Context: an optimization exercise on an open-source flow, tuned for small area, a short achievable clock period and few clock cycles per item. The choices shown serve that exercise and are no tape-out recipe.
At most, simulation tests tie the RTL to the original design; equivalence was not proved.
The series may have gaps, and a smaller design here may also do less where the tests do not look.
Function not checked in runs 2 to 7 and 9: the RTL went through the layout flow alone.

run_1/detail.png
Region (411, 411) to (451, 451) µm. Cells in gray, sequential cells in the stronger gray; small squares are vias.
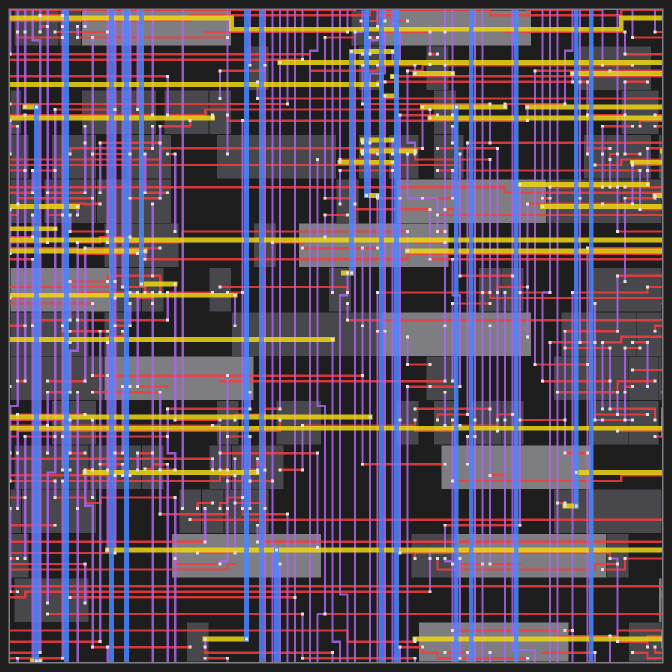
run_1/io_placement.png
The bar under the picture is 200 µm long. Pins as bars across the die edge, other pins in gray.
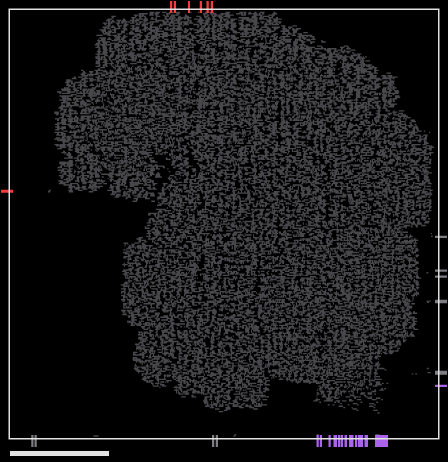
run_1/clock_tree.png
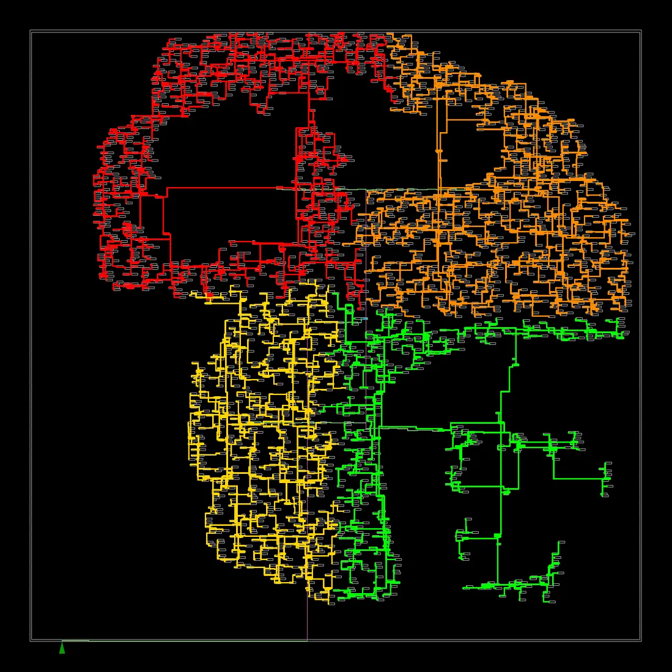
--- run.sh ---
#!/bin/bash
# synth_recipe.tcl (not shown) runs the flow's synth.tcl, then flattens the netlist and writes it again
# the make line also repeats each setting of config.mk as NAME=value (left out here)
make -C /OpenROAD-flow-scripts/flow DESIGN_CONFIG=/design/flow/config.mk WORK_HOME=/design/flow/orfs CLKGATE_MAP_FILE= SYNTH_SCRIPT=/design/flow/synth_recipe.tcl finish
--- config.mk ---
export PLATFORM = sky130hd
export DESIGN_NAME = DCSformer
export DESIGN_NICKNAME = DCSformer
export VERILOG_FILES = /design/flow/design.v
export SDC_FILE = /design/flow/constraint.sdc
export NUM_CORES = 4
export LEC_CHECK = 0
export CAP_MARGIN = 20
export CORE_MARGIN = 2
export CORE_UTILIZATION = 30
export PLACE_DENSITY = 0.5
export SLEW_MARGIN = 20
--- constraint.sdc ---
create_clock -name core_clock -period 12.0 [get_ports {clk}]
set_input_delay 2.4000 -clock core_clock [delete_from_list [all_inputs] [get_ports {clk}]]
set_output_delay 2.4000 -clock core_clock [all_outputs]
set_load 0.01 [all_outputs]
--- design.v ---
module DCSformer(
	clk,
	rst_n,
	i_valid,
	w_valid,
	i_data,
	w_data,
	w_ready,
	o_valid,
	o_data
);
input               clk, rst_n, i_valid, w_valid;
input         [7:0] i_data, w_data;
output logic        w_ready, o_valid;
output logic [31:0] o_data;
parameter IDLE = 3'b000,
		  INPUT = 3'b001,
		  MM = 3'b010,
		  RAT = 3'b011,
		  WEIGHT_IN = 3'b100,
		  OUTPUT = 3'b101;
logic [2:0] current_state, next_state;
logic [6:0] counter;
always_ff @( posedge clk or negedge rst_n ) begin 
	if(!rst_n)begin
		current_state <= IDLE;
	end
	else begin
		current_state <= next_state;
	end
end
always_ff @( posedge clk or negedge rst_n ) begin 
	if(!rst_n)begin
		counter <= 7'b0;
	end
	else begin
		if((current_state==IDLE&&!i_valid) || (current_state==INPUT&& counter==127) || (current_state==MM && counter==63) || (current_state==RAT&& counter==7) || (current_state==WEIGHT_IN && (counter==7 || !w_valid)) || (current_state==OUTPUT && counter==7))begin
			counter <= 7'b0;
		end
		else begin
			counter <= counter + 1;
		end
	end
end
always_comb begin : fsm
	case (current_state)
		IDLE:begin
			if(i_valid)begin
				next_state = INPUT;
			end
			else begin
				next_state = IDLE;
			end
		end 
		INPUT:begin
			if(counter==127)begin
				next_state = MM;
			end
			else begin
				next_state = INPUT;
			end
		end
		MM:begin
			if(counter==63)begin
				next_state = RAT;
			end
			else begin
				next_state = MM;
			end
		end
		RAT:begin
			if(counter==7)begin
				next_state = WEIGHT_IN;
			end
			else begin
				next_state = RAT;
			end
		end
		WEIGHT_IN:begin
			if(counter==7)begin
				next_state = OUTPUT;
			end
			else begin
				next_state = WEIGHT_IN;
			end
		end
		OUTPUT:begin
			if(counter==7)begin
				next_state = IDLE;
			end
			else begin
				next_state = OUTPUT;
			end
		end
		default:
			next_state = IDLE; 
	endcase
end
logic  [7:0][15:0][7:0] i_data_reg;
logic  [7:0][7:0][19:0] mm_out_reg;
logic [22:0] RAT_value;
logic [7:0][19:0] sel_row;
assign sel_row = mm_out_reg[counter[2:0]];
logic [19:0] mm_dot;
logic [15:0][15:0] mm_prod;
logic [15:0][7:0] mm_row_a, mm_row_b;
assign mm_row_a = i_data_reg[counter[5:3]];
assign mm_row_b = i_data_reg[counter[2:0]];
always_comb begin
	mm_dot = 20'b0;
	for(int k=0;k<16;k=k+1)begin
		mm_prod[k] = mm_row_a[k]*mm_row_b[k];
		mm_dot = mm_dot + {4'b0,mm_prod[k]};
	end
end
genvar i,j;
generate
	for(i=0;i<8;i=i+1)begin
		for(j=0;j<16;j=j+1)begin
			always_ff @(posedge clk or negedge rst_n)begin
				if(~rst_n)begin
					i_data_reg[i][j] <= 8'b0;
				end
				else begin
					if(i_valid)begin
						if(i==counter[6:4] && j==counter[3:0])begin
							i_data_reg[i][j] <= i_data;
						end
					end
				end
			end
		end
	end
endgenerate
generate
	for(i=0;i<8;i=i+1)begin
		for(j=0;j<8;j=j+1)begin
			always_ff @(posedge clk or negedge rst_n)begin
				if(~rst_n)begin
					mm_out_reg[i][j] <= 8'b0;
				end
				else begin
					if(current_state==MM)begin
						if(i==counter[5:3] && j==counter[2:0])begin
							mm_out_reg[i][j] <= mm_dot;
						end
					end
					if(current_state==RAT)begin
						if(i==counter[2:0])begin
							if(mm_out_reg[i][j]<RAT_value[22:3])begin
								mm_out_reg[i][j] <= 0;
							end
						end
					end
				end
			end
		end
	end
endgenerate
always_comb  begin
	begin
		if(current_state==RAT)begin
			RAT_value = sel_row[0] + sel_row[1] + sel_row[2] + sel_row[3] + sel_row[4] + sel_row[5] + sel_row[6] + sel_row[7];
		end
		else
			RAT_value = 0;
	end
end
logic [7:0][7:0] weight_in_reg;
always_comb  begin
	if(current_state==RAT && counter==7)begin
		w_ready = 1'b1;
	end
	else
		w_ready = 1'b0;
end
generate
	for(i=0;i<8;i=i+1)begin
		always_ff @(posedge clk or negedge rst_n)begin
			if(~rst_n)begin
				weight_in_reg[i] <= 4'b0;
			end
			else begin
				if(current_state==WEIGHT_IN)begin
					if(i==counter[2:0])begin
						weight_in_reg[i] <= w_data;
					end
				end
			end
		end
	end
endgenerate
always_ff @(posedge clk or negedge rst_n)begin
	if(!rst_n)begin
		o_data <= 31'b0;
	end
	else
	begin
		if(current_state==OUTPUT)begin
			o_data <= sel_row[0]*weight_in_reg[0] + sel_row[1]*weight_in_reg[1] + sel_row[2]*weight_in_reg[2] + sel_row[3]*weight_in_reg[3] + sel_row[4]*weight_in_reg[4] + sel_row[5]*weight_in_reg[5] + sel_row[6]*weight_in_reg[6] + sel_row[7]*weight_in_reg[7];
		end
		else
			o_data <= 0;
	end
end
always_ff @(posedge clk or negedge rst_n)begin
	if(!rst_n)begin
		o_valid <= 1'b0;
	end
	else
	if(current_state==OUTPUT)begin
		o_valid <= 1'b1;
	end
	else
		o_valid <= 1'b0;
end
endmodule
==> results by group, run 1 <==
Drt
  • Detailed Routing Iterations Pass 1: 8
  • Post-route ant nets: 0
  • Final WL: 828000 µm
  • Avg WL per Cell: 26.4 µm
  • DR iter-0 viols: 15900

STA
  • Relative slew slack: 0.174
  • Crit share post-route: 0.967
  • Final Hold Viols: 0
  • # setup viols final: 0
  • Unrepaired setup endpoints after global routing: false
  • Worst-Margin Slew: 1.23 ns
  • Peak Freq: 86.1 MHz

GRT
  • Total global-route track usage: 0.219
  • First-pass GRT wire length: 1210000 µm

Logic synthesis
  • Top cells by instance count after synthesis: nand2_1, inv_1, dfrtp_1, fa_1, ha_1
  • Share of the synthesized area in the top cell type: 0.273
  • Count of different cell masters after synthesis: 88
  • Yosys top cell by area: dfrtp_1
  • Post-Synth XOR/XNOR Area: 0.00180
  • Ys async rst share: 1.00
  • Mapped Cells: 21300
  • Compound-Gate Fraction of Synth Area: 0.0708
  • Synth area leaders: dfrtp_1, fa_1, ha_1
  • Number of synthesis warnings: 1
  • Syn_nets: 25500
  • Top FF cell, synth: dfrtp_1
  • Syn avg cell area: 10.4 µm²

Floorplan
  • Core Box Area: 735000 µm²
  • Starting density of the core: 0.301
  • Rows: 315
  • Die ar.: 745000 µm²

Run status
  • Outcome: timing/DRC/antenna clean

Final layout
  • Max reg flops: 1280
  • Final core occ: 0.336
  • Fin area: 247000 µm²
  • Layout net count: 25600
  • Fill count: 74400
  • Multi-input gate area: 148000 µm²
  • P&R area growth vs syn: 11.7%

CTS
  • Clock Path Buffers: 4
  • Cts hold-fix bufs: 0
  • Clk slew on worst S/H paths: 0.06 ns

Place
  • Routability cong.: 0.938
  • Area post-placement: 237000 µm²

Setup path
  • CP Class: reg2reg
  • CP Max Fanout: 34
  • CP max stage cell: dfrtp_4
  • Largest delay share family, worst path: adder cells
  • Crit path arrival time: 12.49 ns
  • Delay of the slowest critical-path stage: 0.87 ns
  • WP data required: 12.88 ns
  • Element type at the critical path start: flip-flop

Hold path
  • Worst hold path type: reg2reg
Testbench counts for the RTL of run 1, summed over its fixed seeds: cycles 14,083, items 64.
About detail.png:
color	layer
blue	metal 4
yellow	metal 3
purple	metal 2
red	metal 1
netlist names of flops here include	`mm_out_reg` (11)
sequential cells in the window	11
most frequent	nand2_1 (25), ha_1 (12), dfrtp_1 (11)
cells with their middle in the window	81

About io_placement.png:
color	port	pins	direction	edge
green	`o_valid`	1	output	bottom
purple	`o_data`	32	output	31 bottom, 1 right
red	`i_data`	8	input	6 top, 2 left
Die W: 863 µm
Die H: 863 µm
port bufs: 53

About clock_tree.png:
clk sinks: 2411
FFs & Latches: 2411
clock root buffer: clkbuf_16

==> run 1: worst paths after layout <==
| kind | from | endpoint | slack, ns | cells after the start |
|---|---|---|---|---|
| min | i_data_reg[833] | i_data_reg[833] | 0.52 | 1 |
| max | counter[0] | mm_out_reg[1134] | 0.39 | 28 |
| min reg2reg | i_data_reg[833] | i_data_reg[833] | 0.52 | 1 |
| max reg2reg | counter[0] | mm_out_reg[1134] | 0.39 | 28 |
| max in group asynchronous | rst_n | i_data_reg[223] | 7.91 | 4 |
| min in group asynchronous | rst_n | mm_out_reg[140] | 1.30 | 1 |
==> run 1: metal layers <==
layer	GRT usage	routed length [µm]	vias up
li1	-	-	71000
met1	0.306	361000	86600
met2	0.337	366000	6233
met3	0.0451	66500	1294
met4	0.0768	34500	8
met5	0	55	-
==> run 1: cell type report <==
| class | instances | area share |
|---|---|---|
| multi-input cells | 15300 | 0.597 |
| flip-flops and latches | 2411 | 0.244 |
| well taps | 9827 | 0.0497 |
| inverters | 2499 | 0.0380 |
| clock buffers | 445 | 0.0365 |
| repair buffers | 723 | 0.0281 |
| clock inverters | 114 | 0.00617 |
| diodes | 19 | 0.000192 |
==> run 1: kinds of logic (layout without fill, tap and decap cells) <==
| kind of cell | count (synthesis) | in the layout |
|---|---|---|
| buf+inv | 3512 | 3781 |
| fa+ha+maj | 4259 | 4259 |
| other cells | 0 | 19 |
| compound gates | 2602 | 2602 |
| mux | 2160 | 2160 |
| simple gates | 6266 | 6266 |
| flops | 2411 | 2411 |
| xor+xnor | 43 | 43 |
==> run 1: metrics by stage <==
step / setup WS [ns] / std cells / hold WS (ns)
5_1_grt: 0.0532 / 31400 / 0.533
3_5_place_dp: 0.472 / 30800 / 0.508
3_3_place_gp: 0.577 / 30800 / 0.500
4_1_cts: 0.397 / 31300 / 0.521
2_1_floorplan: 0.935 / 21300 / 0.491
6_report: 0.392 / 31400 / 0.520
==> run 1: what timing repair did <==
item,4_1_cts,5_1_grt
setup endpoints to repair,0,1
endpoints found under the hold margin,0,0
resized for setup,0,1
setup buffers,0,0
==> run 1: layout by cell type (no fill, tap or decap), types with 564 or more instances in the layout <==
cell type and n:
mux4_2 832, fa_1 2329, a21oi_1 1363, nand2_1 3462, dfrtp_1 2405, ha_1 1925
mux2_2 1118, buf_4 564, nor2_1 1437, inv_1 2498
==> run 2: a larger rewrite; changed files in full <==
==> design.v <==
module DCSformer(
	clk,
	rst_n,
	i_valid,
	w_valid,
	i_data,
	w_data,
	w_ready,
	o_valid,
	o_data
);
input               clk, rst_n, i_valid, w_valid;
input         [7:0] i_data, w_data;
output logic        w_ready, o_valid;
output logic [31:0] o_data;
localparam [2:0] S_IDLE = 3'd0, S_P1 = 3'd1, S_WAIT = 3'd2, S_P2 = 3'd3,
                 S_FIN = 3'd4, S_OUT = 3'd5;
logic       iv_r, wv_r;
logic [7:0] id_r, wd_r;
always_ff @(posedge clk or negedge rst_n) begin
	if (!rst_n) begin
		iv_r <= 1'b0;
		wv_r <= 1'b0;
	end else begin
		iv_r <= i_valid;
		wv_r <= w_valid;
	end
end
always_ff @(posedge clk) begin
	id_r <= i_data;
	wd_r <= w_data;
end
logic [6:0] cnt;
always_ff @(posedge clk or negedge rst_n) begin
	if (!rst_n) cnt <= 7'd0;
	else if (iv_r) cnt <= cnt + 7'd1;
end
logic [111:0][7:0] xd;
always_ff @(posedge clk) xd <= {xd[110:0], id_r};
logic [2:0] st;
logic [2:0] s;      
logic       h;      
logic [2:0] oc;     
logic [3:0] wcnt;   
logic s2_acc, s2_clr, s2_sh, s2_rot, s2_end;
logic       wr;       
logic [2:0] row_1, row_2, wr_row;
always_ff @(posedge clk or negedge rst_n) begin
	if (!rst_n) begin
		s2_acc <= 1'b0;
		s2_clr <= 1'b0;
		s2_sh  <= 1'b0;
		s2_rot <= 1'b0;
		s2_end <= 1'b0;
		wr     <= 1'b0;
	end else begin
		s2_acc <= iv_r | (st == S_P2);
		s2_clr <= iv_r ? (cnt[3:0] == 4'd0) : (st == S_P2 && s == 3'd0 && !h);
		s2_sh  <= (st == S_P2) & h;
		s2_rot <= (st == S_P2) & h;
		s2_end <= iv_r & (cnt[3:0] == 4'd15);
		wr     <= s2_end;
	end
end
always_ff @(posedge clk) begin
	row_2  <= cnt[6:4];
	wr_row <= row_2;
end
logic p1, p1_last, p2_adv;
assign p1      = (st == S_P1);
assign p1_last = p1 && (s == 3'd7);
assign p2_adv  = (st == S_P2) && h;
always_ff @(posedge clk or negedge rst_n) begin
	if (!rst_n) begin
		st <= S_IDLE;
		s  <= 3'd0;
		h  <= 1'b0;
		oc <= 3'd0;
	end else begin
		case (st)
			S_IDLE: begin
				s <= 3'd0;
				h <= 1'b0;
				if (wr && wr_row == 3'd7) st <= S_P1;
			end
			S_P1: begin
				s <= s + 3'd1;
				if (s == 3'd7) st <= (wcnt != 4'd0) ? S_P2 : S_WAIT;
			end
			S_WAIT: begin
				s <= 3'd0;
				h <= 1'b0;
				if (wcnt != 4'd0) st <= S_P2;
			end
			S_P2: begin
				h <= ~h;
				if (h) begin
					s <= s + 3'd1;
					if (s == 3'd7) st <= S_FIN;
				end
			end
			S_FIN: begin
				st <= S_OUT;
				oc <= 3'd0;
			end
			S_OUT: begin
				oc <= oc + 3'd1;
				if (oc == 3'd7) st <= S_IDLE;
			end
			default: st <= S_IDLE;
		endcase
	end
end
always_ff @(posedge clk or negedge rst_n) begin
	if (!rst_n) begin
		w_ready <= 1'b0;
		o_valid <= 1'b0;
	end else begin
		w_ready <= iv_r && (cnt == 7'd125);
		o_valid <= (st == S_FIN) || (st == S_OUT && oc != 3'd7);
	end
end
logic [7:0][7:0] wbuf;
logic [7:0]      wcur;
always_ff @(posedge clk or negedge rst_n) begin
	if (!rst_n) wcnt <= 4'd0;
	else if (st == S_OUT) wcnt <= 4'd0;
	else if (wv_r) wcnt <= wcnt + 4'd1;
end
always_ff @(posedge clk) begin
	if (wv_r) wbuf[wcnt[2:0]] <= wd_r;
	if ((p1_last || st == S_WAIT) && wcnt != 4'd0) wcur <= wbuf[0];
	else if (p2_adv) wcur <= wbuf[s + 3'd1];
end
logic ring_rot;
assign ring_rot = p1 | p2_adv;
logic [7:0][19:0] acc20;    
logic [7:0][19:0] C0, C1, C2, C3;
logic [3:0][19:0] C4;
logic wrA0, wrA1, wrA2, wrA3, wrA4, wrB1, wrB2, wrB3;
assign wrA0 = wr;
assign wrA1 = wr && wr_row >= 3'd1;
assign wrA2 = wr && wr_row >= 3'd2;
assign wrA3 = wr && wr_row >= 3'd3;
assign wrA4 = wr && wr_row >= 3'd4;
assign wrB3 = wr && wr_row >= 3'd5;
assign wrB2 = wr && wr_row >= 3'd6;
assign wrB1 = wr && wr_row == 3'd7;
always_ff @(posedge clk) begin
	if (ring_rot || wrA0) C0 <= {(ring_rot ? C0[0] : acc20[0]), C0[7:1]};
	if (ring_rot || wrA1) C1[6:0] <= {(ring_rot ? C1[7] : acc20[1]), C1[6:1]};
	if (ring_rot || wrB1) C1[7]   <= ring_rot ? C1[0] : acc20[7];
	if (ring_rot || wrA2) C2[5:0] <= {(ring_rot ? C2[6] : acc20[2]), C2[5:1]};
	if (ring_rot || wrB2) C2[7:6] <= {(ring_rot ? C2[0] : acc20[6]), C2[7]};
	if (ring_rot || wrA3) C3[4:0] <= {(ring_rot ? C3[5] : acc20[3]), C3[4:1]};
	if (ring_rot || wrB3) C3[7:5] <= {(ring_rot ? C3[0] : acc20[5]), C3[7:6]};
	if (ring_rot || wrA4) C4 <= {(ring_rot ? C4[0] : acc20[4]), C4[3:1]};
end
logic [7:0][19:0] tap, tapn;
assign tap[0] = C0[0]; assign tapn[0] = C0[1];
assign tap[1] = C1[7]; assign tapn[1] = C1[0];
assign tap[2] = C2[6]; assign tapn[2] = C2[7];
assign tap[3] = C3[5]; assign tapn[3] = C3[6];
assign tap[4] = C4[0]; assign tapn[4] = C4[1];
assign tap[5] = C3[0]; assign tapn[5] = C3[1];
assign tap[6] = C2[0]; assign tapn[6] = C2[1];
assign tap[7] = C1[0]; assign tapn[7] = C1[1];
logic [7:0][30:0] acc, sum;
logic [7:0][19:0] tr;       
logic [7:0]       mask;
logic [7:0][17:0] prod;
logic a_rot;
assign a_rot = s2_rot | (p1 && s != 3'd7) | (st == S_OUT);
genvar m;
generate
	for (m = 0; m < 8; m = m + 1) begin : lane
		logic [9:0]  a;
		logic [7:0]  b;
		logic [7:0]  xtap;
		logic [30:0] A, T;
		if (m == 0) begin : g0
			assign xtap = id_r;
		end else begin : gm
			assign xtap = xd[16*m-1];
		end
		assign a = (st == S_P2) ? (h ? tap[m][19:10] : tap[m][9:0]) : {2'b00, id_r};
		assign b = (st == S_P2) ? (mask[m] ? wcur : 8'd0) : xtap;
		always_ff @(posedge clk) prod[m] <= a * b;
		assign A = (s2_clr || (p1 && s == 3'd0)) ? 31'd0 : acc[m];
		assign T = p1 ? {11'd0, tap[m]} :
		           (s2_acc ? (s2_sh ? {3'd0, prod[m], 10'd0} : {13'd0, prod[m]}) : 31'd0);
		assign sum[m] = A + T;
		always_ff @(posedge clk) begin
			acc[m] <= a_rot ? sum[(m+7)%8] : sum[m];
			if (p1_last) begin
				tr[m]   <= sum[(m+7)%8][22:3];
				mask[m] <= tapn[m] >= sum[(m+7)%8][22:3];
			end else if (p2_adv) begin
				tr[m]   <= tr[(m+7)%8];
				mask[m] <= tapn[m] >= tr[(m+7)%8];
			end
		end
		assign acc20[m] = acc[m][19:0];
	end
endgenerate
assign o_data = {1'b0, acc[0]};
endmodule
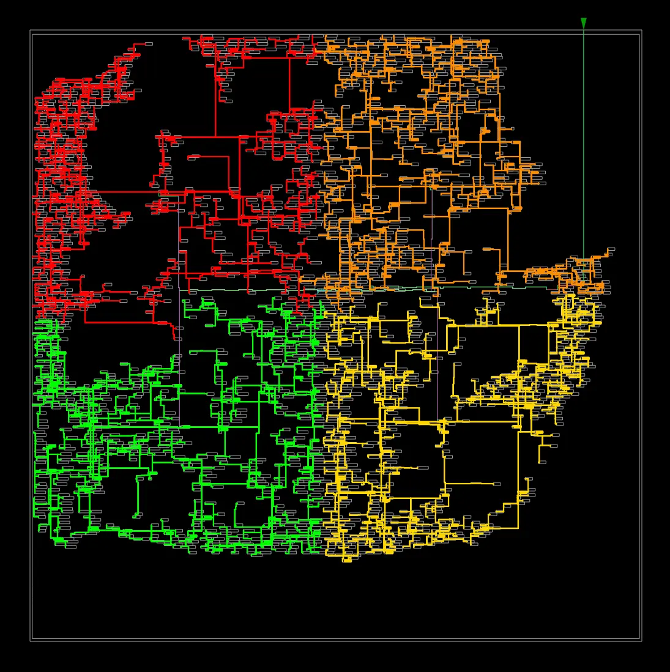
run_2/clock_tree.png
CTS HTree Levels: 4
CTS buffer count: 240
FFs & Latches: 2300
clk sinks: 2300

==> run 2 against run 1 <==
Final cell count fell by 52%; via count fell by 55%; synthesized area fell by 51%; first-iteration DRC count fell by 58%; core utilization rose by 0.79 points; non-clock buffer count fell by 482; still clean; clock-buffer cell count fell by 136; critical path depth fell by 6.
==> results by group, run 2 <==
CTS
  • Cts hold-fix bufs: 0 (unchanged)
  • # Post-CTS Setup Buffers: 0 (unchanged)

Logic synthesis
  • Count of different cell masters after synthesis: 90 (was 88)
  • Syn avg cell area: 11.0 µm² (was 10.4 µm²)
  • Share of the synthesized area in the top cell type: 0.263 (was 0.273)
  • Top cells by instance count after synthesis: dfxtp_1, nand2_1, edfxtp_1, ha_1, inv_1 (was nand2_1, inv_1, dfrtp_1, fa_1, ha_1)
  • Syn_nets: 11200 (was 25500)
  • Synth area leaders: edfxtp_1, dfxtp_1, ha_1 (was dfrtp_1, fa_1, ha_1)
  • Mapped Cells: 9936 (was 21300)
  • Yosys top cell by area: edfxtp_1 (was dfrtp_1)
  • Ys async rst share: 0.0130 (was 1.00)
  • Number of synthesis warnings: 1 (unchanged)

STA
  • Peak Freq: 123 MHz (was 86.1 MHz)
  • Worst-Margin Slew: 1.28 ns (was 1.23 ns)
  • Relative slew slack: 0.136 (was 0.174)
  • Crit share post-route: 0.680 (was 0.967)
  • Unrepaired setup endpoints after global routing: false (unchanged)

Floorplan
  • Die W: 608 µm (was 863 µm)
  • Core Box Area: 363000 µm² (was 735000 µm²)
  • Die H: 608 µm (was 863 µm)

Place
  • Post-Place Cells: 14600 (was 30800)
  • Routability cong.: 0.922 (was 0.938)

Drt
  • Wire length on met1: 167000 µm (was 361000 µm)
  • DR iter-0 viols: 6649 (was 15900)
  • Detailed Routing Iterations Pass 1: 9 (was 8)
  • Avg WL per Cell: 24.1 µm (was 26.4 µm)
  • Top Layer Used: met5 (unchanged)

Setup path
  • CP Max Fanout: 156 (was 34)
  • Element type at the critical path start: flip-flop (unchanged)
  • CP max stage cell: xor2_1 (was dfrtp_4)
  • Crit path arrival time: 8.83 ns (was 12.49 ns)
  • Largest delay share family, worst path: compound AO/OA/AOI/OAI gates (was adder cells)

Final layout
  • Final cell count without fillers: 15100 (was 31400)
  • P&R area growth vs syn: 14.0% (was 11.7%)
  • Fill count: 36300 (was 74400)
  • Commonest cells after routing, fill and taps aside: dfxtp_1, nand2_1, edfxtp_1 (was nand2_1, inv_1, dfrtp_1)

GRT
  • Total global-route track usage: 0.193 (was 0.219)
  • First-pass GRT wire length: 522000 µm (was 1210000 µm)

Run status
  • Outcome: timing/DRC/antenna clean (unchanged)

Hold path
  • Worst hold path type: reg2reg (unchanged)
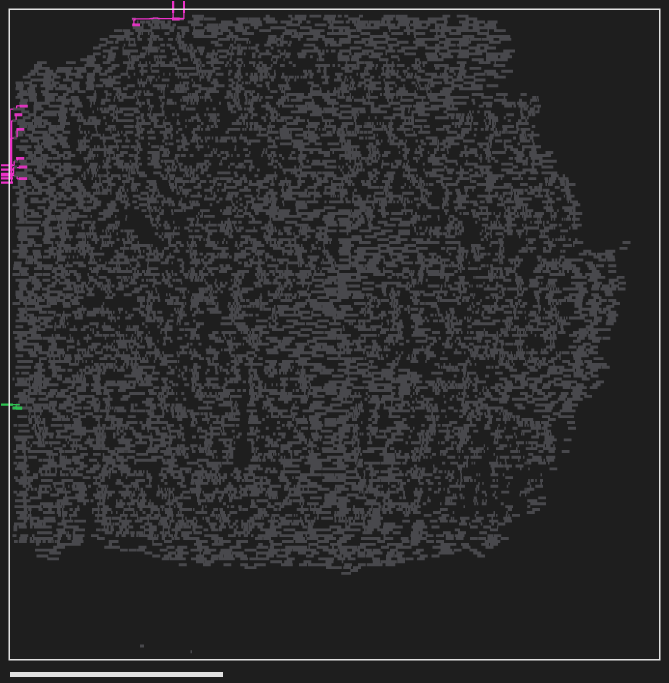
run_2/io_fan.png
The bar under the picture is 200 µm long.
color	port	bits	direction	edge	end cells	buffers	wire
magenta	`i_data`	8	input	6 left, 2 top	8	8	285 µm
green	`o_valid`	1	output	left	1	1	17.6 µm
port bufs: 52
total I/O pin count: 54

## run 2: metrics by stage
| step | util | instance area, µm² | setup WS, ns |
|---|---|---|---|
| after global placement | 0.321 | 116000 | 4.10 |
| after global routing | 0.344 | 125000 | 3.61 |
| after floorplan | - | 110000 | 3.28 |
| after CTS | 0.344 | 125000 | 4.01 |
| final | 0.344 | 125000 | 3.84 |
| after detailed placement | 0.321 | 116000 | 4.09 |
## run 2: cell families (layout without fill, tap and decap cells)
group	after synthesis	count (layout)	share of synthesized area
AO/OA/AOI/OAI	1824	1824	0.103
XOR/XNOR	309	309	0.0247
adder cells (fa/ha/maj)	1253	1253	0.170
buffers and inverters	1174	1547	0.0414
flip-flops	2300	2300	0.509
multiplexers	422	422	0.0419
other	1	12	0.0000342
AND/OR/NAND/NOR	2653	2653	0.110
## run 2: worst paths after layout
kind                       slack, ns    start       to  cells after the start
setup / recovery                3.84    st[0]  mask[0]                     22
hold / removal                  0.29  xd[731]  xd[739]                      0
setup reg to reg                3.84    st[0]  mask[0]                     22
hold reg to reg                 0.29  xd[731]  xd[739]                      0
max in group asynchronous       9.93    rst_n    s2_sh                      1
min in group asynchronous       1.52    rst_n     iv_r                      1
## run 2: area by class of cell
| class | count | area [µm²] | share of cell area |
|---|---|---|---|
| Timing Repair Buffer | 241 | 2000 | 0.0161 |
| Sequential cell | 2300 | 55800 | 0.447 |
| Clock inverter | 144 | 1820 | 0.0146 |
| Multi-Input combinational cell | 6462 | 49400 | 0.395 |
| Antenna cell | 11 | 27.5 | 0.000220 |
| Clock buffer | 309 | 6610 | 0.0530 |
| Inverter | 853 | 3200 | 0.0256 |
| Tap cell | 4794 | 6000 | 0.0480 |
## run 2: layer usage
layer / up-vias / GRT usage
li1: 34400 / -
met1: 36700 / 0.272
met2: 2338 / 0.302
met3: 477 / 0.0291
met4: 8 / 0.0592
met5: - / 0
run_2/io_placement.png
The bar under the picture is 200 µm long. Pins as bars across the die edge, other pins in gray.
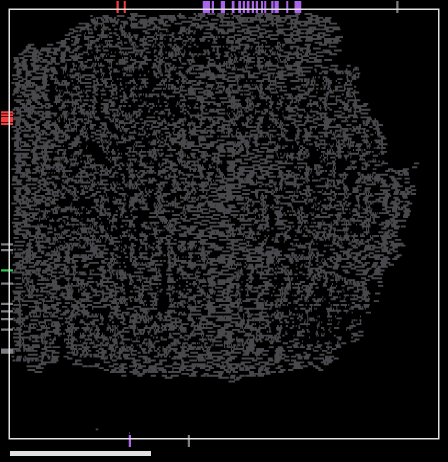

## Run 3: files that changed since run 2, shown whole
==> design.v <==
module DCSformer(
	clk,
	rst_n,
	i_valid,
	w_valid,
	i_data,
	w_data,
	w_ready,
	o_valid,
	o_data
);
input               clk, rst_n, i_valid, w_valid;
input         [7:0] i_data, w_data;
output logic        w_ready, o_valid;
output logic [31:0] o_data;
localparam [2:0] S_IDLE = 3'd0, S_P1 = 3'd1, S_PRE = 3'd2, S_WAIT = 3'd3,
                 S_P2 = 3'd4, S_FIN = 3'd5, S_OUT = 3'd6;
function automatic [35:0] csa;
	input [17:0] x, y, z;
	begin
		csa = {((x & y) | (x & z) | (y & z)) << 1, x ^ y ^ z};
	end
endfunction
logic       iv_r, wv_r;
logic [7:0] id_r, wd_r;
always_ff @(posedge clk or negedge rst_n) begin
	if (!rst_n) begin
		iv_r <= 1'b0;
		wv_r <= 1'b0;
	end else begin
		iv_r <= i_valid;
		wv_r <= w_valid;
	end
end
always_ff @(posedge clk) begin
	id_r <= i_data;
	wd_r <= w_data;
end
logic [6:0] cnt;
always_ff @(posedge clk or negedge rst_n) begin
	if (!rst_n) cnt <= 7'd0;
	else if (iv_r) cnt <= cnt + 7'd1;
end
logic [111:0][7:0] xd;
always_ff @(posedge clk) xd <= {xd[110:0], id_r};
logic [2:0] st, st_n;
logic [2:0] s, s_n;      
logic       h, h_n;      
logic [2:0] oc;          
logic [3:0] wcnt;        
logic       wr;          
logic       s2_end;
logic [2:0] row_2, wr_row;
always_comb begin
	st_n = st;
	s_n  = s;
	h_n  = h;
	case (st)
		S_IDLE: begin
			s_n = 3'd0;
			h_n = 1'b0;
			if (wr && wr_row == 3'd7) st_n = S_P1;
		end
		S_P1: begin
			s_n = s + 3'd1;
			if (s == 3'd7) st_n = S_PRE;
		end
		S_PRE: begin
			s_n = 3'd0;
			h_n = 1'b0;
			st_n = (wcnt != 4'd0) ? S_P2 : S_WAIT;
		end
		S_WAIT: begin
			if (wcnt != 4'd0) st_n = S_P2;
		end
		S_P2: begin
			h_n = ~h;
			if (h) begin
				s_n = s + 3'd1;
				if (s == 3'd7) st_n = S_FIN;
			end
		end
		S_FIN: st_n = S_OUT;
		S_OUT: if (oc == 3'd7) st_n = S_IDLE;
		default: st_n = S_IDLE;
	endcase
end
logic q_p2, q_rrot, q_tadv, q_p1, q_p1clr, q_tload, q_arot, q_wcur;
logic s2_acc, s2_clr, s2_sh;
logic sel_tap, sel_lo, sel_hi, clrA;
always_ff @(posedge clk or negedge rst_n) begin
	if (!rst_n) begin
		st <= S_IDLE;
		s  <= 3'd0;
		h  <= 1'b0;
		oc <= 3'd0;
		q_p2 <= 1'b0; q_rrot <= 1'b0; q_tadv <= 1'b0; q_p1 <= 1'b0;
		q_p1clr <= 1'b0; q_tload <= 1'b0; q_arot <= 1'b0; q_wcur <= 1'b0;
		s2_acc <= 1'b0; s2_clr <= 1'b0; s2_sh <= 1'b0;
		sel_tap <= 1'b0; sel_lo <= 1'b0; sel_hi <= 1'b0; clrA <= 1'b0;
		s2_end <= 1'b0;
		wr     <= 1'b0;
		w_ready <= 1'b0;
		o_valid <= 1'b0;
	end else begin
		st <= st_n;
		s  <= s_n;
		h  <= h_n;
		oc <= (st == S_OUT) ? oc + 3'd1 : 3'd0;
		q_p2    <= (st_n == S_P2);
		q_rrot  <= (st_n == S_P1 && s_n != 3'd7) || (st_n == S_PRE) || (st_n == S_P2 && h_n);
		q_tadv  <= (st_n == S_PRE) || (st_n == S_P2 && h_n);
		q_wcur  <= (st_n == S_P2 && (st != S_P2 || h));
		q_p1    <= (st_n == S_P1);
		q_p1clr <= (st_n == S_P1 && s_n == 3'd0);
		q_tload <= (st_n == S_P1 && s_n == 3'd7);
		q_arot  <= (st_n == S_P1 && s_n != 3'd7) || (st == S_P2 && h) || (st_n == S_OUT);
		s2_acc  <= iv_r | (st == S_P2);
		s2_clr  <= iv_r ? (cnt[3:0] == 4'd0) : (st == S_P2 && s == 3'd0 && !h);
		s2_sh   <= (st == S_P2) & h;
		sel_tap <= (st_n == S_P1);
		sel_lo  <= iv_r | (st == S_P2 && !h);
		sel_hi  <= (st == S_P2 && h);
		clrA    <= (iv_r && cnt[3:0] == 4'd0) || (st == S_P2 && s == 3'd0 && !h) ||
		           (st_n == S_P1 && s_n == 3'd0);
		s2_end  <= iv_r & (cnt[3:0] == 4'd15);
		wr      <= s2_end;
		w_ready <= iv_r && (cnt == 7'd125);
		o_valid <= (st_n == S_OUT);
	end
end
always_ff @(posedge clk) begin
	row_2  <= cnt[6:4];
	wr_row <= row_2;
end
logic [7:0][7:0] wbuf;
logic [7:0]      wcur;
always_ff @(posedge clk or negedge rst_n) begin
	if (!rst_n) wcnt <= 4'd0;
	else if (st == S_OUT) wcnt <= 4'd0;
	else if (wv_r) wcnt <= wcnt + 4'd1;
end
always_ff @(posedge clk) begin
	if (wv_r) wbuf[wcnt[2:0]] <= wd_r;
	if (st_n == S_P2 && (st != S_P2 || h)) wcur <= wbuf[s_n];
end
logic [7:0][19:0] acc20;    
logic [7:0][19:0] C0, C1, C2, C3;
logic [3:0][19:0] C4;
logic wrA0, wrA1, wrA2, wrA3, wrA4, wrB1, wrB2, wrB3;
assign wrA0 = wr;
assign wrA1 = wr && wr_row >= 3'd1;
assign wrA2 = wr && wr_row >= 3'd2;
assign wrA3 = wr && wr_row >= 3'd3;
assign wrA4 = wr && wr_row >= 3'd4;
assign wrB3 = wr && wr_row >= 3'd5;
assign wrB2 = wr && wr_row >= 3'd6;
assign wrB1 = wr && wr_row == 3'd7;
always_ff @(posedge clk) begin
	if (q_rrot || wrA0) C0 <= {(q_rrot ? C0[0] : acc20[0]), C0[7:1]};
	if (q_rrot || wrA1) C1[6:0] <= {(q_rrot ? C1[7] : acc20[1]), C1[6:1]};
	if (q_rrot || wrB1) C1[7]   <= q_rrot ? C1[0] : acc20[7];
	if (q_rrot || wrA2) C2[5:0] <= {(q_rrot ? C2[6] : acc20[2]), C2[5:1]};
	if (q_rrot || wrB2) C2[7:6] <= {(q_rrot ? C2[0] : acc20[6]), C2[7]};
	if (q_rrot || wrA3) C3[4:0] <= {(q_rrot ? C3[5] : acc20[3]), C3[4:1]};
	if (q_rrot || wrB3) C3[7:5] <= {(q_rrot ? C3[0] : acc20[5]), C3[7:6]};
	if (q_rrot || wrA4) C4 <= {(q_rrot ? C4[0] : acc20[4]), C4[3:1]};
end
logic [7:0][19:0] tap, tapn;
assign tap[0] = C0[0]; assign tapn[0] = C0[1];
assign tap[1] = C1[7]; assign tapn[1] = C1[0];
assign tap[2] = C2[6]; assign tapn[2] = C2[7];
assign tap[3] = C3[5]; assign tapn[3] = C3[6];
assign tap[4] = C4[0]; assign tapn[4] = C4[1];
assign tap[5] = C3[0]; assign tapn[5] = C3[1];
assign tap[6] = C2[0]; assign tapn[6] = C2[1];
assign tap[7] = C1[0]; assign tapn[7] = C1[1];
logic [7:0][30:0] acc, sum;
logic [7:0][19:0] tr;       
logic [7:0]       mask;
genvar m;
generate
	for (m = 0; m < 8; m = m + 1) begin : lane
		logic [9:0]  a;
		logic [7:0]  b;
		logic [7:0]  xtap;
		logic [35:0] l1a, l1b, l2a, l2b, l3, l4;
		logic [17:0] ps, pc;
		logic [30:0] A, T1, T2;
		if (m == 0) begin : g0
			assign xtap = id_r;
		end else begin : gm
			assign xtap = xd[16*m-1];
		end
		assign a = q_p2 ? (h ? tap[m][19:10] : tap[m][9:0]) : {2'b00, id_r};
		assign b = q_p2 ? (mask[m] ? wcur : 8'd0) : xtap;
		wire [17:0] pp0 = {8'd0, (a & {10{b[0]}})};
		wire [17:0] pp1 = {7'd0, (a & {10{b[1]}}), 1'd0};
		wire [17:0] pp2 = {6'd0, (a & {10{b[2]}}), 2'd0};
		wire [17:0] pp3 = {5'd0, (a & {10{b[3]}}), 3'd0};
		wire [17:0] pp4 = {4'd0, (a & {10{b[4]}}), 4'd0};
		wire [17:0] pp5 = {3'd0, (a & {10{b[5]}}), 5'd0};
		wire [17:0] pp6 = {2'd0, (a & {10{b[6]}}), 6'd0};
		wire [17:0] pp7 = {1'd0, (a & {10{b[7]}}), 7'd0};
		assign l1a = csa(pp0, pp1, pp2);
		assign l1b = csa(pp3, pp4, pp5);
		assign l2a = csa(l1a[17:0], l1a[35:18], l1b[17:0]);
		assign l2b = csa(l1b[35:18], pp6, pp7);
		assign l3  = csa(l2a[17:0], l2a[35:18], l2b[17:0]);
		assign l4  = csa(l3[17:0], l3[35:18], l2b[35:18]);
		always_ff @(posedge clk) begin
			ps <= l4[17:0];
			pc <= l4[35:18];
		end
		assign A  = clrA ? 31'd0 : acc[m];
		assign T1 = ({31{sel_tap}} & {11'd0, tap[m]}) |
		            ({31{sel_lo}}  & {13'd0, ps}) |
		            ({31{sel_hi}}  & {3'd0, ps, 10'd0});
		assign T2 = ({31{sel_lo}}  & {13'd0, pc}) |
		            ({31{sel_hi}}  & {3'd0, pc, 10'd0});
		assign sum[m] = A + T1 + T2;
		always_ff @(posedge clk) begin
			acc[m] <= q_arot ? sum[(m+7)%8] : sum[m];
			if (q_tload) begin
				tr[m] <= sum[m][22:3];
			end else if (q_tadv) begin
				tr[m] <= tr[(m+7)%8];
			end
			if (q_tadv) mask[m] <= tapn[m] >= tr[(m+7)%8];
		end
		assign acc20[m] = acc[m][19:0];
	end
endgenerate
assign o_data = {1'b0, acc[0]};
endmodule
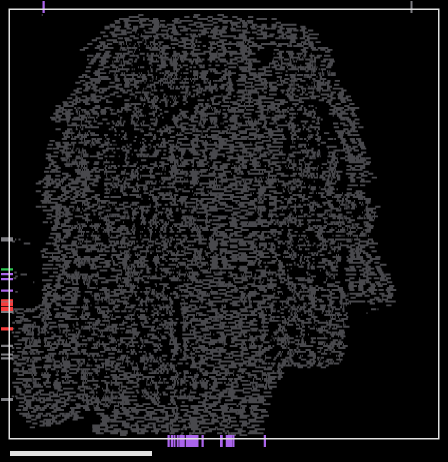
run_3/io_placement.png
The bar under the picture is 200 µm long. Pins as bars across the die edge, other pins in gray.
color	port	pins	direction	edge
green	`o_valid`	1	output	left
red	`i_data`	8	input	left
purple	`o_data`	32	output	28 bottom, 3 left, 1 top
all pins by edge	28 bottom, 24 left, 2 top

==> run 3 against run 2 <==
Final cell count decreased by 6.6%; largest cell class unchanged; sequential share of layout area increased by 2.7 points; synthesized cell count decreased by 8.7%.
==> results by group, run 3 <==
Logic synthesis
  • Share of the synthesized area in the top cell type: 0.269 (was 0.263)
  • Number of synthesis warnings: 1 (unchanged)
  • Top cells by instance count after synthesis: dfxtp_1, nand2_1, edfxtp_1, inv_1, fa_1 (was dfxtp_1, nand2_1, edfxtp_1, ha_1, inv_1)
  • Count of different cell masters after synthesis: 95 (was 90)
  • Synth area leaders: edfxtp_1, dfxtp_1, fa_1 (was edfxtp_1, dfxtp_1, ha_1)
  • Ys async rst share: 0.0150 (was 0.0130)
  • Syn avg cell area: 11.8 µm² (was 11.0 µm²)
  • Yosys top cell by area: edfxtp_1 (unchanged)
  • Syn_nets: 10200 (was 11200)
  • Top FF cell, synth: dfxtp_1 (unchanged)

STA
  • Relative slew slack: 0.161 (was 0.136)
  • Worst-Margin Slew: 1.25 ns (was 1.28 ns)
  • Setup WS post-layout: 5.40 ns (was 3.84 ns)
  • Final Hold Viols: 0 (unchanged)
  • # setup viols final: 0 (unchanged)
  • Unrepaired setup endpoints after global routing: false (unchanged)
  • Crit share post-route: 0.550 (was 0.680)
  • Peak Freq: 151 MHz (was 123 MHz)

Final layout
  • Final core occ: 0.344 (about the same)
  • Leading cell type in the layout, fill and taps excluded: dfxtp_1 (unchanged)
  • Commonest cells after routing, fill and taps aside: dfxtp_1, nand2_1, edfxtp_1 (unchanged)
  • Max reg flops: 896 (unchanged)
  • P&R area growth vs syn: 14.1% (was 14.0%)
  • Fin area: 122000 µm² (was 125000 µm²)

GRT
  • Total global-route track usage: 0.186 (was 0.193)
  • First-pass GRT wire length: 491000 µm (was 522000 µm)

Setup path
  • WP data required: 12.74 ns (was 12.67 ns)
  • Element type at the critical path start: flip-flop (unchanged)
  • Crit path arrival time: 7.35 ns (was 8.83 ns)

CTS
  • Clock root buffer: clkbuf_16 (unchanged)
  • # Post-CTS Setup Buffers: 0 (unchanged)
  • Cts repair resizes: 0 (unchanged)
  • Cts hold-fix bufs: 0 (unchanged)
  • Clock Path Buffers: 4 (unchanged)
  • Clk slew on worst S/H paths: 0.06 ns (about the same)

Floorplan
  • Die ar.: 362000 µm² (was 370000 µm²)
  • Rows: 219 (was 221)
  • Starting density of the core: 0.301 (was 0.302)
  • Die H: 601 µm (was 608 µm)
  • Die W: 601 µm (was 608 µm)
  • Total I/O pin count: 54 (unchanged)

Place
  • Post-Place Cells: 13600 (was 14600)
  • Routability cong.: 0.933 (was 0.922)
  • Place WS: 5.59 ns (was 4.09 ns)

Drt
  • DR iter-0 viols: 6759 (was 6649)
  • Detailed Routing Iterations Pass 1: 9 (unchanged)

Run status
  • Outcome: timing/DRC/antenna clean (unchanged)
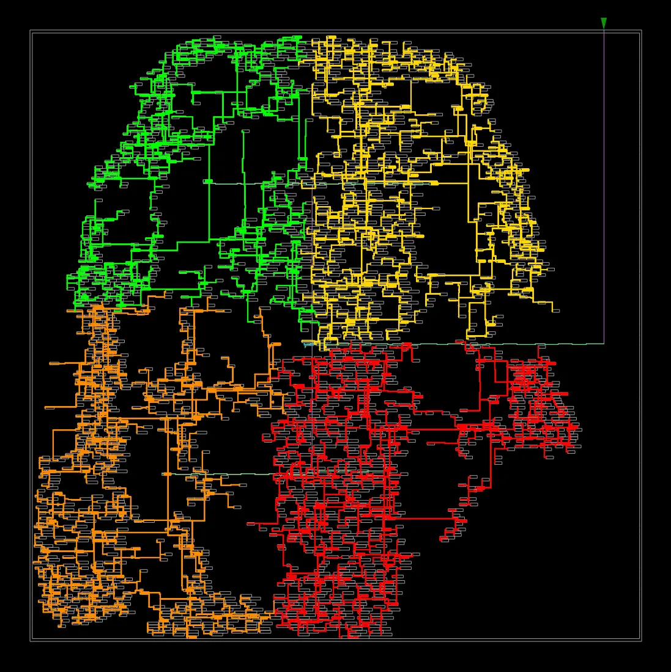
run_3/clock_tree.png
CTS buffer count: 267
CTS HTree Levels: 5
FFs & Latches: 2402
clk sinks: 2402

## run 3: critical path: stages (launching register included)
cell and delay [ns]:
dfrtp_4 0.67, inv_6 0.36, buf_4 0.63, buf_4 0.67, nand2_1 0.16, fa_1 0.52, inv_1 0.04, ha_1 0.43
nand3_1 0.15, or3_1 0.41, a211oi_1 0.34, o22ai_1 0.27, o31ai_1 0.38, a21o_1 0.24, nand3_1 0.16, xor2_1 0.68
o21ai_0 0.16
## run 3: cell families after synthesis
| logic type | synth area share |
|---|---|
| AO/OA/AOI/OAI | 0.0923 |
| multiplexers | 0.0407 |
| adder cells (fa/ha/maj) | 0.175 |
| flip-flops | 0.541 |
| AND/OR/NAND/NOR | 0.0892 |
| XOR/XNOR | 0.0178 |
| buffers and inverters | 0.0442 |
| other | 0.0000350 |
## run 3: worst paths after layout
kind                       startpoint        to  slack, ns  cells after the start
hold reg to reg               xd[530]   xd[538]       0.30                      0
hold / removal                xd[530]   xd[538]       0.30                      0
setup / recovery                 clrA  acc[185]       5.40                     16
setup reg to reg                 clrA  acc[185]       5.40                     16
min in group asynchronous       rst_n   w_ready       1.58                      2
max in group asynchronous       rst_n      clrA       9.93                      2
## run 3: cell type report
class                           count  area [µm²]
Tap cell                         4751        5940
Fill cell                       35400      233000
Antenna cell                       21        52.6
Clock buffer                      352        7580
Multi-Input combinational cell   5438       44600
Clock inverter                    131        1580
Inverter                          895        3370
Sequential cell                  2402       57900
Timing Repair Buffer              127        1150
## run 3: metrics by stage
step	hold WS [ns]
4_1_cts	0.306
6_report	0.299
2_1_floorplan	0.310
3_5_place_dp	0.312
5_1_grt	0.308
3_3_place_gp	0.310
## run 3: per-layer routing
metal	GRT usage	part of all wire	routed length (µm)
met1	0.253	0.44	150000
met2	0.296	0.45	156000
met3	0.0297	0.067	22900
met4	0.0724	0.039	13500
met5	0	0.0010	358
## Run 4: files that changed since run 3, shown whole
==> design.v <==
module DCSformer(
	clk,
	rst_n,
	i_valid,
	w_valid,
	i_data,
	w_data,
	w_ready,
	o_valid,
	o_data
);
input               clk, rst_n, i_valid, w_valid;
input         [7:0] i_data, w_data;
output logic        w_ready, o_valid;
output logic [31:0] o_data;
localparam [2:0] S_IDLE = 3'd0, S_P1 = 3'd1, S_TW = 3'd2, S_PRE = 3'd3,
                 S_WAIT = 3'd4, S_P2 = 3'd5, S_DRAIN = 3'd6;
function automatic [35:0] csa;
	input [17:0] x, y, z;
	begin
		csa = {((x & y) | (x & z) | (y & z)) << 1, x ^ y ^ z};
	end
endfunction
logic       iv_r, wv_r;
logic [7:0] id_r, wd_r;
always_ff @(posedge clk or negedge rst_n) begin
	if (!rst_n) begin
		iv_r <= 1'b0;
		wv_r <= 1'b0;
	end else begin
		iv_r <= i_valid;
		wv_r <= w_valid;
	end
end
always_ff @(posedge clk) begin
	id_r <= i_data;
	wd_r <= w_data;
end
logic [6:0] cnt;
always_ff @(posedge clk or negedge rst_n) begin
	if (!rst_n) cnt <= 7'd0;
	else if (iv_r) cnt <= cnt + 7'd1;
end
logic [111:0][7:0] xd;
always_ff @(posedge clk) xd <= {xd[110:0], id_r};
logic [2:0] st, st_n;
logic [2:0] s, s_n;      
logic       h, h_n;      
logic [3:0] wcnt;        
logic       wr;          
logic       s2_end;
logic [2:0] row_2, wr_row;
always_comb begin
	st_n = st;
	s_n  = s;
	h_n  = h;
	case (st)
		S_IDLE: begin
			s_n = 3'd0;
			h_n = 1'b0;
			if (wr && wr_row == 3'd7) st_n = S_P1;
		end
		S_P1: begin
			s_n = s + 3'd1;
			if (s == 3'd7) st_n = S_TW;
		end
		S_TW: st_n = S_PRE;
		S_PRE: begin
			s_n = 3'd0;
			h_n = 1'b0;
			st_n = (wcnt == 4'd8) ? S_P2 : S_WAIT;
		end
		S_WAIT: begin
			if (wcnt == 4'd8) st_n = S_P2;
		end
		S_P2: begin
			h_n = ~h;
			if (h) begin
				s_n = s + 3'd1;
				if (s == 3'd7) st_n = S_DRAIN;
			end
		end
		S_DRAIN: begin
			s_n = s + 3'd1;
			if (s == 3'd1) st_n = S_IDLE;
		end
		default: st_n = S_IDLE;
	endcase
end
logic q_p2, q_rrot, q_tadv, q_wrot;
logic clrA, sel_tap, sel_lo, sel_hi;
logic s3_t, s3_o;
always_ff @(posedge clk or negedge rst_n) begin
	if (!rst_n) begin
		st <= S_IDLE;
		s  <= 3'd0;
		h  <= 1'b0;
		q_p2 <= 1'b0; q_rrot <= 1'b0; q_tadv <= 1'b0; q_wrot <= 1'b0;
		clrA <= 1'b0; sel_tap <= 1'b0; sel_lo <= 1'b0; sel_hi <= 1'b0;
		s3_t <= 1'b0; s3_o <= 1'b0;
		s2_end <= 1'b0;
		wr     <= 1'b0;
		w_ready <= 1'b0;
		o_valid <= 1'b0;
	end else begin
		st <= st_n;
		s  <= s_n;
		h  <= h_n;
		q_p2    <= (st_n == S_P2);
		q_rrot  <= (st_n == S_P1 && s_n != 3'd7) || (st_n == S_PRE) || (st_n == S_P2 && h_n);
		q_tadv  <= (st_n == S_PRE) || (st_n == S_P2 && h_n);
		q_wrot  <= (st_n == S_P2 && h_n);
		clrA    <= (iv_r && cnt[3:0] == 4'd0) || (st == S_P2 && !h) || (st_n == S_P1);
		sel_tap <= (st_n == S_P1);
		sel_lo  <= iv_r | (st == S_P2 && !h);
		sel_hi  <= (st == S_P2 && h);
		s3_t    <= sel_tap;
		s3_o    <= sel_hi;
		s2_end  <= iv_r & (cnt[3:0] == 4'd15);
		wr      <= s2_end;
		w_ready <= iv_r && (cnt == 7'd125);
		o_valid <= s3_o;
	end
end
always_ff @(posedge clk) begin
	row_2  <= cnt[6:4];
	wr_row <= row_2;
end
logic [7:0][7:0] wsr;
always_ff @(posedge clk or negedge rst_n) begin
	if (!rst_n) wcnt <= 4'd0;
	else if (st == S_P2) wcnt <= 4'd0;
	else if (wv_r) wcnt <= wcnt + 4'd1;
end
always_ff @(posedge clk) begin
	if (wv_r || q_wrot) wsr <= {(q_wrot ? wsr[0] : wd_r), wsr[7:1]};
end
logic [7:0][19:0] acc20;    
logic [7:0][19:0] C0, C1, C2, C3;
logic [3:0][19:0] C4;
logic wrA0, wrA1, wrA2, wrA3, wrA4, wrB1, wrB2, wrB3;
assign wrA0 = wr;
assign wrA1 = wr && wr_row >= 3'd1;
assign wrA2 = wr && wr_row >= 3'd2;
assign wrA3 = wr && wr_row >= 3'd3;
assign wrA4 = wr && wr_row >= 3'd4;
assign wrB3 = wr && wr_row >= 3'd5;
assign wrB2 = wr && wr_row >= 3'd6;
assign wrB1 = wr && wr_row == 3'd7;
always_ff @(posedge clk) begin
	if (q_rrot || wrA0) C0 <= {(q_rrot ? C0[0] : acc20[0]), C0[7:1]};
	if (q_rrot || wrA1) C1[6:0] <= {(q_rrot ? C1[7] : acc20[1]), C1[6:1]};
	if (q_rrot || wrB1) C1[7]   <= q_rrot ? C1[0] : acc20[7];
	if (q_rrot || wrA2) C2[5:0] <= {(q_rrot ? C2[6] : acc20[2]), C2[5:1]};
	if (q_rrot || wrB2) C2[7:6] <= {(q_rrot ? C2[0] : acc20[6]), C2[7]};
	if (q_rrot || wrA3) C3[4:0] <= {(q_rrot ? C3[5] : acc20[3]), C3[4:1]};
	if (q_rrot || wrB3) C3[7:5] <= {(q_rrot ? C3[0] : acc20[5]), C3[7:6]};
	if (q_rrot || wrA4) C4 <= {(q_rrot ? C4[0] : acc20[4]), C4[3:1]};
end
logic [7:0][19:0] tap, tapn;
assign tap[0] = C0[0]; assign tapn[0] = C0[1];
assign tap[1] = C1[7]; assign tapn[1] = C1[0];
assign tap[2] = C2[6]; assign tapn[2] = C2[7];
assign tap[3] = C3[5]; assign tapn[3] = C3[6];
assign tap[4] = C4[0]; assign tapn[4] = C4[1];
assign tap[5] = C3[0]; assign tapn[5] = C3[1];
assign tap[6] = C2[0]; assign tapn[6] = C2[1];
assign tap[7] = C1[0]; assign tapn[7] = C1[1];
logic [7:0][27:0] acc;
logic [7:0]       mask;
logic [7:0][19:0] tq;       
genvar m;
generate
	for (m = 0; m < 8; m = m + 1) begin : lane
		logic [9:0]  a;
		logic [7:0]  b;
		logic [7:0]  xtap;
		logic [35:0] l1a, l1b, l2a, l2b, l3, l4;
		logic [17:0] ps, pc;
		logic [27:0] A, T1, T2;
		if (m == 0) begin : g0
			assign xtap = id_r;
		end else begin : gm
			assign xtap = xd[16*m-1];
		end
		assign a = q_p2 ? (h ? tap[m][19:10] : tap[m][9:0]) : {2'b00, id_r};
		assign b = q_p2 ? (mask[m] ? wsr[(8-m)%8] : 8'd0) : xtap;
		wire [17:0] pp0 = {8'd0, (a & {10{b[0]}})};
		wire [17:0] pp1 = {7'd0, (a & {10{b[1]}}), 1'd0};
		wire [17:0] pp2 = {6'd0, (a & {10{b[2]}}), 2'd0};
		wire [17:0] pp3 = {5'd0, (a & {10{b[3]}}), 3'd0};
		wire [17:0] pp4 = {4'd0, (a & {10{b[4]}}), 4'd0};
		wire [17:0] pp5 = {3'd0, (a & {10{b[5]}}), 5'd0};
		wire [17:0] pp6 = {2'd0, (a & {10{b[6]}}), 6'd0};
		wire [17:0] pp7 = {1'd0, (a & {10{b[7]}}), 7'd0};
		assign l1a = csa(pp0, pp1, pp2);
		assign l1b = csa(pp3, pp4, pp5);
		assign l2a = csa(l1a[17:0], l1a[35:18], l1b[17:0]);
		assign l2b = csa(l1b[35:18], pp6, pp7);
		assign l3  = csa(l2a[17:0], l2a[35:18], l2b[17:0]);
		assign l4  = csa(l3[17:0], l3[35:18], l2b[35:18]);
		always_ff @(posedge clk) begin
			ps <= l4[17:0];
			pc <= l4[35:18];
		end
		assign A  = clrA ? 28'd0 : acc[m];
		assign T1 = ({28{sel_tap}} & {8'd0, tap[m]}) |
		            ({28{sel_lo}}  & {10'd0, ps}) |
		            ({28{sel_hi}}  & {ps, 10'd0});
		assign T2 = ({28{sel_lo}}  & {10'd0, pc}) |
		            ({28{sel_hi}}  & {pc, 10'd0});
		always_ff @(posedge clk) begin
			acc[m] <= A + T1 + T2;
			if (q_tadv) mask[m] <= tapn[m] >= tq[0];
		end
		assign acc20[m] = acc[m][19:0];
	end
endgenerate
logic [30:0] tsum;
assign tsum = acc[0] + acc[1] + acc[2] + acc[3] + acc[4] + acc[5] + acc[6] + acc[7];
always_ff @(posedge clk) begin
	if (s3_t || q_tadv) tq <= {(s3_t ? tsum[22:3] : tq[0]), tq[7:1]};
	if (s3_o) o_data <= {1'b0, tsum};
end
endmodule
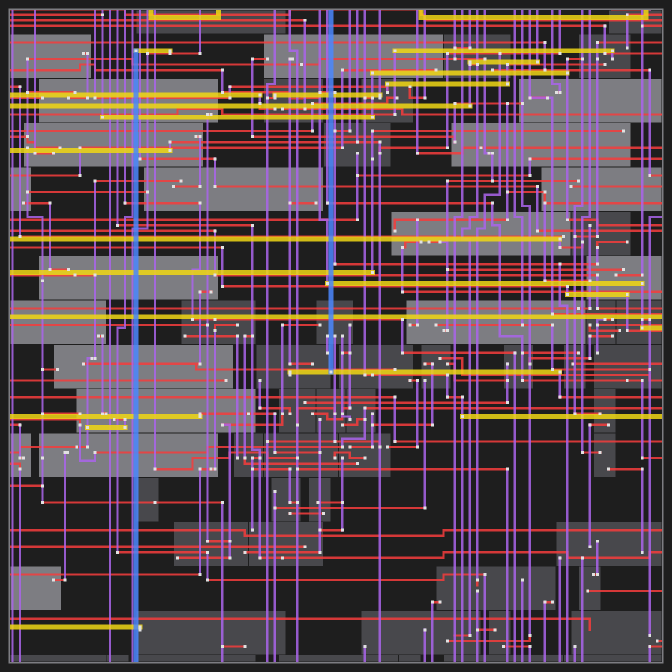
run_4/detail.png
Region (277, 277) to (317, 317) µm. Cells in gray, sequential cells in the stronger gray; small squares are vias.
color	layer
red	metal 1
yellow	metal 3
purple	metal 2
blue	metal 4
cells with their middle in the window	52
most frequent	edfxtp_1 (14), ha_1 (9), inv_1 (6)
sequential cells in the window	14
netlist names of flops here include	`C2` (14)

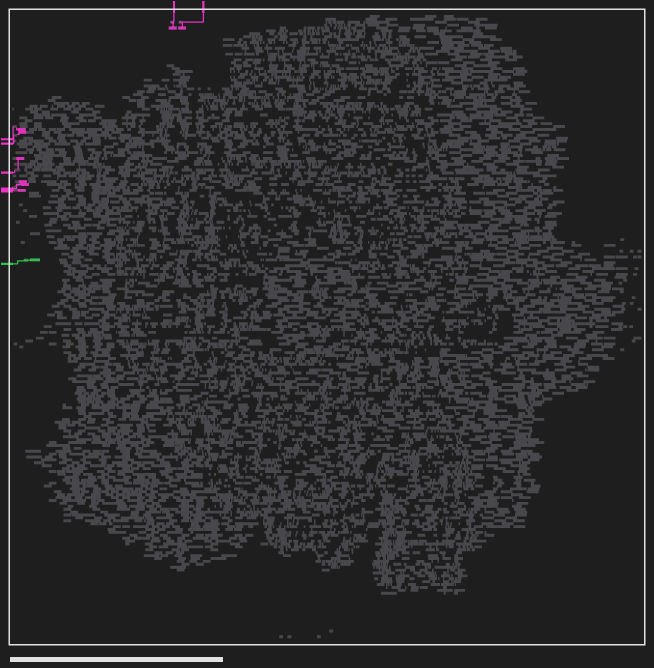
run_4/io_fan.png
The bar under the picture is 200 µm long.
color	port	bits	direction	edge	end cells	buffers	wire
magenta	`i_data`	8	input	6 left, 2 top	8	8	144 µm
green	`o_valid`	1	output	left	1	1	33.8 µm

==> run 4 against run 3 <==
Final cell count fell by 5.5%; maximum frequency rose by 16%; highest routed layer unchanged; clock skew fell by 0.0016 ns; via count fell by 7.9%; still clean on timing, DRC and antenna; critical path type unchanged; clock-buffer cell count rose by 6; routed wire length fell by 8.3%; synthesized cell count fell by 8.2%.
==> results by group, run 4 <==
CTS
  • Clk sinks: 2399 (was 2402)
  • CTS HTree Levels: 5 (unchanged)
  • Clk slew on worst S/H paths: 0.06 ns (about the same)
  • Clock Path Buffers: 4 (unchanged)
  • Clock root buffer: clkbuf_16 (unchanged)
  • CTS buffer count: 267 (unchanged)

Run status
  • Outcome: timing/DRC/antenna clean (unchanged)

Setup path
  • Element type at the critical path start: flip-flop (unchanged)
  • WP data required: 12.75 ns (was 12.74 ns)
  • Reg2reg path depth: 11 (was 16)

Place
  • Port bufs: 52 (unchanged)
  • Routability cong.: 0.908 (was 0.933)

Floorplan
  • Rows: 216 (was 219)

STA
  • Final Hold Viols: 0 (unchanged)

Logic synthesis
  • Syn_nets: 9666 (was 10200)
  • Mapped Cells: 8328 (was 9067)
  • Top FF cell, synth: dfxtp_1 (unchanged)
  • Synth area leaders: edfxtp_1, dfxtp_1, fa_1 (unchanged)
  • Share of the synthesized area in the top cell type: 0.282 (was 0.269)
  • Ys async rst share: 0.0142 (was 0.0150)
  • Count of different cell masters after synthesis: 86 (was 95)

Final layout
  • Max reg flops: 896 (unchanged)
  • Fin area: 120000 µm² (was 122000 µm²)
  • Leading cell type in the layout, fill and taps excluded: dfxtp_1 (unchanged)
  • Layout net count: 9874 (was 10300)

Drt
  • Post-route ant nets: 0 (unchanged)
  • Avg WL per Cell: 23.6 µm (was 24.3 µm)

Hold path
  • Worst hold path type: reg2reg (unchanged)

GRT
  • Total global-route track usage: 0.175 (was 0.186)
-- run 4: final cells by class --
| type | instances | area, µm² | share of cell area |
|---|---|---|---|
| antenna | 12 | 30.0 | 0.000250 |
| clock buffer | 358 | 7520 | 0.0626 |
| clock inverter | 120 | 1520 | 0.0127 |
| tap | 4578 | 5730 | 0.0477 |
| sequential | 2399 | 58100 | 0.484 |
| multi-input combinational | 4692 | 42200 | 0.351 |
| inverter | 1052 | 3950 | 0.0329 |
| timing repair buffer | 124 | 1110 | 0.00927 |
-- run 4: cells by family after synthesis --
| kind of cell | share of synthesized area |
|---|---|
| flops | 0.554 |
| simple gates | 0.0799 |
| fa+ha+maj | 0.211 |
| buf+inv | 0.0444 |
| compound gates | 0.0763 |
| xor+xnor | 0.0196 |
| mux | 0.0145 |
| other cells | 0.0000358 |
-- run 4: final timing paths --
path,start,end,slack [ns]
setup reg to reg,q_p2,lane[6].ps[9],6.31
max in group asynchronous,rst_n,q_rrot,9.93
setup / recovery,q_p2,lane[6].ps[9],6.31
hold / removal,xd[623],xd[631],0.31
hold reg to reg,xd[623],xd[631],0.31
min in group asynchronous,rst_n,w_ready,1.59
-- run 4: per-stage QoR --
stage          instances  hold slack [ns]   util  worst slack [ns]
2_1_floorplan       8328            0.310      -              3.42
6_report           13300            0.312  0.346              6.31
3_5_place_dp       12800            0.312  0.320              6.33
3_3_place_gp       12800            0.310  0.320              6.43
4_1_cts            13300            0.313  0.346              6.31
5_1_grt            13300            0.320  0.346              6.06
-- run 4: critical path: stages, from the launching register on --
cell     delay, ns
dfrtp_4       0.88
buf_4         0.58
buf_4         0.78
nor2b_1       0.12
a21oi_1       0.86
nor2_1        0.18
fa_1          0.57
inv_1         0.06
fa_1          0.51
fa_1          0.49
inv_1         0.05
fa_1          0.43
-- run 4: per-layer routing --
metal,global-route usage,share of wire,up-vias
met4,0.0525,0.030,6
li1,-,-,28200
met2,0.260,0.43,2188
met1,0.253,0.46,31900
met3,0.0389,0.079,424
met5,0,0.000099,-
## Run 5: what changed since run 4
--- a/config.mk
+++ b/config.mk
@@ -5,8 +5,9 @@
 export SDC_FILE = /design/flow/constraint.sdc
 export NUM_CORES = 4
 export LEC_CHECK = 0
-export CAP_MARGIN = 20
+export ABC_CLOCK_PERIOD_IN_PS = 4000
+export CAP_MARGIN = 80
 export CORE_MARGIN = 2
 export CORE_UTILIZATION = 30
 export PLACE_DENSITY = 0.5
-export SLEW_MARGIN = 20
+export SLEW_MARGIN = 80
==> run 5 against run 4 <==
Critical path depth rose by 6; final area is 5.3% higher; global-route usage is 0.14 points higher; hold slack got worse by 0.0035 ns; critical endpoint is now o_data[30]; highest routed layer unchanged.
==> results by group, run 5 <==
Run status
  • Outcome: timing/DRC/antenna clean (unchanged)

GRT
  • Total global-route track usage: 0.176 (was 0.175)

STA
  • Unrepaired setup endpoints after global routing: false (unchanged)
  • Peak Freq: 180 MHz (was 176 MHz)
  • # setup viols final: 0 (unchanged)
  • Crit share post-route: 0.462 (was 0.475)
  • Hold WS: 0.308 ns (was 0.312 ns)

Setup path
  • Worst Setup SP: acc[86] (was q_p2)
  • CP endpoint: o_data[30] (was lane[6].ps[9])
  • Most used cell, CP: fa_1 (unchanged)
  • CP Max Fanout: 3 (was 69)
  • CP Class: reg2reg (unchanged)
  • Cells along the critical path: fa_1, inv_1, fa_1, fa_1, fa_1, inv_1, ha_1, fa_1, a21o_1, a21oi_2, o21a_1, o21ai_1, a21oi_2, o31ai_4, and3_2, a21o_1, a221o_1 (was buf_4, buf_4, nor2b_1, a21oi_1, nor2_1, fa_1, inv_1, fa_1, fa_1, inv_1, fa_1)
  • Crit path arrival time: 6.19 ns (was 6.45 ns)
  • Element type at the critical path start: flip-flop (unchanged)
  • Delay of the slowest critical-path stage: 0.56 ns (was 0.88 ns)
  • Reg2reg path depth: 17 (was 11)

CTS
  • # Post-CTS Setup Buffers: 0 (unchanged)
  • Cts hold-fix bufs: 0 (unchanged)
  • Clk slew on worst S/H paths: 0.06 ns (about the same)
  • CTS buffer count: 267 (unchanged)
  • CTS HTree Levels: 5 (unchanged)
  • Cts repair resizes: 0 (unchanged)
  • Clock Path Buffers: 4 (unchanged)

Floorplan
  • Die ar.: 354000 µm² (unchanged)
  • Core Box Area: 347000 µm² (unchanged)

Place
  • Port bufs: 52 (unchanged)

Logic synthesis
  • Number of synthesis warnings: 1 (unchanged)
  • Synth area leaders: edfxtp_1, dfxtp_1, fa_1 (unchanged)
  • Yosys top cell by area: edfxtp_1 (unchanged)
  • Share of the synthesized area in the top cell type: 0.282 (unchanged)
  • Ys async rst share: 0.0142 (unchanged)
  • Count of different cell masters after synthesis: 86 (unchanged)
  • Top cells by instance count after synthesis: dfxtp_1, inv_1, edfxtp_1, fa_1, nor2_1 (unchanged)

Drt
  • Avg WL per Cell: 23.0 µm (was 23.6 µm)
  • Post-route ant nets: 0 (unchanged)
  • DR iter-0 viols: 6448 (was 6556)
  • Detailed Routing Iterations Pass 1: 7 (was 9)

Final layout
  • Max reg flops: 896 (unchanged)
  • Layout net count: 10300 (was 9874)
  • Multi-input gate area: 44400 µm² (was 42200 µm²)
  • Register Area: 58200 µm² (was 58100 µm²)

Hold path
  • Worst hold path type: reg2reg (unchanged)
## run 5: cell types whose count changed in the layout (fill, tap and decap cells not counted), moves of 56 or more
cell	change
a21o_2	+63
a21o_1	-64
dfxtp_1	-66
buf_6	+56
a21oi_1	-67
buf_2	+161
dfxtp_2	+64
o21ai_0	-56
## run 5: area by class of cell
cell class | count | area share
Inverter | 1052 | 0.0314
Sequential cell | 2399 | 0.460
Timing Repair Buffer | 560 | 0.0435
Multi-Input combinational cell | 4692 | 0.351
Clock inverter | 124 | 0.0101
Tap cell | 4578 | 0.0453
Clock buffer | 360 | 0.0591
Antenna cell | 6 | 0.000119
## run 5: per-layer routing
layer	part of all wire	global-route usage
met1	0.47	0.261
met2	0.43	0.260
met3	0.073	0.0293
met4	0.034	0.0578
met5	0.000041	0
## run 5: worst max-delay path: cells and delay by family (launching register included)
family	cells	cell delay, ns
compound gates	8	1.71
fa+ha+maj	6	2.81
buf+inv	2	0.13
flops	1	0.35
simple gates	1	0.29
## run 5: logic make-up (layout without fill, tap and decap cells)
kind of cell | Yosys count | after routing | share of synthesized area
other cells | 1 | 7 | 0.0000358
fa+ha+maj | 1318 | 1318 | 0.211
compound gates | 1181 | 1181 | 0.0763
mux | 142 | 142 | 0.0145
simple gates | 1816 | 1816 | 0.0799
xor+xnor | 234 | 234 | 0.0196
flops | 2399 | 2399 | 0.554
buf+inv | 1237 | 2096 | 0.0444
## run 5: metrics by stage
stage / instance area [µm²] / util / std cells / setup slack, ns
final: 127000 / 0.365 / 13800 / 6.45
after global placement: 111000 / 0.320 / 12800 / 6.43
after global routing: 126000 / 0.365 / 13800 / 6.28
after floorplan: 105000 / - / 8328 / 3.42
after detailed placement: 117000 / 0.338 / 13300 / 6.47
after CTS: 126000 / 0.363 / 13700 / 6.46
## run 5: how the worst min path moves through the flow
stage	endpoint	depth (start not counted)	start	slack, ns
final	xd[459]	0	xd[451]	0.31
after global routing	xd[248]	0	xd[240]	0.31
after CTS	xd[248]	0	xd[240]	0.31
after detailed placement	wr_row[0]	0	row_2[0]	0.31
after global placement	xd[525]	0	xd[517]	0.31
after floorplan	wr_row[0]	0	row_2[0]	0.31
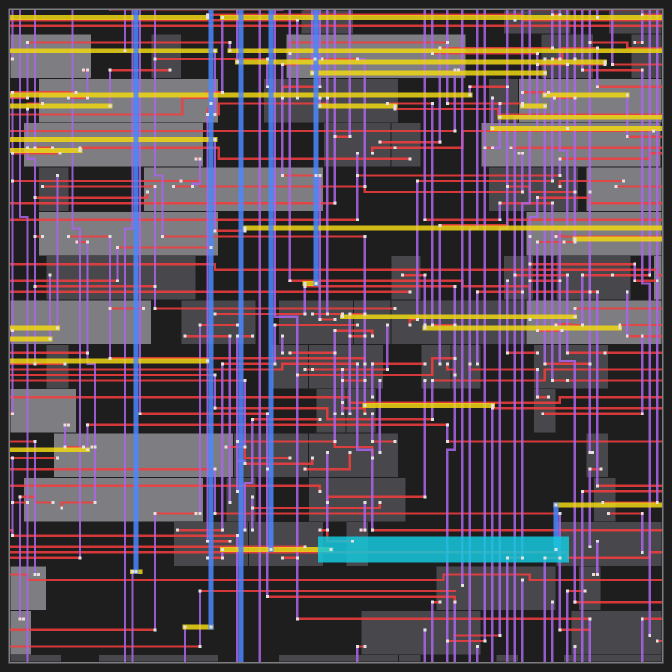
run_5/detail.png
Region (277, 277) to (317, 317) µm. Cells in gray, sequential cells in the stronger gray; small squares are vias.
color	layer
red	metal 1
purple	metal 2
blue	metal 4
yellow	metal 3
cyan	metal 5
netlist names of flops here include	`C2` (12)
cells with their middle in the window	54
most frequent	edfxtp_1 (12), ha_1 (9), inv_1 (5)
sequential cells in the window	12

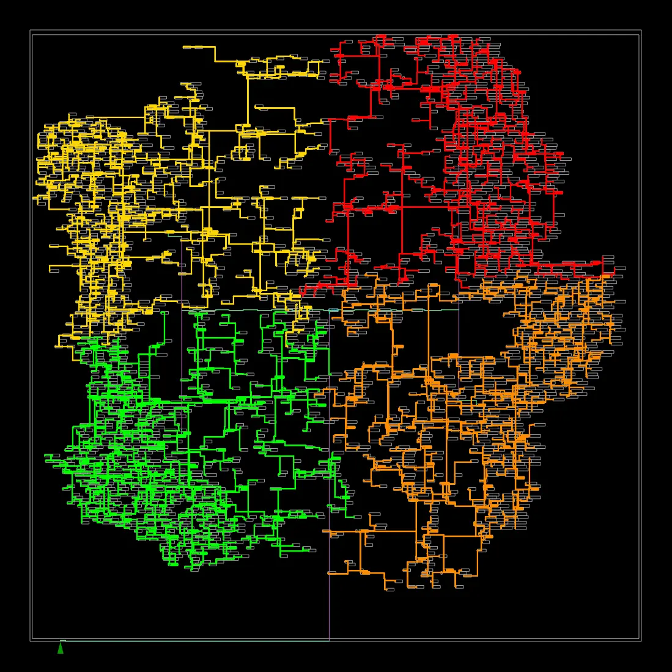
run_5/clock_tree.png
clk sinks: 2399
FFs & Latches: 2399

## Run 6: what changed since run 5
--- a/config.mk
+++ b/config.mk
@@ -8,6 +8,6 @@
 export ABC_CLOCK_PERIOD_IN_PS = 4000
 export CAP_MARGIN = 80
 export CORE_MARGIN = 2
-export CORE_UTILIZATION = 30
-export PLACE_DENSITY = 0.5
+export CORE_UTILIZATION = 55
+export PLACE_DENSITY = 0.65
 export SLEW_MARGIN = 80
==> run 6 against run 5 <==
Clock-buffer cell count down 57; still clean on timing, DRC and antenna; largest cell class unchanged; via count shrank 0.32%; final cell count decreased by 16%.
==> results by group, run 6 <==
Run status
  • Outcome: timing/DRC/antenna clean (unchanged)

CTS
  • Cts repair resizes: 0 (unchanged)
  • Clk slew on worst S/H paths: 0.06 ns (about the same)
  • Clock root buffer: clkbuf_16 (unchanged)
  • Cts hold-fix bufs: 0 (unchanged)

Logic synthesis
  • Top cells by instance count after synthesis: dfxtp_1, inv_1, edfxtp_1, fa_1, nor2_1 (unchanged)
  • Count of different cell masters after synthesis: 86 (unchanged)
  • Synth Area in Simple Gates: 0.0799 (unchanged)
  • Post-Synth XOR/XNOR Area: 0.0196 (unchanged)
  • Syn avg cell area: 12.6 µm² (unchanged)
  • Ys async rst share: 0.0142 (unchanged)
  • Top FF cell, synth: dfxtp_1 (unchanged)
  • Synth area leaders: edfxtp_1, dfxtp_1, fa_1 (unchanged)
  • Compound-Gate Fraction of Synth Area: 0.0763 (unchanged)
  • Syn_nets: 9666 (unchanged)
  • Synth Area in Adders: 0.211 (unchanged)
  • Yosys top cell by area: edfxtp_1 (unchanged)

STA
  • Final Hold Viols: 0 (unchanged)
  • # setup viols final: 0 (unchanged)

Place
  • Area post-placement: 114000 µm² (was 117000 µm²)
  • Port bufs: 52 (unchanged)
  • Routability cong.: 1.00 (was 0.908)

Drt
  • Avg WL per Cell: 25.5 µm (was 23.0 µm)
  • Post-route ant nets: 0 (unchanged)
  • DR iter-0 viols: 6676 (was 6448)
  • Final WL: 296000 µm (was 317000 µm)

Hold path
  • Worst hold path type: reg2reg (unchanged)

GRT
  • Total global-route track usage: 0.307 (was 0.176)
  • First-pass GRT wire length: 428000 µm (was 455000 µm)

Setup path
  • CP Class: reg2reg (unchanged)
  • Crit path arrival time: 6.28 ns (was 6.19 ns)
  • Element type at the critical path start: flip-flop (unchanged)

Floorplan
  • Die W: 440 µm (was 595 µm)
  • Core Box Area: 190000 µm² (was 347000 µm²)
  • Die H: 440 µm (was 595 µm)

Final layout
  • Fin area: 123000 µm² (was 127000 µm²)
  • Commonest cells after routing, fill and taps aside: dfxtp_1, inv_1, edfxtp_1 (unchanged)
  • Layout net count: 10200 (was 10300)
  • P&R area growth vs syn: 17.3% (was 20.8%)
  • Fill count: 14200 (was 33500)
run 6: cell counts after synthesis:
Identical to the previous run, type by type.
run 6: layout make-up:
| class | instances | area (µm²) | share of cell area |
|---|---|---|---|
| tap | 2511 | 3140 | 0.0256 |
| sequential | 2399 | 58100 | 0.473 |
| clock buffer | 303 | 6430 | 0.0523 |
| antenna | 7 | 17.5 | 0.000143 |
| clock inverter | 142 | 1760 | 0.0143 |
| timing repair buffer | 494 | 5260 | 0.0428 |
| inverter | 1052 | 3970 | 0.0323 |
| multi-input combinational | 4692 | 44200 | 0.359 |
run 6: worst max-delay path, cell delays in order (launching register included):
cell,delay [ns]
dfrtp_4,0.54
buf_8,0.19
buf_16,0.18
buf_16,0.18
buf_8,0.18
buf_16,0.16
buf_16,0.17
a222oi_1,0.33
clkdlybuf4s50_1,0.57
fa_1,0.41
inv_1,0.07
ha_1,0.29
a21o_1,0.22
a21o_1,0.17
a21oi_1,0.16
nand3_1,0.24
o31ai_4,0.24
buf_2,0.20
o31ai_4,0.08
a41o_1,0.27
o41a_1,0.32
xor2_1,0.15
run 6: worst paths after layout:
| path | slack (ns) | depth (start not counted) | to | start |
|---|---|---|---|---|
| worst max-delay path | 6.44 | 21 | acc[166] | sel_lo |
| worst min-delay path | 0.31 | 0 | xd[341] | xd[333] |
| worst max register to register | 6.44 | 21 | acc[166] | sel_lo |
| worst min register to register | 0.31 | 0 | xd[341] | xd[333] |
| max in group asynchronous | 10.31 | 2 | sel_tap | rst_n |
| min in group asynchronous | 1.30 | 1 | cnt[0] | rst_n |
run 6: cell families after synthesis:
family                     after synthesis
AOI/OAI and AO/OA                     1181
adders and majority gates             1318
buffers and inverters                 1237
and+or+nand+nor                       1816
other                                    1
muxes                                  142
xor gates and xnor gates               234
DFF                                   2399
run 6: per-stage QoR:
step                worst slack (ns)  std cells  hold slack, ns
floorplan                       3.42       8328           0.310
global placement                6.39      10800           0.310
detailed placement              6.61      11100           0.312
CTS                             6.52      11600           0.291
global route                    6.23      11600           0.307
finish                          6.44      11600           0.309
run 6: layer usage:
layer / wire length [µm] / vias up / global-route usage / share of wire
met5: 13 / - / 0 / 0.000044
met2: 124000 / 2712 / 0.436 / 0.42
met4: 11600 / 2 / 0.113 / 0.039
met3: 28800 / 504 / 0.0772 / 0.097
met1: 131000 / 32400 / 0.454 / 0.44
li1: - / 28900 / - / -
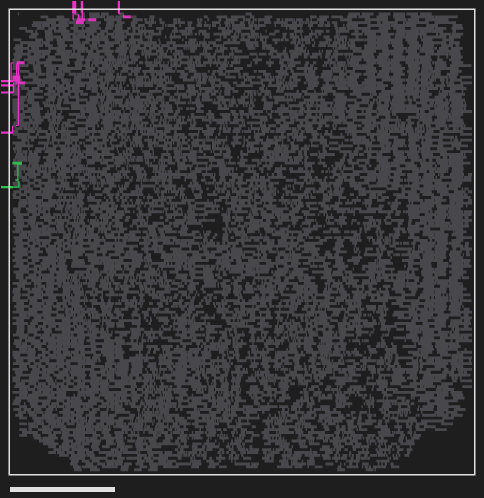
run_6/io_fan.png
The bar under the picture is 100 µm long.
color	port	bits	direction	edge	end cells	buffers	wire
magenta	`i_data`	8	input	4 left, 4 top	8	8	169 µm
green	`o_valid`	1	output	left	1	1	34.9 µm

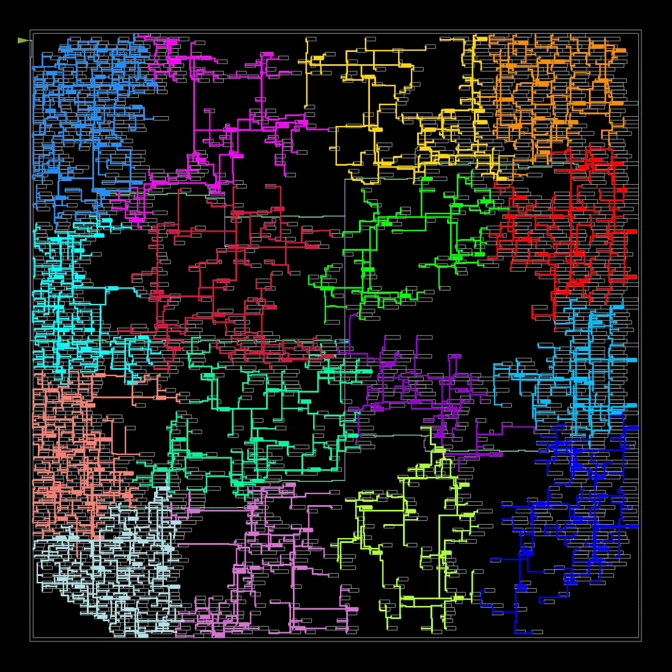
run_6/clock_tree.png
CTS HTree Levels: 4
CTS buffer count: 233

## Run 7: what changed since run 6
--- a/design.v
+++ b/design.v
@@ -87,17 +87,16 @@
 		default: st_n = S_IDLE;
 	endcase
 end
-logic q_p2, q_rrot, q_tadv, q_wrot;
-logic clrA, sel_tap, sel_lo, sel_hi;
-logic s3_t, s3_o;
+logic q_rrot, q_tadv, q_wrot;
+logic s3_t, s3_o, s3_hi;
 always_ff @(posedge clk or negedge rst_n) begin
 	if (!rst_n) begin
 		st <= S_IDLE;
 		s  <= 3'd0;
 		h  <= 1'b0;
-		q_p2 <= 1'b0; q_rrot <= 1'b0; q_tadv <= 1'b0; q_wrot <= 1'b0;
-		clrA <= 1'b0; sel_tap <= 1'b0; sel_lo <= 1'b0; sel_hi <= 1'b0;
-		s3_t <= 1'b0; s3_o <= 1'b0;
+		q_rrot <= 1'b0; q_tadv <= 1'b0; q_wrot <= 1'b0;
+		stap <= 1'b0;
+		s3_t <= 1'b0; s3_o <= 1'b0; s3_hi <= 1'b0;
 		s2_end <= 1'b0;
 		wr     <= 1'b0;
 		w_ready <= 1'b0;
@@ -106,16 +105,13 @@
 		st <= st_n;
 		s  <= s_n;
 		h  <= h_n;
-		q_p2    <= (st_n == S_P2);
 		q_rrot  <= (st_n == S_P1 && s_n != 3'd7) || (st_n == S_PRE) || (st_n == S_P2 && h_n);
 		q_tadv  <= (st_n == S_PRE) || (st_n == S_P2 && h_n);
 		q_wrot  <= (st_n == S_P2 && h_n);
-		clrA    <= (iv_r && cnt[3:0] == 4'd0) || (st == S_P2 && !h) || (st_n == S_P1);
-		sel_tap <= (st_n == S_P1);
-		sel_lo  <= iv_r | (st == S_P2 && !h);
-		sel_hi  <= (st == S_P2 && h);
-		s3_t    <= sel_tap;
-		s3_o    <= sel_hi;
+		stap    <= (st_n == S_P1);
+		s3_hi   <= (st == S_P2 && h);
+		s3_t    <= stap;
+		s3_o    <= s3_hi;
 		s2_end  <= iv_r & (cnt[3:0] == 4'd15);
 		wr      <= s2_end;
 		w_ready <= iv_r && (cnt == 7'd125);
@@ -169,6 +165,14 @@
 logic [7:0][27:0] acc;
 logic [7:0]       mask;
 logic [7:0][19:0] tq;       
+logic [6:0] nidx;           
+assign nidx = iv_r ? cnt + 7'd1 : cnt;
+logic [7:0] mask_n;         
+logic [7:0] sin, slo, shi, sw, clr, tlo, thi;
+logic       stap;
+logic       p2h0_n, p2h1_n;
+assign p2h0_n = (st_n == S_P2) && !h_n;
+assign p2h1_n = (st_n == S_P2) && h_n;
 genvar m;
 generate
 	for (m = 0; m < 8; m = m + 1) begin : lane
@@ -183,8 +187,24 @@
 		end else begin : gm
 			assign xtap = xd[16*m-1];
 		end
-		assign a = q_p2 ? (h ? tap[m][19:10] : tap[m][9:0]) : {2'b00, id_r};
-		assign b = q_p2 ? (mask[m] ? wsr[(8-m)%8] : 8'd0) : xtap;
+		always_ff @(posedge clk or negedge rst_n) begin
+			if (!rst_n) begin
+				sin[m] <= 1'b0; slo[m] <= 1'b0; shi[m] <= 1'b0; sw[m] <= 1'b0;
+				clr[m] <= 1'b0; tlo[m] <= 1'b0; thi[m] <= 1'b0;
+			end else begin
+				sin[m] <= i_valid && (nidx[6:4] >= m);
+				slo[m] <= p2h0_n && mask_n[m];
+				shi[m] <= p2h1_n && mask_n[m];
+				sw[m]  <= (st_n == S_P2) && mask_n[m];
+				clr[m] <= (sin[m] && cnt[3:0] == 4'd0) || (st == S_P2 && !h) || (st_n == S_P1);
+				tlo[m] <= sin[m] || slo[m];
+				thi[m] <= shi[m];
+			end
+		end
+		assign mask_n[m] = q_tadv ? (tapn[m] >= tq[0]) : mask[m];
+		assign a = ({10{shi[m]}} & tap[m][19:10]) | ({10{slo[m]}} & tap[m][9:0]) |
+		           ({10{sin[m]}} & {2'b00, id_r});
+		assign b = ({8{sw[m]}} & wsr[(8-m)%8]) | ({8{sin[m]}} & xtap);
 		wire [17:0] pp0 = {8'd0, (a & {10{b[0]}})};
 		wire [17:0] pp1 = {7'd0, (a & {10{b[1]}}), 1'd0};
 		wire [17:0] pp2 = {6'd0, (a & {10{b[2]}}), 2'd0};
@@ -203,15 +223,15 @@
 			ps <= l4[17:0];
 			pc <= l4[35:18];
 		end
-		assign A  = clrA ? 28'd0 : acc[m];
-		assign T1 = ({28{sel_tap}} & {8'd0, tap[m]}) |
-		            ({28{sel_lo}}  & {10'd0, ps}) |
-		            ({28{sel_hi}}  & {ps, 10'd0});
-		assign T2 = ({28{sel_lo}}  & {10'd0, pc}) |
-		            ({28{sel_hi}}  & {pc, 10'd0});
+		assign A  = clr[m] ? 28'd0 : acc[m];
+		assign T1 = ({28{stap}}   & {8'd0, tap[m]}) |
+		            ({28{tlo[m]}} & {10'd0, ps}) |
+		            ({28{thi[m]}} & {ps, 10'd0});
+		assign T2 = ({28{tlo[m]}} & {10'd0, pc}) |
+		            ({28{thi[m]}} & {pc, 10'd0});
 		always_ff @(posedge clk) begin
 			acc[m] <= A + T1 + T2;
-			if (q_tadv) mask[m] <= tapn[m] >= tq[0];
+			mask[m] <= mask_n[m];
 		end
 		assign acc20[m] = acc[m][19:0];
 	end
==> config.mk (replaced) <==
export PLATFORM = sky130hd
export DESIGN_NAME = DCSformer
export DESIGN_NICKNAME = DCSformer
export VERILOG_FILES = /design/flow/design.v
export SDC_FILE = /design/flow/constraint.sdc
export NUM_CORES = 4
export LEC_CHECK = 0
export CAP_MARGIN = 20
export CORE_MARGIN = 2
export CORE_UTILIZATION = 30
export PLACE_DENSITY = 0.5
export SLEW_MARGIN = 20
==> run 7 against run 6 <==
Setup slack got worse by 0.18 ns; flip-flop and latch count is 52 higher; maximum frequency down 3.1%; final cell count grew 16%; first-iteration DRC count increased by 8.8%; hold slack got worse by 0.0056 ns; final area fell by 1.1%; sequential share of layout area rose by 1.5 points; critical path type unchanged.
==> results by group, run 7 <==
Run status
  • Outcome: timing/DRC/antenna clean (unchanged)

Logic synthesis
  • Top cells by instance count after synthesis: dfxtp_1, inv_1, edfxtp_1, fa_1, nor2_1 (unchanged)
  • Syn_nets: 9706 (was 9666)
  • Mapped Cells: 8368 (was 8328)
  • Mux contribution to synthesized area: 0.00521 (was 0.0145)
  • Ys async rst share: 0.0351 (was 0.0142)
  • Share of the synthesized area in the top cell type: 0.278 (was 0.282)
  • Post-Synth XOR/XNOR Area: 0.0194 (was 0.0196)
  • Count of different cell masters after synthesis: 76 (was 86)
  • Syn avg cell area: 12.6 µm² (about the same)

GRT
  • Total global-route track usage: 0.186 (was 0.307)

CTS
  • Clk slew on worst S/H paths: 0.06 ns (about the same)
  • Cts repair resizes: 0 (unchanged)
  • Clock root buffer: clkbuf_16 (unchanged)

STA
  • Worst-Margin Slew: 1.22 ns
  • Peak Freq: 174 MHz (was 180 MHz)
  • Hold WS: 0.304 ns (was 0.309 ns)
  • Relative slew slack: 0.183
  • # setup viols final: 0 (unchanged)

Drt
  • DR iter-0 viols: 7265 (was 6676)
  • Post-route ant nets: 0 (unchanged)
  • Final WL: 335000 µm (was 296000 µm)
  • Detailed Routing Iterations Pass 1: 13 (was 7)

Floorplan
  • Rows: 217 (was 160)
  • Die ar.: 356000 µm² (was 194000 µm²)

Place
  • Port bufs: 52 (unchanged)

Final layout
  • P&R area growth vs syn: 15.2% (was 17.3%)
  • Commonest cells after routing, fill and taps aside: dfxtp_1, inv_1, edfxtp_1 (unchanged)

Setup path
  • Element type at the critical path start: flip-flop (unchanged)
  • Crit path arrival time: 6.35 ns (was 6.28 ns)
  • CP Class: reg2reg (unchanged)
  • WP data required: 12.62 ns (was 12.72 ns)
## run 7: changes by cell type after synthesis, sizes merged, moves of 13 or more
cell    previous run  this run
clkbuf           156       192
a211oi            25        38
a222oi            56       120
mux2              75        47
a21o             225       179
a22oi             58       141
mux2i             67         2
nor2b            135        47
inv             1052      1080
o21ai            253       274
nor2             711       730
a21oi            276       252
dfrtp             34        86
## run 7: critical path: stages (launching register included)
cell,delay [ns]
dfxtp_1,0.30
inv_1,0.08
fa_1,0.56
inv_1,0.10
fa_1,0.50
fa_1,0.49
inv_1,0.05
fa_1,0.42
inv_1,0.07
ha_1,0.20
inv_1,0.08
fa_1,0.46
nor2b_1,0.15
o31a_1,0.19
nor3_1,0.08
o31ai_1,0.72
a31o_2,0.35
a211o_1,0.14
a21oi_1,0.07
xnor2_1,0.17
mux2_2,0.28
## run 7: kinds of logic (layout without fill, tap and decap cells)
group / count (synthesis) / count (layout)
flops: 2451 / 2451
simple gates: 1741 / 1741
fa+ha+maj: 1318 / 1318
buf+inv: 1290 / 1800
compound gates: 1284 / 1284
xor+xnor: 234 / 234
mux: 49 / 49
other cells: 1 / 19
## run 7: path summary, 6_finish.rpt
check | start | endpoint | slack, ns | depth (start not counted)
hold reg to reg | xd[158] | xd[166] | 0.30 | 0
min in group asynchronous | rst_n | s[2] | 1.32 | 1
max in group asynchronous | rst_n | stap | 8.84 | 3
setup reg to reg | acc[86] | tq[159] | 6.26 | 20
setup / recovery | acc[86] | tq[159] | 6.26 | 20
hold / removal | xd[158] | xd[166] | 0.30 | 0
## run 7: metal layers
layer	global-route usage	wire [µm]
met1	0.259	148000
met2	0.295	153000
met3	0.0280	22300
met4	0.0650	11600
met5	0	46
## run 7: cell type report
type | instances | area, µm²
Multi-Input combinational cell | 4627 | 41400
Sequential cell | 2451 | 59300
Clock buffer | 357 | 7610
Timing Repair Buffer | 228 | 1820
Tap cell | 4599 | 5750
Inverter | 1081 | 4060
Antenna cell | 18 | 45.0
Fill cell | 34200 | 228000
Clock inverter | 134 | 1520
## run 7: per-stage QoR
stage / setup slack [ns] / cells / area [µm²]
finish: 6.26 / 13500 / 122000
floorplan: 3.37 / 8368 / 106000
global placement: 6.29 / 13000 / 112000
CTS: 6.28 / 13500 / 121000
detailed placement: 6.30 / 13000 / 112000
global route: 5.92 / 13500 / 121000
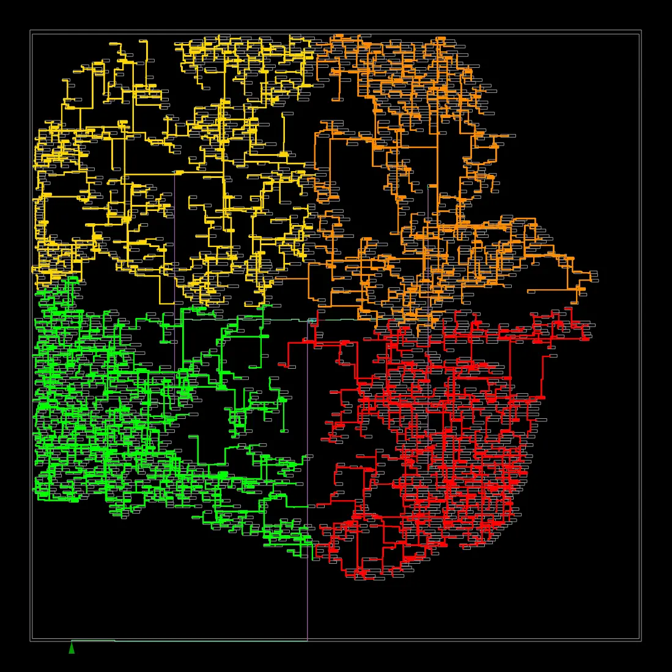
run_7/clock_tree.png
CTS buffer count: 270
clk sinks: 2451
FFs & Latches: 2451

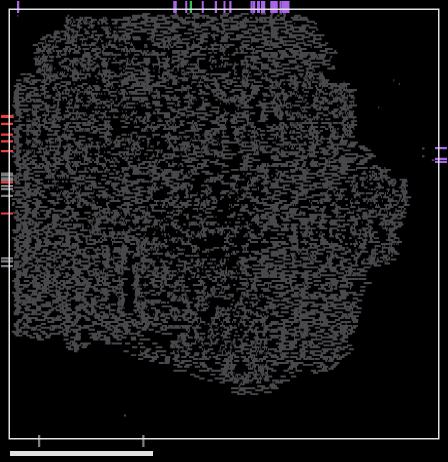
run_7/io_placement.png
The bar under the picture is 200 µm long. Pins as bars across the die edge, other pins in gray.
color	port	pins	direction	edge
red	`i_data`	8	input	left
purple	`o_data`	32	output	29 top, 3 right
green	`o_valid`	1	output	top
all pins by edge	30 top, 19 left, 3 right, 2 bottom
Die W: 597 µm
Die H: 597 µm

## Run 8: what changed since run 7
--- a/design.v
+++ b/design.v
@@ -14,11 +14,17 @@
 output logic        w_ready, o_valid;
 output logic [31:0] o_data;
 localparam [2:0] S_IDLE = 3'd0, S_P1 = 3'd1, S_TW = 3'd2, S_PRE = 3'd3,
-                 S_WAIT = 3'd4, S_P2 = 3'd5, S_DRAIN = 3'd6;
+                 S_WAIT = 3'd4, S_P2 = 3'd5;
 function automatic [35:0] csa;
 	input [17:0] x, y, z;
 	begin
 		csa = {((x & y) | (x & z) | (y & z)) << 1, x ^ y ^ z};
+	end
+endfunction
+function automatic [61:0] csa31;
+	input [30:0] x, y, z;
+	begin
+		csa31 = {((x & y) | (x & z) | (y & z)) << 1, x ^ y ^ z};
 	end
 endfunction
 logic       iv_r, wv_r;
@@ -64,7 +70,10 @@
 			s_n = s + 3'd1;
 			if (s == 3'd7) st_n = S_TW;
 		end
-		S_TW: st_n = S_PRE;
+		S_TW: begin
+			s_n = s + 3'd1;
+			if (s == 3'd1) st_n = S_PRE;
+		end
 		S_PRE: begin
 			s_n = 3'd0;
 			h_n = 1'b0;
@@ -77,18 +86,14 @@
 			h_n = ~h;
 			if (h) begin
 				s_n = s + 3'd1;
-				if (s == 3'd7) st_n = S_DRAIN;
+				if (s == 3'd7) st_n = S_IDLE;
 			end
-		end
-		S_DRAIN: begin
-			s_n = s + 3'd1;
-			if (s == 3'd1) st_n = S_IDLE;
 		end
 		default: st_n = S_IDLE;
 	endcase
 end
 logic q_rrot, q_tadv, q_wrot;
-logic s3_t, s3_o, s3_hi;
+logic s3_t, s3_o, s3_hi, s4_t, s4_o;
 always_ff @(posedge clk or negedge rst_n) begin
 	if (!rst_n) begin
 		st <= S_IDLE;
@@ -96,7 +101,7 @@
 		h  <= 1'b0;
 		q_rrot <= 1'b0; q_tadv <= 1'b0; q_wrot <= 1'b0;
 		stap <= 1'b0;
-		s3_t <= 1'b0; s3_o <= 1'b0; s3_hi <= 1'b0;
+		s3_t <= 1'b0; s3_o <= 1'b0; s3_hi <= 1'b0; s4_t <= 1'b0; s4_o <= 1'b0;
 		s2_end <= 1'b0;
 		wr     <= 1'b0;
 		w_ready <= 1'b0;
@@ -112,10 +117,12 @@
 		s3_hi   <= (st == S_P2 && h);
 		s3_t    <= stap;
 		s3_o    <= s3_hi;
+		s4_t    <= s3_t;
+		s4_o    <= s3_o;
 		s2_end  <= iv_r & (cnt[3:0] == 4'd15);
 		wr      <= s2_end;
 		w_ready <= iv_r && (cnt == 7'd125);
-		o_valid <= s3_o;
+		o_valid <= s4_o;
 	end
 end
 always_ff @(posedge clk) begin
@@ -236,10 +243,21 @@
 		assign acc20[m] = acc[m][19:0];
 	end
 endgenerate
-logic [30:0] tsum;
-assign tsum = acc[0] + acc[1] + acc[2] + acc[3] + acc[4] + acc[5] + acc[6] + acc[7];
-always_ff @(posedge clk) begin
-	if (s3_t || q_tadv) tq <= {(s3_t ? tsum[22:3] : tq[0]), tq[7:1]};
-	if (s3_o) o_data <= {1'b0, tsum};
+logic [61:0] t1a, t1b, t2a, t2b, t3, t4;
+logic [30:0] ts, tc, tsum;
+assign t1a = csa31({3'd0, acc[0]}, {3'd0, acc[1]}, {3'd0, acc[2]});
+assign t1b = csa31({3'd0, acc[3]}, {3'd0, acc[4]}, {3'd0, acc[5]});
+assign t2a = csa31(t1a[30:0], t1a[61:31], t1b[30:0]);
+assign t2b = csa31(t1b[61:31], {3'd0, acc[6]}, {3'd0, acc[7]});
+assign t3  = csa31(t2a[30:0], t2a[61:31], t2b[30:0]);
+assign t4  = csa31(t3[30:0], t3[61:31], t2b[61:31]);
+always_ff @(posedge clk) begin
+	ts <= t4[30:0];
+	tc <= t4[61:31];
+end
+assign tsum = ts + tc;
+always_ff @(posedge clk) begin
+	if (s4_t || q_tadv) tq <= {(s4_t ? tsum[22:3] : tq[0]), tq[7:1]};
+	if (s4_o) o_data <= {1'b0, tsum};
 end
 endmodule
==> flow/run.sh (new file) <==
#!/bin/bash
set -uo pipefail
cd "$(dirname "$0")/.."
bash standard.sh SETUP_SLACK_MARGIN=8 SKIP_GATE_CLONING=1 \
  "BUFFER_PORTS_ARGS=-buffer_cell sky130_fd_sc_hd__buf_4" finish > flow_standard.log 2>&1
==> standard.sh (new file) <==
#!/bin/bash
# synth_recipe.tcl (not shown) runs the flow's synth.tcl, then flattens the netlist and writes it again
# the make line also repeats each setting of config.mk as NAME=value (left out here)
make -C /OpenROAD-flow-scripts/flow DESIGN_CONFIG=/design/flow/config.mk WORK_HOME=/design/flow/orfs CLKGATE_MAP_FILE= SYNTH_SCRIPT=/design/flow/synth_recipe.tcl "${@:-finish}"
removed: run.sh
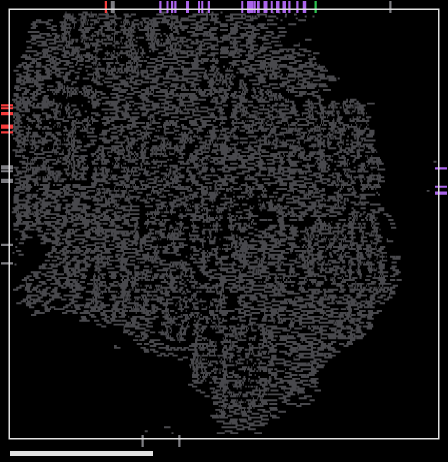
run_8/io_placement.png
The bar under the picture is 200 µm long. Pins as bars across the die edge, other pins in gray.
color	port	pins	direction	edge
green	`o_valid`	1	output	top
purple	`o_data`	32	output	28 top, 4 right
red	`i_data`	8	input	7 left, 1 top
all pins by edge	34 top, 14 left, 4 right, 2 bottom

==> run 8 against run 7 <==
First-iteration DRC count is 15% lower; core utilization increased by 0.37 points; final area grew 2.6%; register-to-register slack better by 1.6 ns; clock-buffer cell count increased by 29; via count fell by 0.39%; critical path type unchanged.
==> results by group, run 8 <==
Run status
  • Outcome: timing/DRC/antenna clean (unchanged)

Logic synthesis
  • Syn avg cell area: 12.9 µm² (was 12.6 µm²)
  • Yosys top cell by area: edfxtp_1 (unchanged)
  • Syn_nets: 9646 (was 9706)
  • Synth area leaders: edfxtp_1, dfxtp_1, fa_1 (unchanged)
  • Top cells by instance count after synthesis: dfxtp_1, edfxtp_1, inv_1, nand2_1, fa_1 (was dfxtp_1, inv_1, edfxtp_1, fa_1, nor2_1)
  • Mapped Cells: 8308 (was 8368)
  • Ys async rst share: 0.0350 (was 0.0351)

Final layout
  • Final core occ: 0.351 (was 0.348)
  • Register Area: 60500 µm² (was 59300 µm²)
  • Layout net count: 9944 (was 9997)
  • Max reg flops: 896 (unchanged)

Floorplan
  • Core Box Area: 355000 µm² (was 350000 µm²)
  • Die ar.: 361000 µm² (was 356000 µm²)
  • Total I/O pin count: 54 (unchanged)

GRT
  • First-pass GRT wire length: 472000 µm (was 476000 µm)

Place
  • Routability cong.: 0.944 (was 0.940)

Hold path
  • Worst hold path type: reg2reg (unchanged)

Setup path
  • CP Max Fanout: 17 (was 5)
  • Critical R2R Capture: acc[136] (was tq[159])
  • Worst Setup SP: stap (was acc[86])

CTS
  • Clk slew on worst S/H paths: 0.06 ns (about the same)
  • Clock Path Buffers: 4 (unchanged)
  • Clk sinks: 2511 (was 2451)

STA
  • Final Hold Viols: 0 (unchanged)
  • Peak Freq: 242 MHz (was 174 MHz)
  • Worst-Margin Slew: 1.04 ns (was 1.22 ns)
  • # setup viols final: 0 (unchanged)

Drt
  • DR iter-0 viols: 6146 (was 7265)
Testbench counts for the RTL of run 8, summed over its fixed seeds: cycles 10,384, items 64.
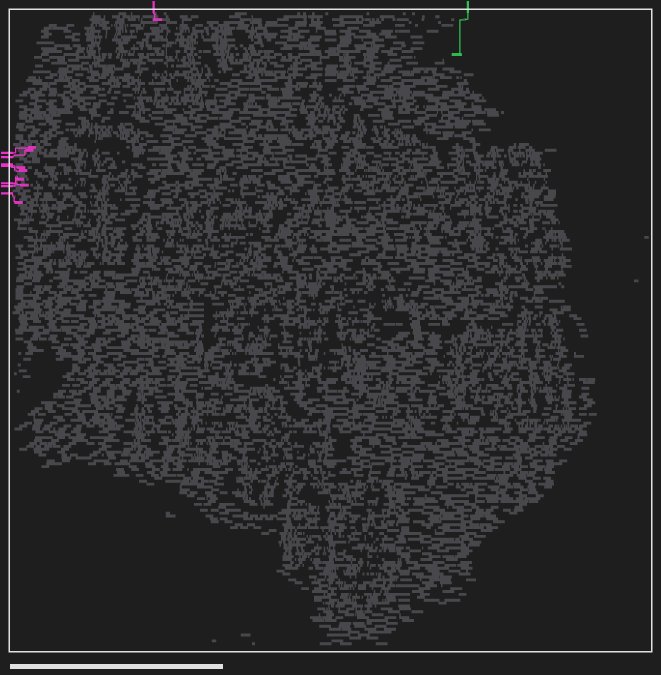
run_8/io_fan.png
The bar under the picture is 200 µm long.
color	port	bits	direction	edge	end cells	buffers	wire
green	`o_valid`	1	output	top	1	1	49.3 µm
magenta	`i_data`	8	input	7 left, 1 top	8	8	114 µm

run 8: cell count changes after synthesis, sizes merged, moves of 25 or more:
cell / change
and2: +25
a22oi: +59
a22o: +52
or2: -111
nor2b: +38
o21ai: -89
a222oi: -56
inv: -150
nand2b: +48
nor2: -424
dfxtp: +58
nand2: +454
mux2: +86
run 8: worst min-delay path by stage:
stage,endpoint,slack (ns)
2_1_floorplan,wr_row[0],0.31
3_3_place_gp,xd[711],0.31
3_5_place_dp,xd[19],0.31
4_1_cts,xd[154],0.24
5_1_grt,wr_row[2],0.26
6_report,xd[154],0.25
run 8: layer usage:
metal / vias up / track usage / routed length, µm
li1: 28700 / - / -
met3: 522 / 0.0319 / 23000
met5: - / 0 / 58
met1: 32900 / 0.242 / 142000
met4: 8 / 0.0789 / 16000
met2: 2243 / 0.288 / 153000
run 8: critical path: stages (launching register included):
cell and delay (ns):
dfrtp_4 0.54, buf_16 0.17, buf_12 0.13, buf_16 0.17
a22o_1 0.27, fa_1 0.60, ha_4 0.23, a21oi_2 0.13
o211ai_1 0.16, o31ai_2 0.29, o21ai_2 0.16, a311oi_2 0.39
o21ai_1 0.15, a21o_1 0.23, a21o_1 0.20, a21oi_2 0.15
xnor2_1 0.12
run 8: final cells by class:
| cell class | count | area share |
|---|---|---|
| clock inverter | 130 | 0.0111 |
| tap | 4751 | 0.0477 |
| antenna | 33 | 0.000662 |
| timing repair buffer | 204 | 0.0149 |
| multi-input combinational | 4678 | 0.349 |
| inverter | 930 | 0.0280 |
| sequential | 2511 | 0.485 |
| clock buffer | 386 | 0.0632 |
run 8: cells by family after synthesis:
group / after synthesis / synth area share
compound gates: 1225 / 0.0795
xor+xnor: 236 / 0.0194
flops: 2511 / 0.566
buf+inv: 1119 / 0.0394
simple gates: 1763 / 0.0740
fa+ha+maj: 1318 / 0.207
mux: 135 / 0.0142
other cells: 1 / 0.0000351
run 8: what timing repair did:
action                     4_1_cts  5_1_grt
pin swaps                       59      157
setup buffers                   38       46
setup endpoints to repair      171       90
resized for setup              144      183
run 8: per-stage QoR:
stage	area [µm²]	instances	setup slack, ns
global placement	113000	13000	6.16
global route	125000	13600	7.73
CTS	123000	13500	7.83
finish	125000	13600	7.87
floorplan	107000	8308	8.01
detailed placement	113000	13000	6.08
## Run 9: what changed since run 8
--- a/design.v
+++ b/design.v
@@ -70,10 +70,7 @@
 			s_n = s + 3'd1;
 			if (s == 3'd7) st_n = S_TW;
 		end
-		S_TW: begin
-			s_n = s + 3'd1;
-			if (s == 3'd1) st_n = S_PRE;
-		end
+		S_TW: st_n = S_PRE;
 		S_PRE: begin
 			s_n = 3'd0;
 			h_n = 1'b0;
@@ -93,15 +90,15 @@
 	endcase
 end
 logic q_rrot, q_tadv, q_wrot;
-logic s3_t, s3_o, s3_hi, s4_t, s4_o;
+logic s3_o, s3_hi, s4_t, s4_o;
 always_ff @(posedge clk or negedge rst_n) begin
 	if (!rst_n) begin
 		st <= S_IDLE;
 		s  <= 3'd0;
 		h  <= 1'b0;
 		q_rrot <= 1'b0; q_tadv <= 1'b0; q_wrot <= 1'b0;
-		stap <= 1'b0;
-		s3_t <= 1'b0; s3_o <= 1'b0; s3_hi <= 1'b0; s4_t <= 1'b0; s4_o <= 1'b0;
+		p1t <= 1'b0;
+		s3_o <= 1'b0; s3_hi <= 1'b0; s4_t <= 1'b0; s4_o <= 1'b0;
 		s2_end <= 1'b0;
 		wr     <= 1'b0;
 		w_ready <= 1'b0;
@@ -113,11 +110,10 @@
 		q_rrot  <= (st_n == S_P1 && s_n != 3'd7) || (st_n == S_PRE) || (st_n == S_P2 && h_n);
 		q_tadv  <= (st_n == S_PRE) || (st_n == S_P2 && h_n);
 		q_wrot  <= (st_n == S_P2 && h_n);
-		stap    <= (st_n == S_P1);
+		p1t     <= (st_n == S_P1);
 		s3_hi   <= (st == S_P2 && h);
-		s3_t    <= stap;
 		s3_o    <= s3_hi;
-		s4_t    <= s3_t;
+		s4_t    <= p1t;
 		s4_o    <= s3_o;
 		s2_end  <= iv_r & (cnt[3:0] == 4'd15);
 		wr      <= s2_end;
@@ -175,8 +171,8 @@
 logic [6:0] nidx;           
 assign nidx = iv_r ? cnt + 7'd1 : cnt;
 logic [7:0] mask_n;         
-logic [7:0] sin, slo, shi, sw, clr, tlo, thi;
-logic       stap;
+logic [7:0] sin, slo, shi, sw, clr, thi;
+logic       p1t;            
 logic       p2h0_n, p2h1_n;
 assign p2h0_n = (st_n == S_P2) && !h_n;
 assign p2h1_n = (st_n == S_P2) && h_n;
@@ -197,14 +193,14 @@
 		always_ff @(posedge clk or negedge rst_n) begin
 			if (!rst_n) begin
 				sin[m] <= 1'b0; slo[m] <= 1'b0; shi[m] <= 1'b0; sw[m] <= 1'b0;
-				clr[m] <= 1'b0; tlo[m] <= 1'b0; thi[m] <= 1'b0;
+				clr[m] <= 1'b0; thi[m] <= 1'b0;
 			end else begin
 				sin[m] <= i_valid && (nidx[6:4] >= m);
 				slo[m] <= p2h0_n && mask_n[m];
 				shi[m] <= p2h1_n && mask_n[m];
 				sw[m]  <= (st_n == S_P2) && mask_n[m];
-				clr[m] <= (sin[m] && cnt[3:0] == 4'd0) || (st == S_P2 && !h) || (st_n == S_P1);
-				tlo[m] <= sin[m] || slo[m];
+				clr[m] <= (sin[m] && cnt[3:0] == 4'd0) || (s2_end && row_2 == 3'd7) ||
+				          (st == S_P2 && !h);
 				thi[m] <= shi[m];
 			end
 		end
@@ -231,11 +227,8 @@
 			pc <= l4[35:18];
 		end
 		assign A  = clr[m] ? 28'd0 : acc[m];
-		assign T1 = ({28{stap}}   & {8'd0, tap[m]}) |
-		            ({28{tlo[m]}} & {10'd0, ps}) |
-		            ({28{thi[m]}} & {ps, 10'd0});
-		assign T2 = ({28{tlo[m]}} & {10'd0, pc}) |
-		            ({28{thi[m]}} & {pc, 10'd0});
+		assign T1 = thi[m] ? {ps, 10'd0} : {10'd0, ps};
+		assign T2 = thi[m] ? {pc, 10'd0} : {10'd0, pc};
 		always_ff @(posedge clk) begin
 			acc[m] <= A + T1 + T2;
 			mask[m] <= mask_n[m];
@@ -245,10 +238,14 @@
 endgenerate
 logic [61:0] t1a, t1b, t2a, t2b, t3, t4;
 logic [30:0] ts, tc, tsum;
-assign t1a = csa31({3'd0, acc[0]}, {3'd0, acc[1]}, {3'd0, acc[2]});
-assign t1b = csa31({3'd0, acc[3]}, {3'd0, acc[4]}, {3'd0, acc[5]});
+logic [7:0][27:0] tin;
+for (genvar k = 0; k < 8; k = k + 1) begin : g_tin
+	assign tin[k] = acc[k] | ({8'd0, tap[k]} & {28{p1t}});
+end
+assign t1a = csa31({3'd0, tin[0]}, {3'd0, tin[1]}, {3'd0, tin[2]});
+assign t1b = csa31({3'd0, tin[3]}, {3'd0, tin[4]}, {3'd0, tin[5]});
 assign t2a = csa31(t1a[30:0], t1a[61:31], t1b[30:0]);
-assign t2b = csa31(t1b[61:31], {3'd0, acc[6]}, {3'd0, acc[7]});
+assign t2b = csa31(t1b[61:31], {3'd0, tin[6]}, {3'd0, tin[7]});
 assign t3  = csa31(t2a[30:0], t2a[61:31], t2b[30:0]);
 assign t4  = csa31(t3[30:0], t3[61:31], t2b[61:31]);
 always_ff @(posedge clk) begin
@@ -258,6 +255,6 @@
 assign tsum = ts + tc;
 always_ff @(posedge clk) begin
 	if (s4_t || q_tadv) tq <= {(s4_t ? tsum[22:3] : tq[0]), tq[7:1]};
-	if (s4_o) o_data <= {1'b0, tsum};
+	o_data <= {1'b0, tsum};
 end
 endmodule
==> flow/run.sh (replaced) <==
#!/bin/bash
set -uo pipefail
cd "$(dirname "$0")/.."
bash standard.sh SETUP_SLACK_MARGIN=8.5 SKIP_GATE_CLONING=1 \
  "BUFFER_PORTS_ARGS=-buffer_cell sky130_fd_sc_hd__buf_4" finish > flow_standard.log 2>&1
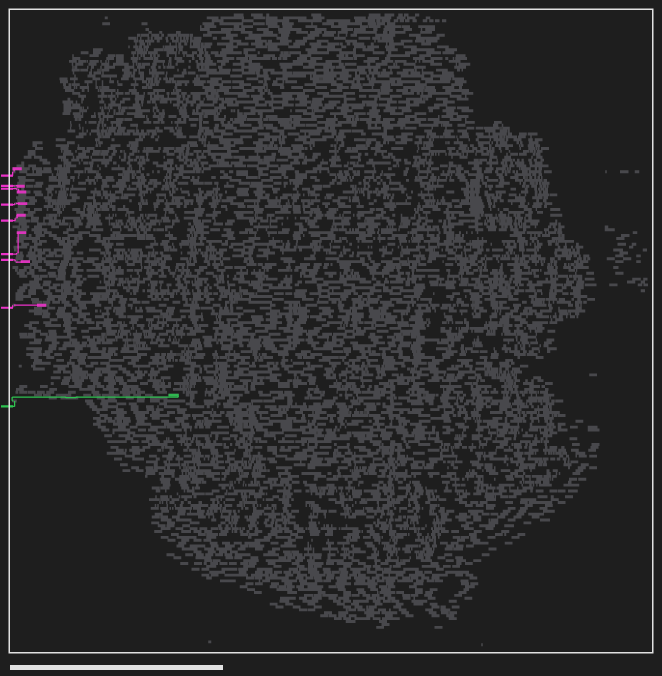
run_9/io_fan.png
The bar under the picture is 200 µm long.
color	port	bits	direction	edge	end cells	buffers	wire
magenta	`i_data`	8	input	left	8	8	108 µm
green	`o_valid`	1	output	left	1	1	170 µm

==> run 9 against run 8 <==
Still clean on timing, DRC and antenna; clock-buffer cell count grew 3; critical path type is now reg2out; sequential share of layout area shrank 1.5 points; via count shrank 0.22%.
==> results by group, run 9 <==
Run status
  • Outcome: timing/DRC/antenna clean (unchanged)

Setup path
  • WP data required: 9.60 ns (was 12.84 ns)
  • Reg2reg path depth: 15 (was 16)
  • Delay of the slowest critical-path stage: 0.47 ns (was 0.60 ns)
  • RR Startpoint: thi[3] (was stap)
  • Critical R2R Capture: acc[111] (was acc[136])
  • CP Class: reg2out (was reg2reg)
  • R2R setup slack: 8.42 ns (was 7.87 ns)
  • CP max stage cell: dfrtp_2 (was fa_1)
  • Crit path arrival time: 1.51 ns (was 4.97 ns)
  • CP Max Fanout: 1 (was 17)
  • Element type at the critical path start: flip-flop (unchanged)
  • Worst Path Buf+Inv: 1 (was 3)

Final layout
  • Commonest cells after routing, fill and taps aside: dfxtp_1, edfxtp_1, inv_1 (was dfxtp_1, edfxtp_1, inv_1, nand2_1, fa_1)
  • Fill count: 34600 (was 34800)
  • Layout net count: 10100 (was 9944)
  • Leading cell type in the layout, fill and taps excluded: dfxtp_1 (unchanged)
  • Final core occ: 0.360 (was 0.351)
  • P&R area growth vs syn: 19.3% (was 16.8%)

GRT
  • First-pass GRT wire length: 465000 µm (was 472000 µm)

STA
  • Final Hold Viols: 0 (unchanged)
  • Unrepaired setup endpoints after global routing: true (unchanged)
  • Worst-Margin Slew: 1.06 ns (was 1.04 ns)
  • # setup viols final: 0 (unchanged)
  • Relative slew slack: 0.291 (was 0.304)
  • Peak Freq: 256 MHz (was 242 MHz)

Floorplan
  • Die W: 602 µm (was 601 µm)
  • Rows: 219 (unchanged)
  • Die ar.: 362000 µm² (was 361000 µm²)
  • Starting density of the core: 0.301 (about the same)
  • Total I/O pin count: 54 (unchanged)

Logic synthesis
  • Top cells by instance count after synthesis: dfxtp_1, edfxtp_1, nand2_1, inv_1, fa_1 (was dfxtp_1, edfxtp_1, inv_1, nand2_1, fa_1)
  • Top FF cell, synth: dfxtp_1 (unchanged)
  • Share of the synthesized area in the top cell type: 0.276 (was 0.274)
  • Synth area leaders: dfxtp_1, edfxtp_1, fa_1 (was edfxtp_1, dfxtp_1, fa_1)
  • Ys async rst share: 0.0316 (was 0.0350)
  • Yosys top cell by area: dfxtp_1 (was edfxtp_1)

Drt
  • Post-route ant nets: 0 (unchanged)
  • Avg WL per Cell: 24.0 µm (was 24.5 µm)
  • DR iter-0 viols: 6004 (was 6146)
  • Detailed Routing Iterations Pass 1: 17 (was 6)

CTS
  • CTS buffer count: 281 (unchanged)
  • Clock root buffer: clkbuf_16 (unchanged)
  • CTS HTree Levels: 5 (unchanged)
  • Clk sinks: 2502 (was 2511)
  • Cts hold-fix bufs: 0 (unchanged)
  • Clk slew on worst S/H paths: 0.06 ns (about the same)
  • Clock Path Buffers: 4 (unchanged)

Hold path
  • Hold Startpoint: xd[331] (was xd[146])
  • Worst hold stages: 0 (unchanged)
  • Hold endpoint: xd[339] (was xd[154])

Place
  • Routability cong.: 0.944 (about the same)
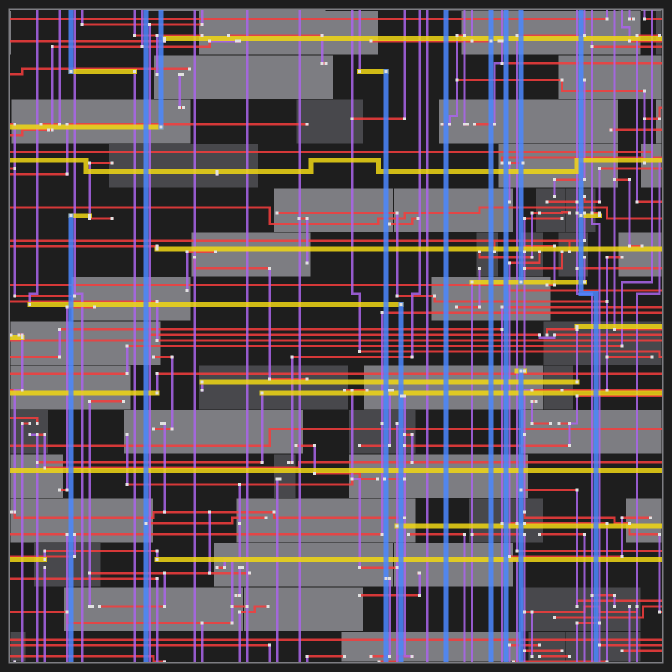
run_9/detail.png
Region (281, 281) to (321, 321) µm. Cells in gray, sequential cells in the stronger gray; small squares are vias.
color	layer
blue	metal 4
yellow	metal 3
purple	metal 2
red	metal 1
netlist names of flops here include	`C3` (11), `xd` (7), `C2` (5)
sequential cells in the window	25
cells with their middle in the window	44
most frequent	edfxtp_1 (16), dfxtp_1 (8)

-- run 9: changes by cell type in the layout (fill, tap and decap cells not counted), moves of 50 or more --
| cell | before | now |
|---|---|---|
| a21o_1 | 185 | 247 |
| a21oi_1 | 207 | 317 |
| a222oi_1 | 64 | 8 |
| a22o_1 | 124 | 48 |
| a22oi_1 | 192 | 73 |
| inv_1 | 917 | 839 |
| mux2i_1 | 2 | 70 |
| nand2_1 | 917 | 820 |
| nand2_2 | 3 | 53 |
| nand2b_1 | 220 | 304 |
| nor2_1 | 302 | 221 |
| nor2b_1 | 84 | 137 |
| o21ai_0 | 153 | 97 |
-- run 9: cell type report --
class / instances / area, µm² / share of cell area
Clock buffer: 389 / 8020 / 0.0627
Antenna cell: 14 / 35.0 / 0.000274
Clock inverter: 123 / 1570 / 0.0122
Sequential cell: 2502 / 60100 / 0.470
Timing Repair Buffer: 304 / 3230 / 0.0252
Tap cell: 4751 / 5940 / 0.0465
Inverter: 845 / 3180 / 0.0248
Multi-Input combinational cell: 4798 / 45900 / 0.358
-- run 9: how the worst max path moves through the flow --
stage               cells after the start    start       to  slack, ns
finish                                  1  o_valid  o_valid       8.09
global route                            1  o_valid  o_valid       8.05
CTS                                     1  o_valid  o_valid       8.01
detailed placement                      9      p1t    ts[1]       7.38
global placement                        9      p1t    ts[1]       7.40
floorplan                               4   q_rrot    C1[0]       6.45
-- run 9: routing by layer --
| metal | GRT usage | wire length [µm] | vias up | part of all wire |
|---|---|---|---|---|
| li1 | - | - | 28800 | - |
| met4 | 0.0671 | 14100 | 8 | 0.043 |
| met5 | 0 | 57 | - | 0.00017 |
| met1 | 0.249 | 148000 | 32900 | 0.45 |
| met3 | 0.0291 | 23300 | 537 | 0.071 |
| met2 | 0.272 | 144000 | 2064 | 0.44 |
-- run 9: repair_timing --
| item | in CTS | in global routing |
|---|---|---|
| pin swaps | 57 | 140 |
| resized for setup | 378 | 346 |
| buffers inserted | 107 | 94 |
| setup endpoints to repair | 589 | 274 |
-- run 9: through the flow --
step                      instances  setup slack (ns)  hold WS, ns  area (µm²)
final                         13700              8.09        0.301      128000
after global routing          13700              8.05        0.295      128000
after CTS                     13600              8.01        0.289      125000
after detailed placement      13000              7.38        0.312      113000
after global placement        13000              7.40        0.310      113000
after floorplan                8344              6.45        0.310      107000
-- run 9: cells by family after synthesis --
family	synth area share
DFF	0.559
xor gates and xnor gates	0.0196
AOI/OAI and AO/OA	0.0704
adders and majority gates	0.206
and+or+nand+nor	0.0817
muxes	0.0258
other	0.0000350
buffers and inverters	0.0368

==> notes/layouts.md <==
Pictures saved along the way, in no particular order.

Nets reached from selected ports.
The bar under the picture is 200 µm long.
picture 1
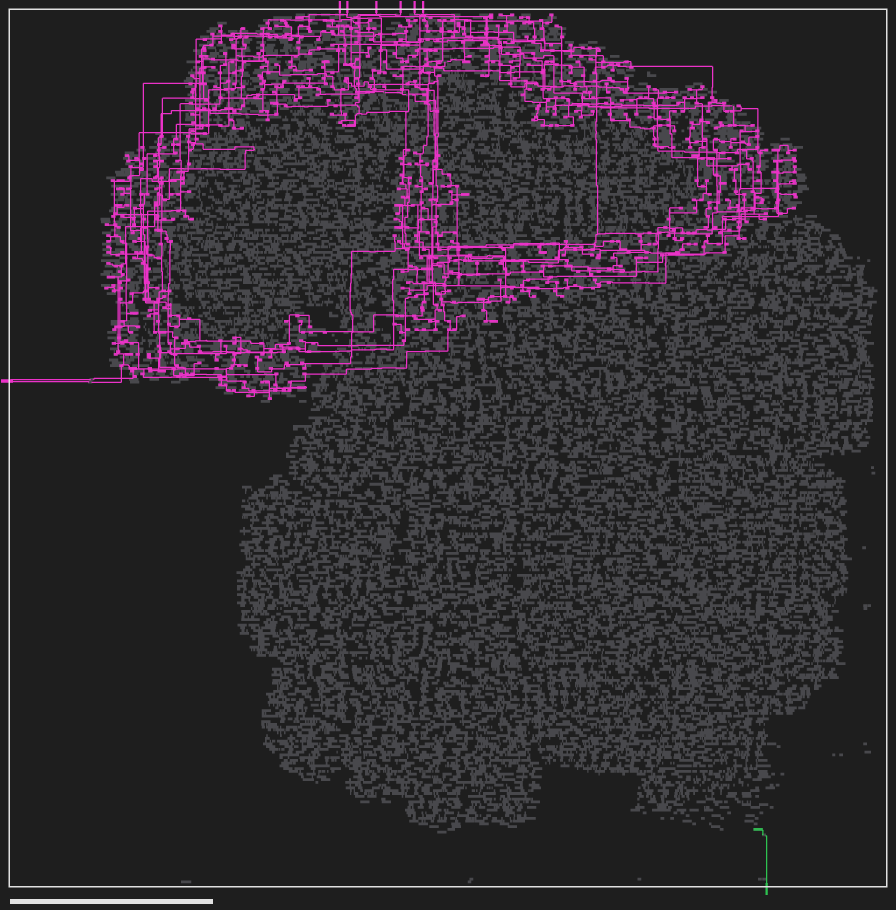
picture 2
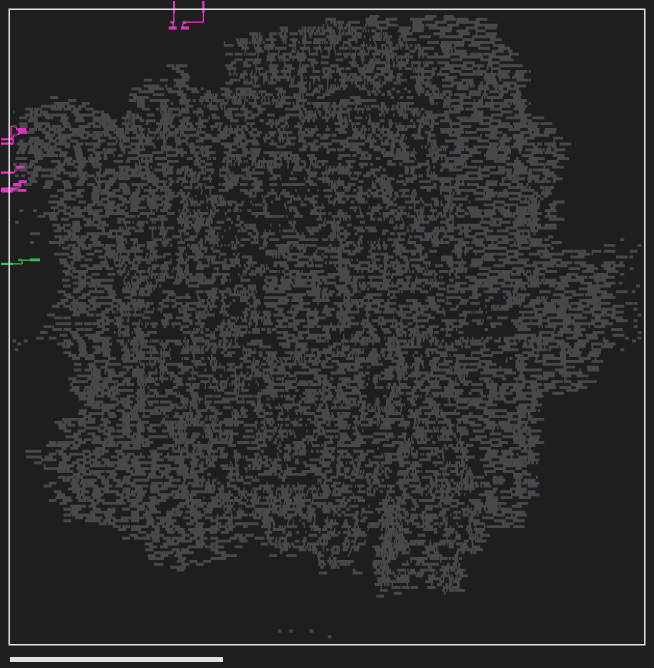
picture 3
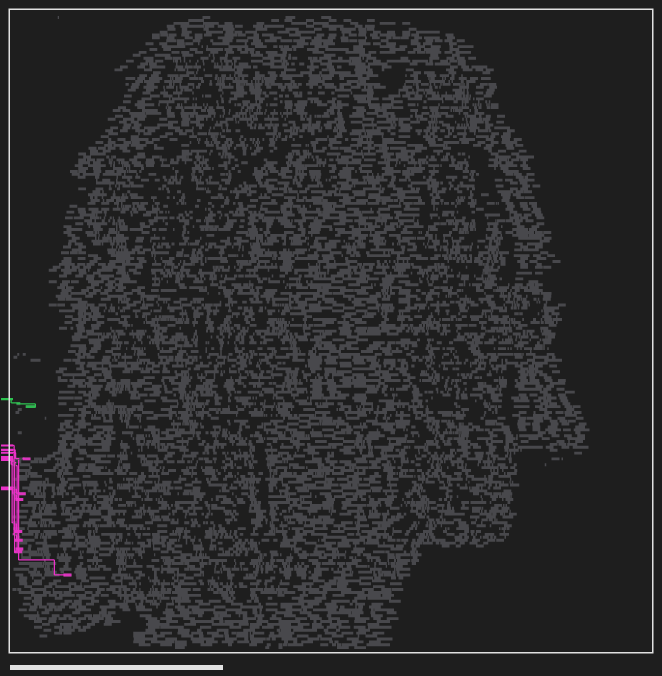
Of these, most cells: picture 1
Picture 3 is run 3.
Picture 1 is run 1.
Picture 2 is run 5.

-- afterwards: timing with drivers on the ports --
No port has a modelled driver above. Below, the same layouts with a new extraction and two added sets of constraints.
Step 1 assumes that a clkbuf_16 drives the clock port and a buf_2 every other input.
Step 2 times the ports against the registers' clock, not the clock port: input delays grow and output delays shrink by t, the midpoint of the rising clock arrivals with the driver on.
Slacks: ideal ports / drivers / drivers and shift; pairs: ideal ports / drivers.
run | t, ns | setup slack, ns | worst setup path at the end | latest minus earliest clock arrival (ns) | pins driven straight from the clock port
run 1 | 1.142 | 0.392 / 0.392 / 0.392 | register to register | 0.109 / 0.110 | 1
run 2 | 1.016 | 3.841 / 3.841 / 3.841 | register to register | 0.090 / 0.090 | 1
run 3 | 0.988 | 5.396 / 5.396 / 5.396 | register to register | 0.050 / 0.050 | 1
run 4 | 0.980 | 6.306 / 6.306 / 6.306 | register to register | 0.050 / 0.050 | 1
run 5 | 0.978 | 6.451 / 6.451 / 6.451 | register to register | 0.061 / 0.061 | 1
run 6 | 0.946 | 6.441 / 6.441 / 6.441 | register to register | 0.108 / 0.109 | 1
run 7 | 0.970 | 6.264 / 6.264 / 6.264 | register to register | 0.071 / 0.071 | 1
run 8 | 0.982 | 7.868 / 7.868 / 7.868 | register to register | 0.113 / 0.113 | 1
run 9 | 0.984 | 8.090 / 7.992 / 7.994 | input, reset recovery | 0.061 / 0.061 | 1
After both steps every run listed still meets setup and hold. The setup slack of run 9, which loses most, moves by -0.098 ns with the drivers and by -0.096 ns with both steps. Setup slack includes reset recovery checks.
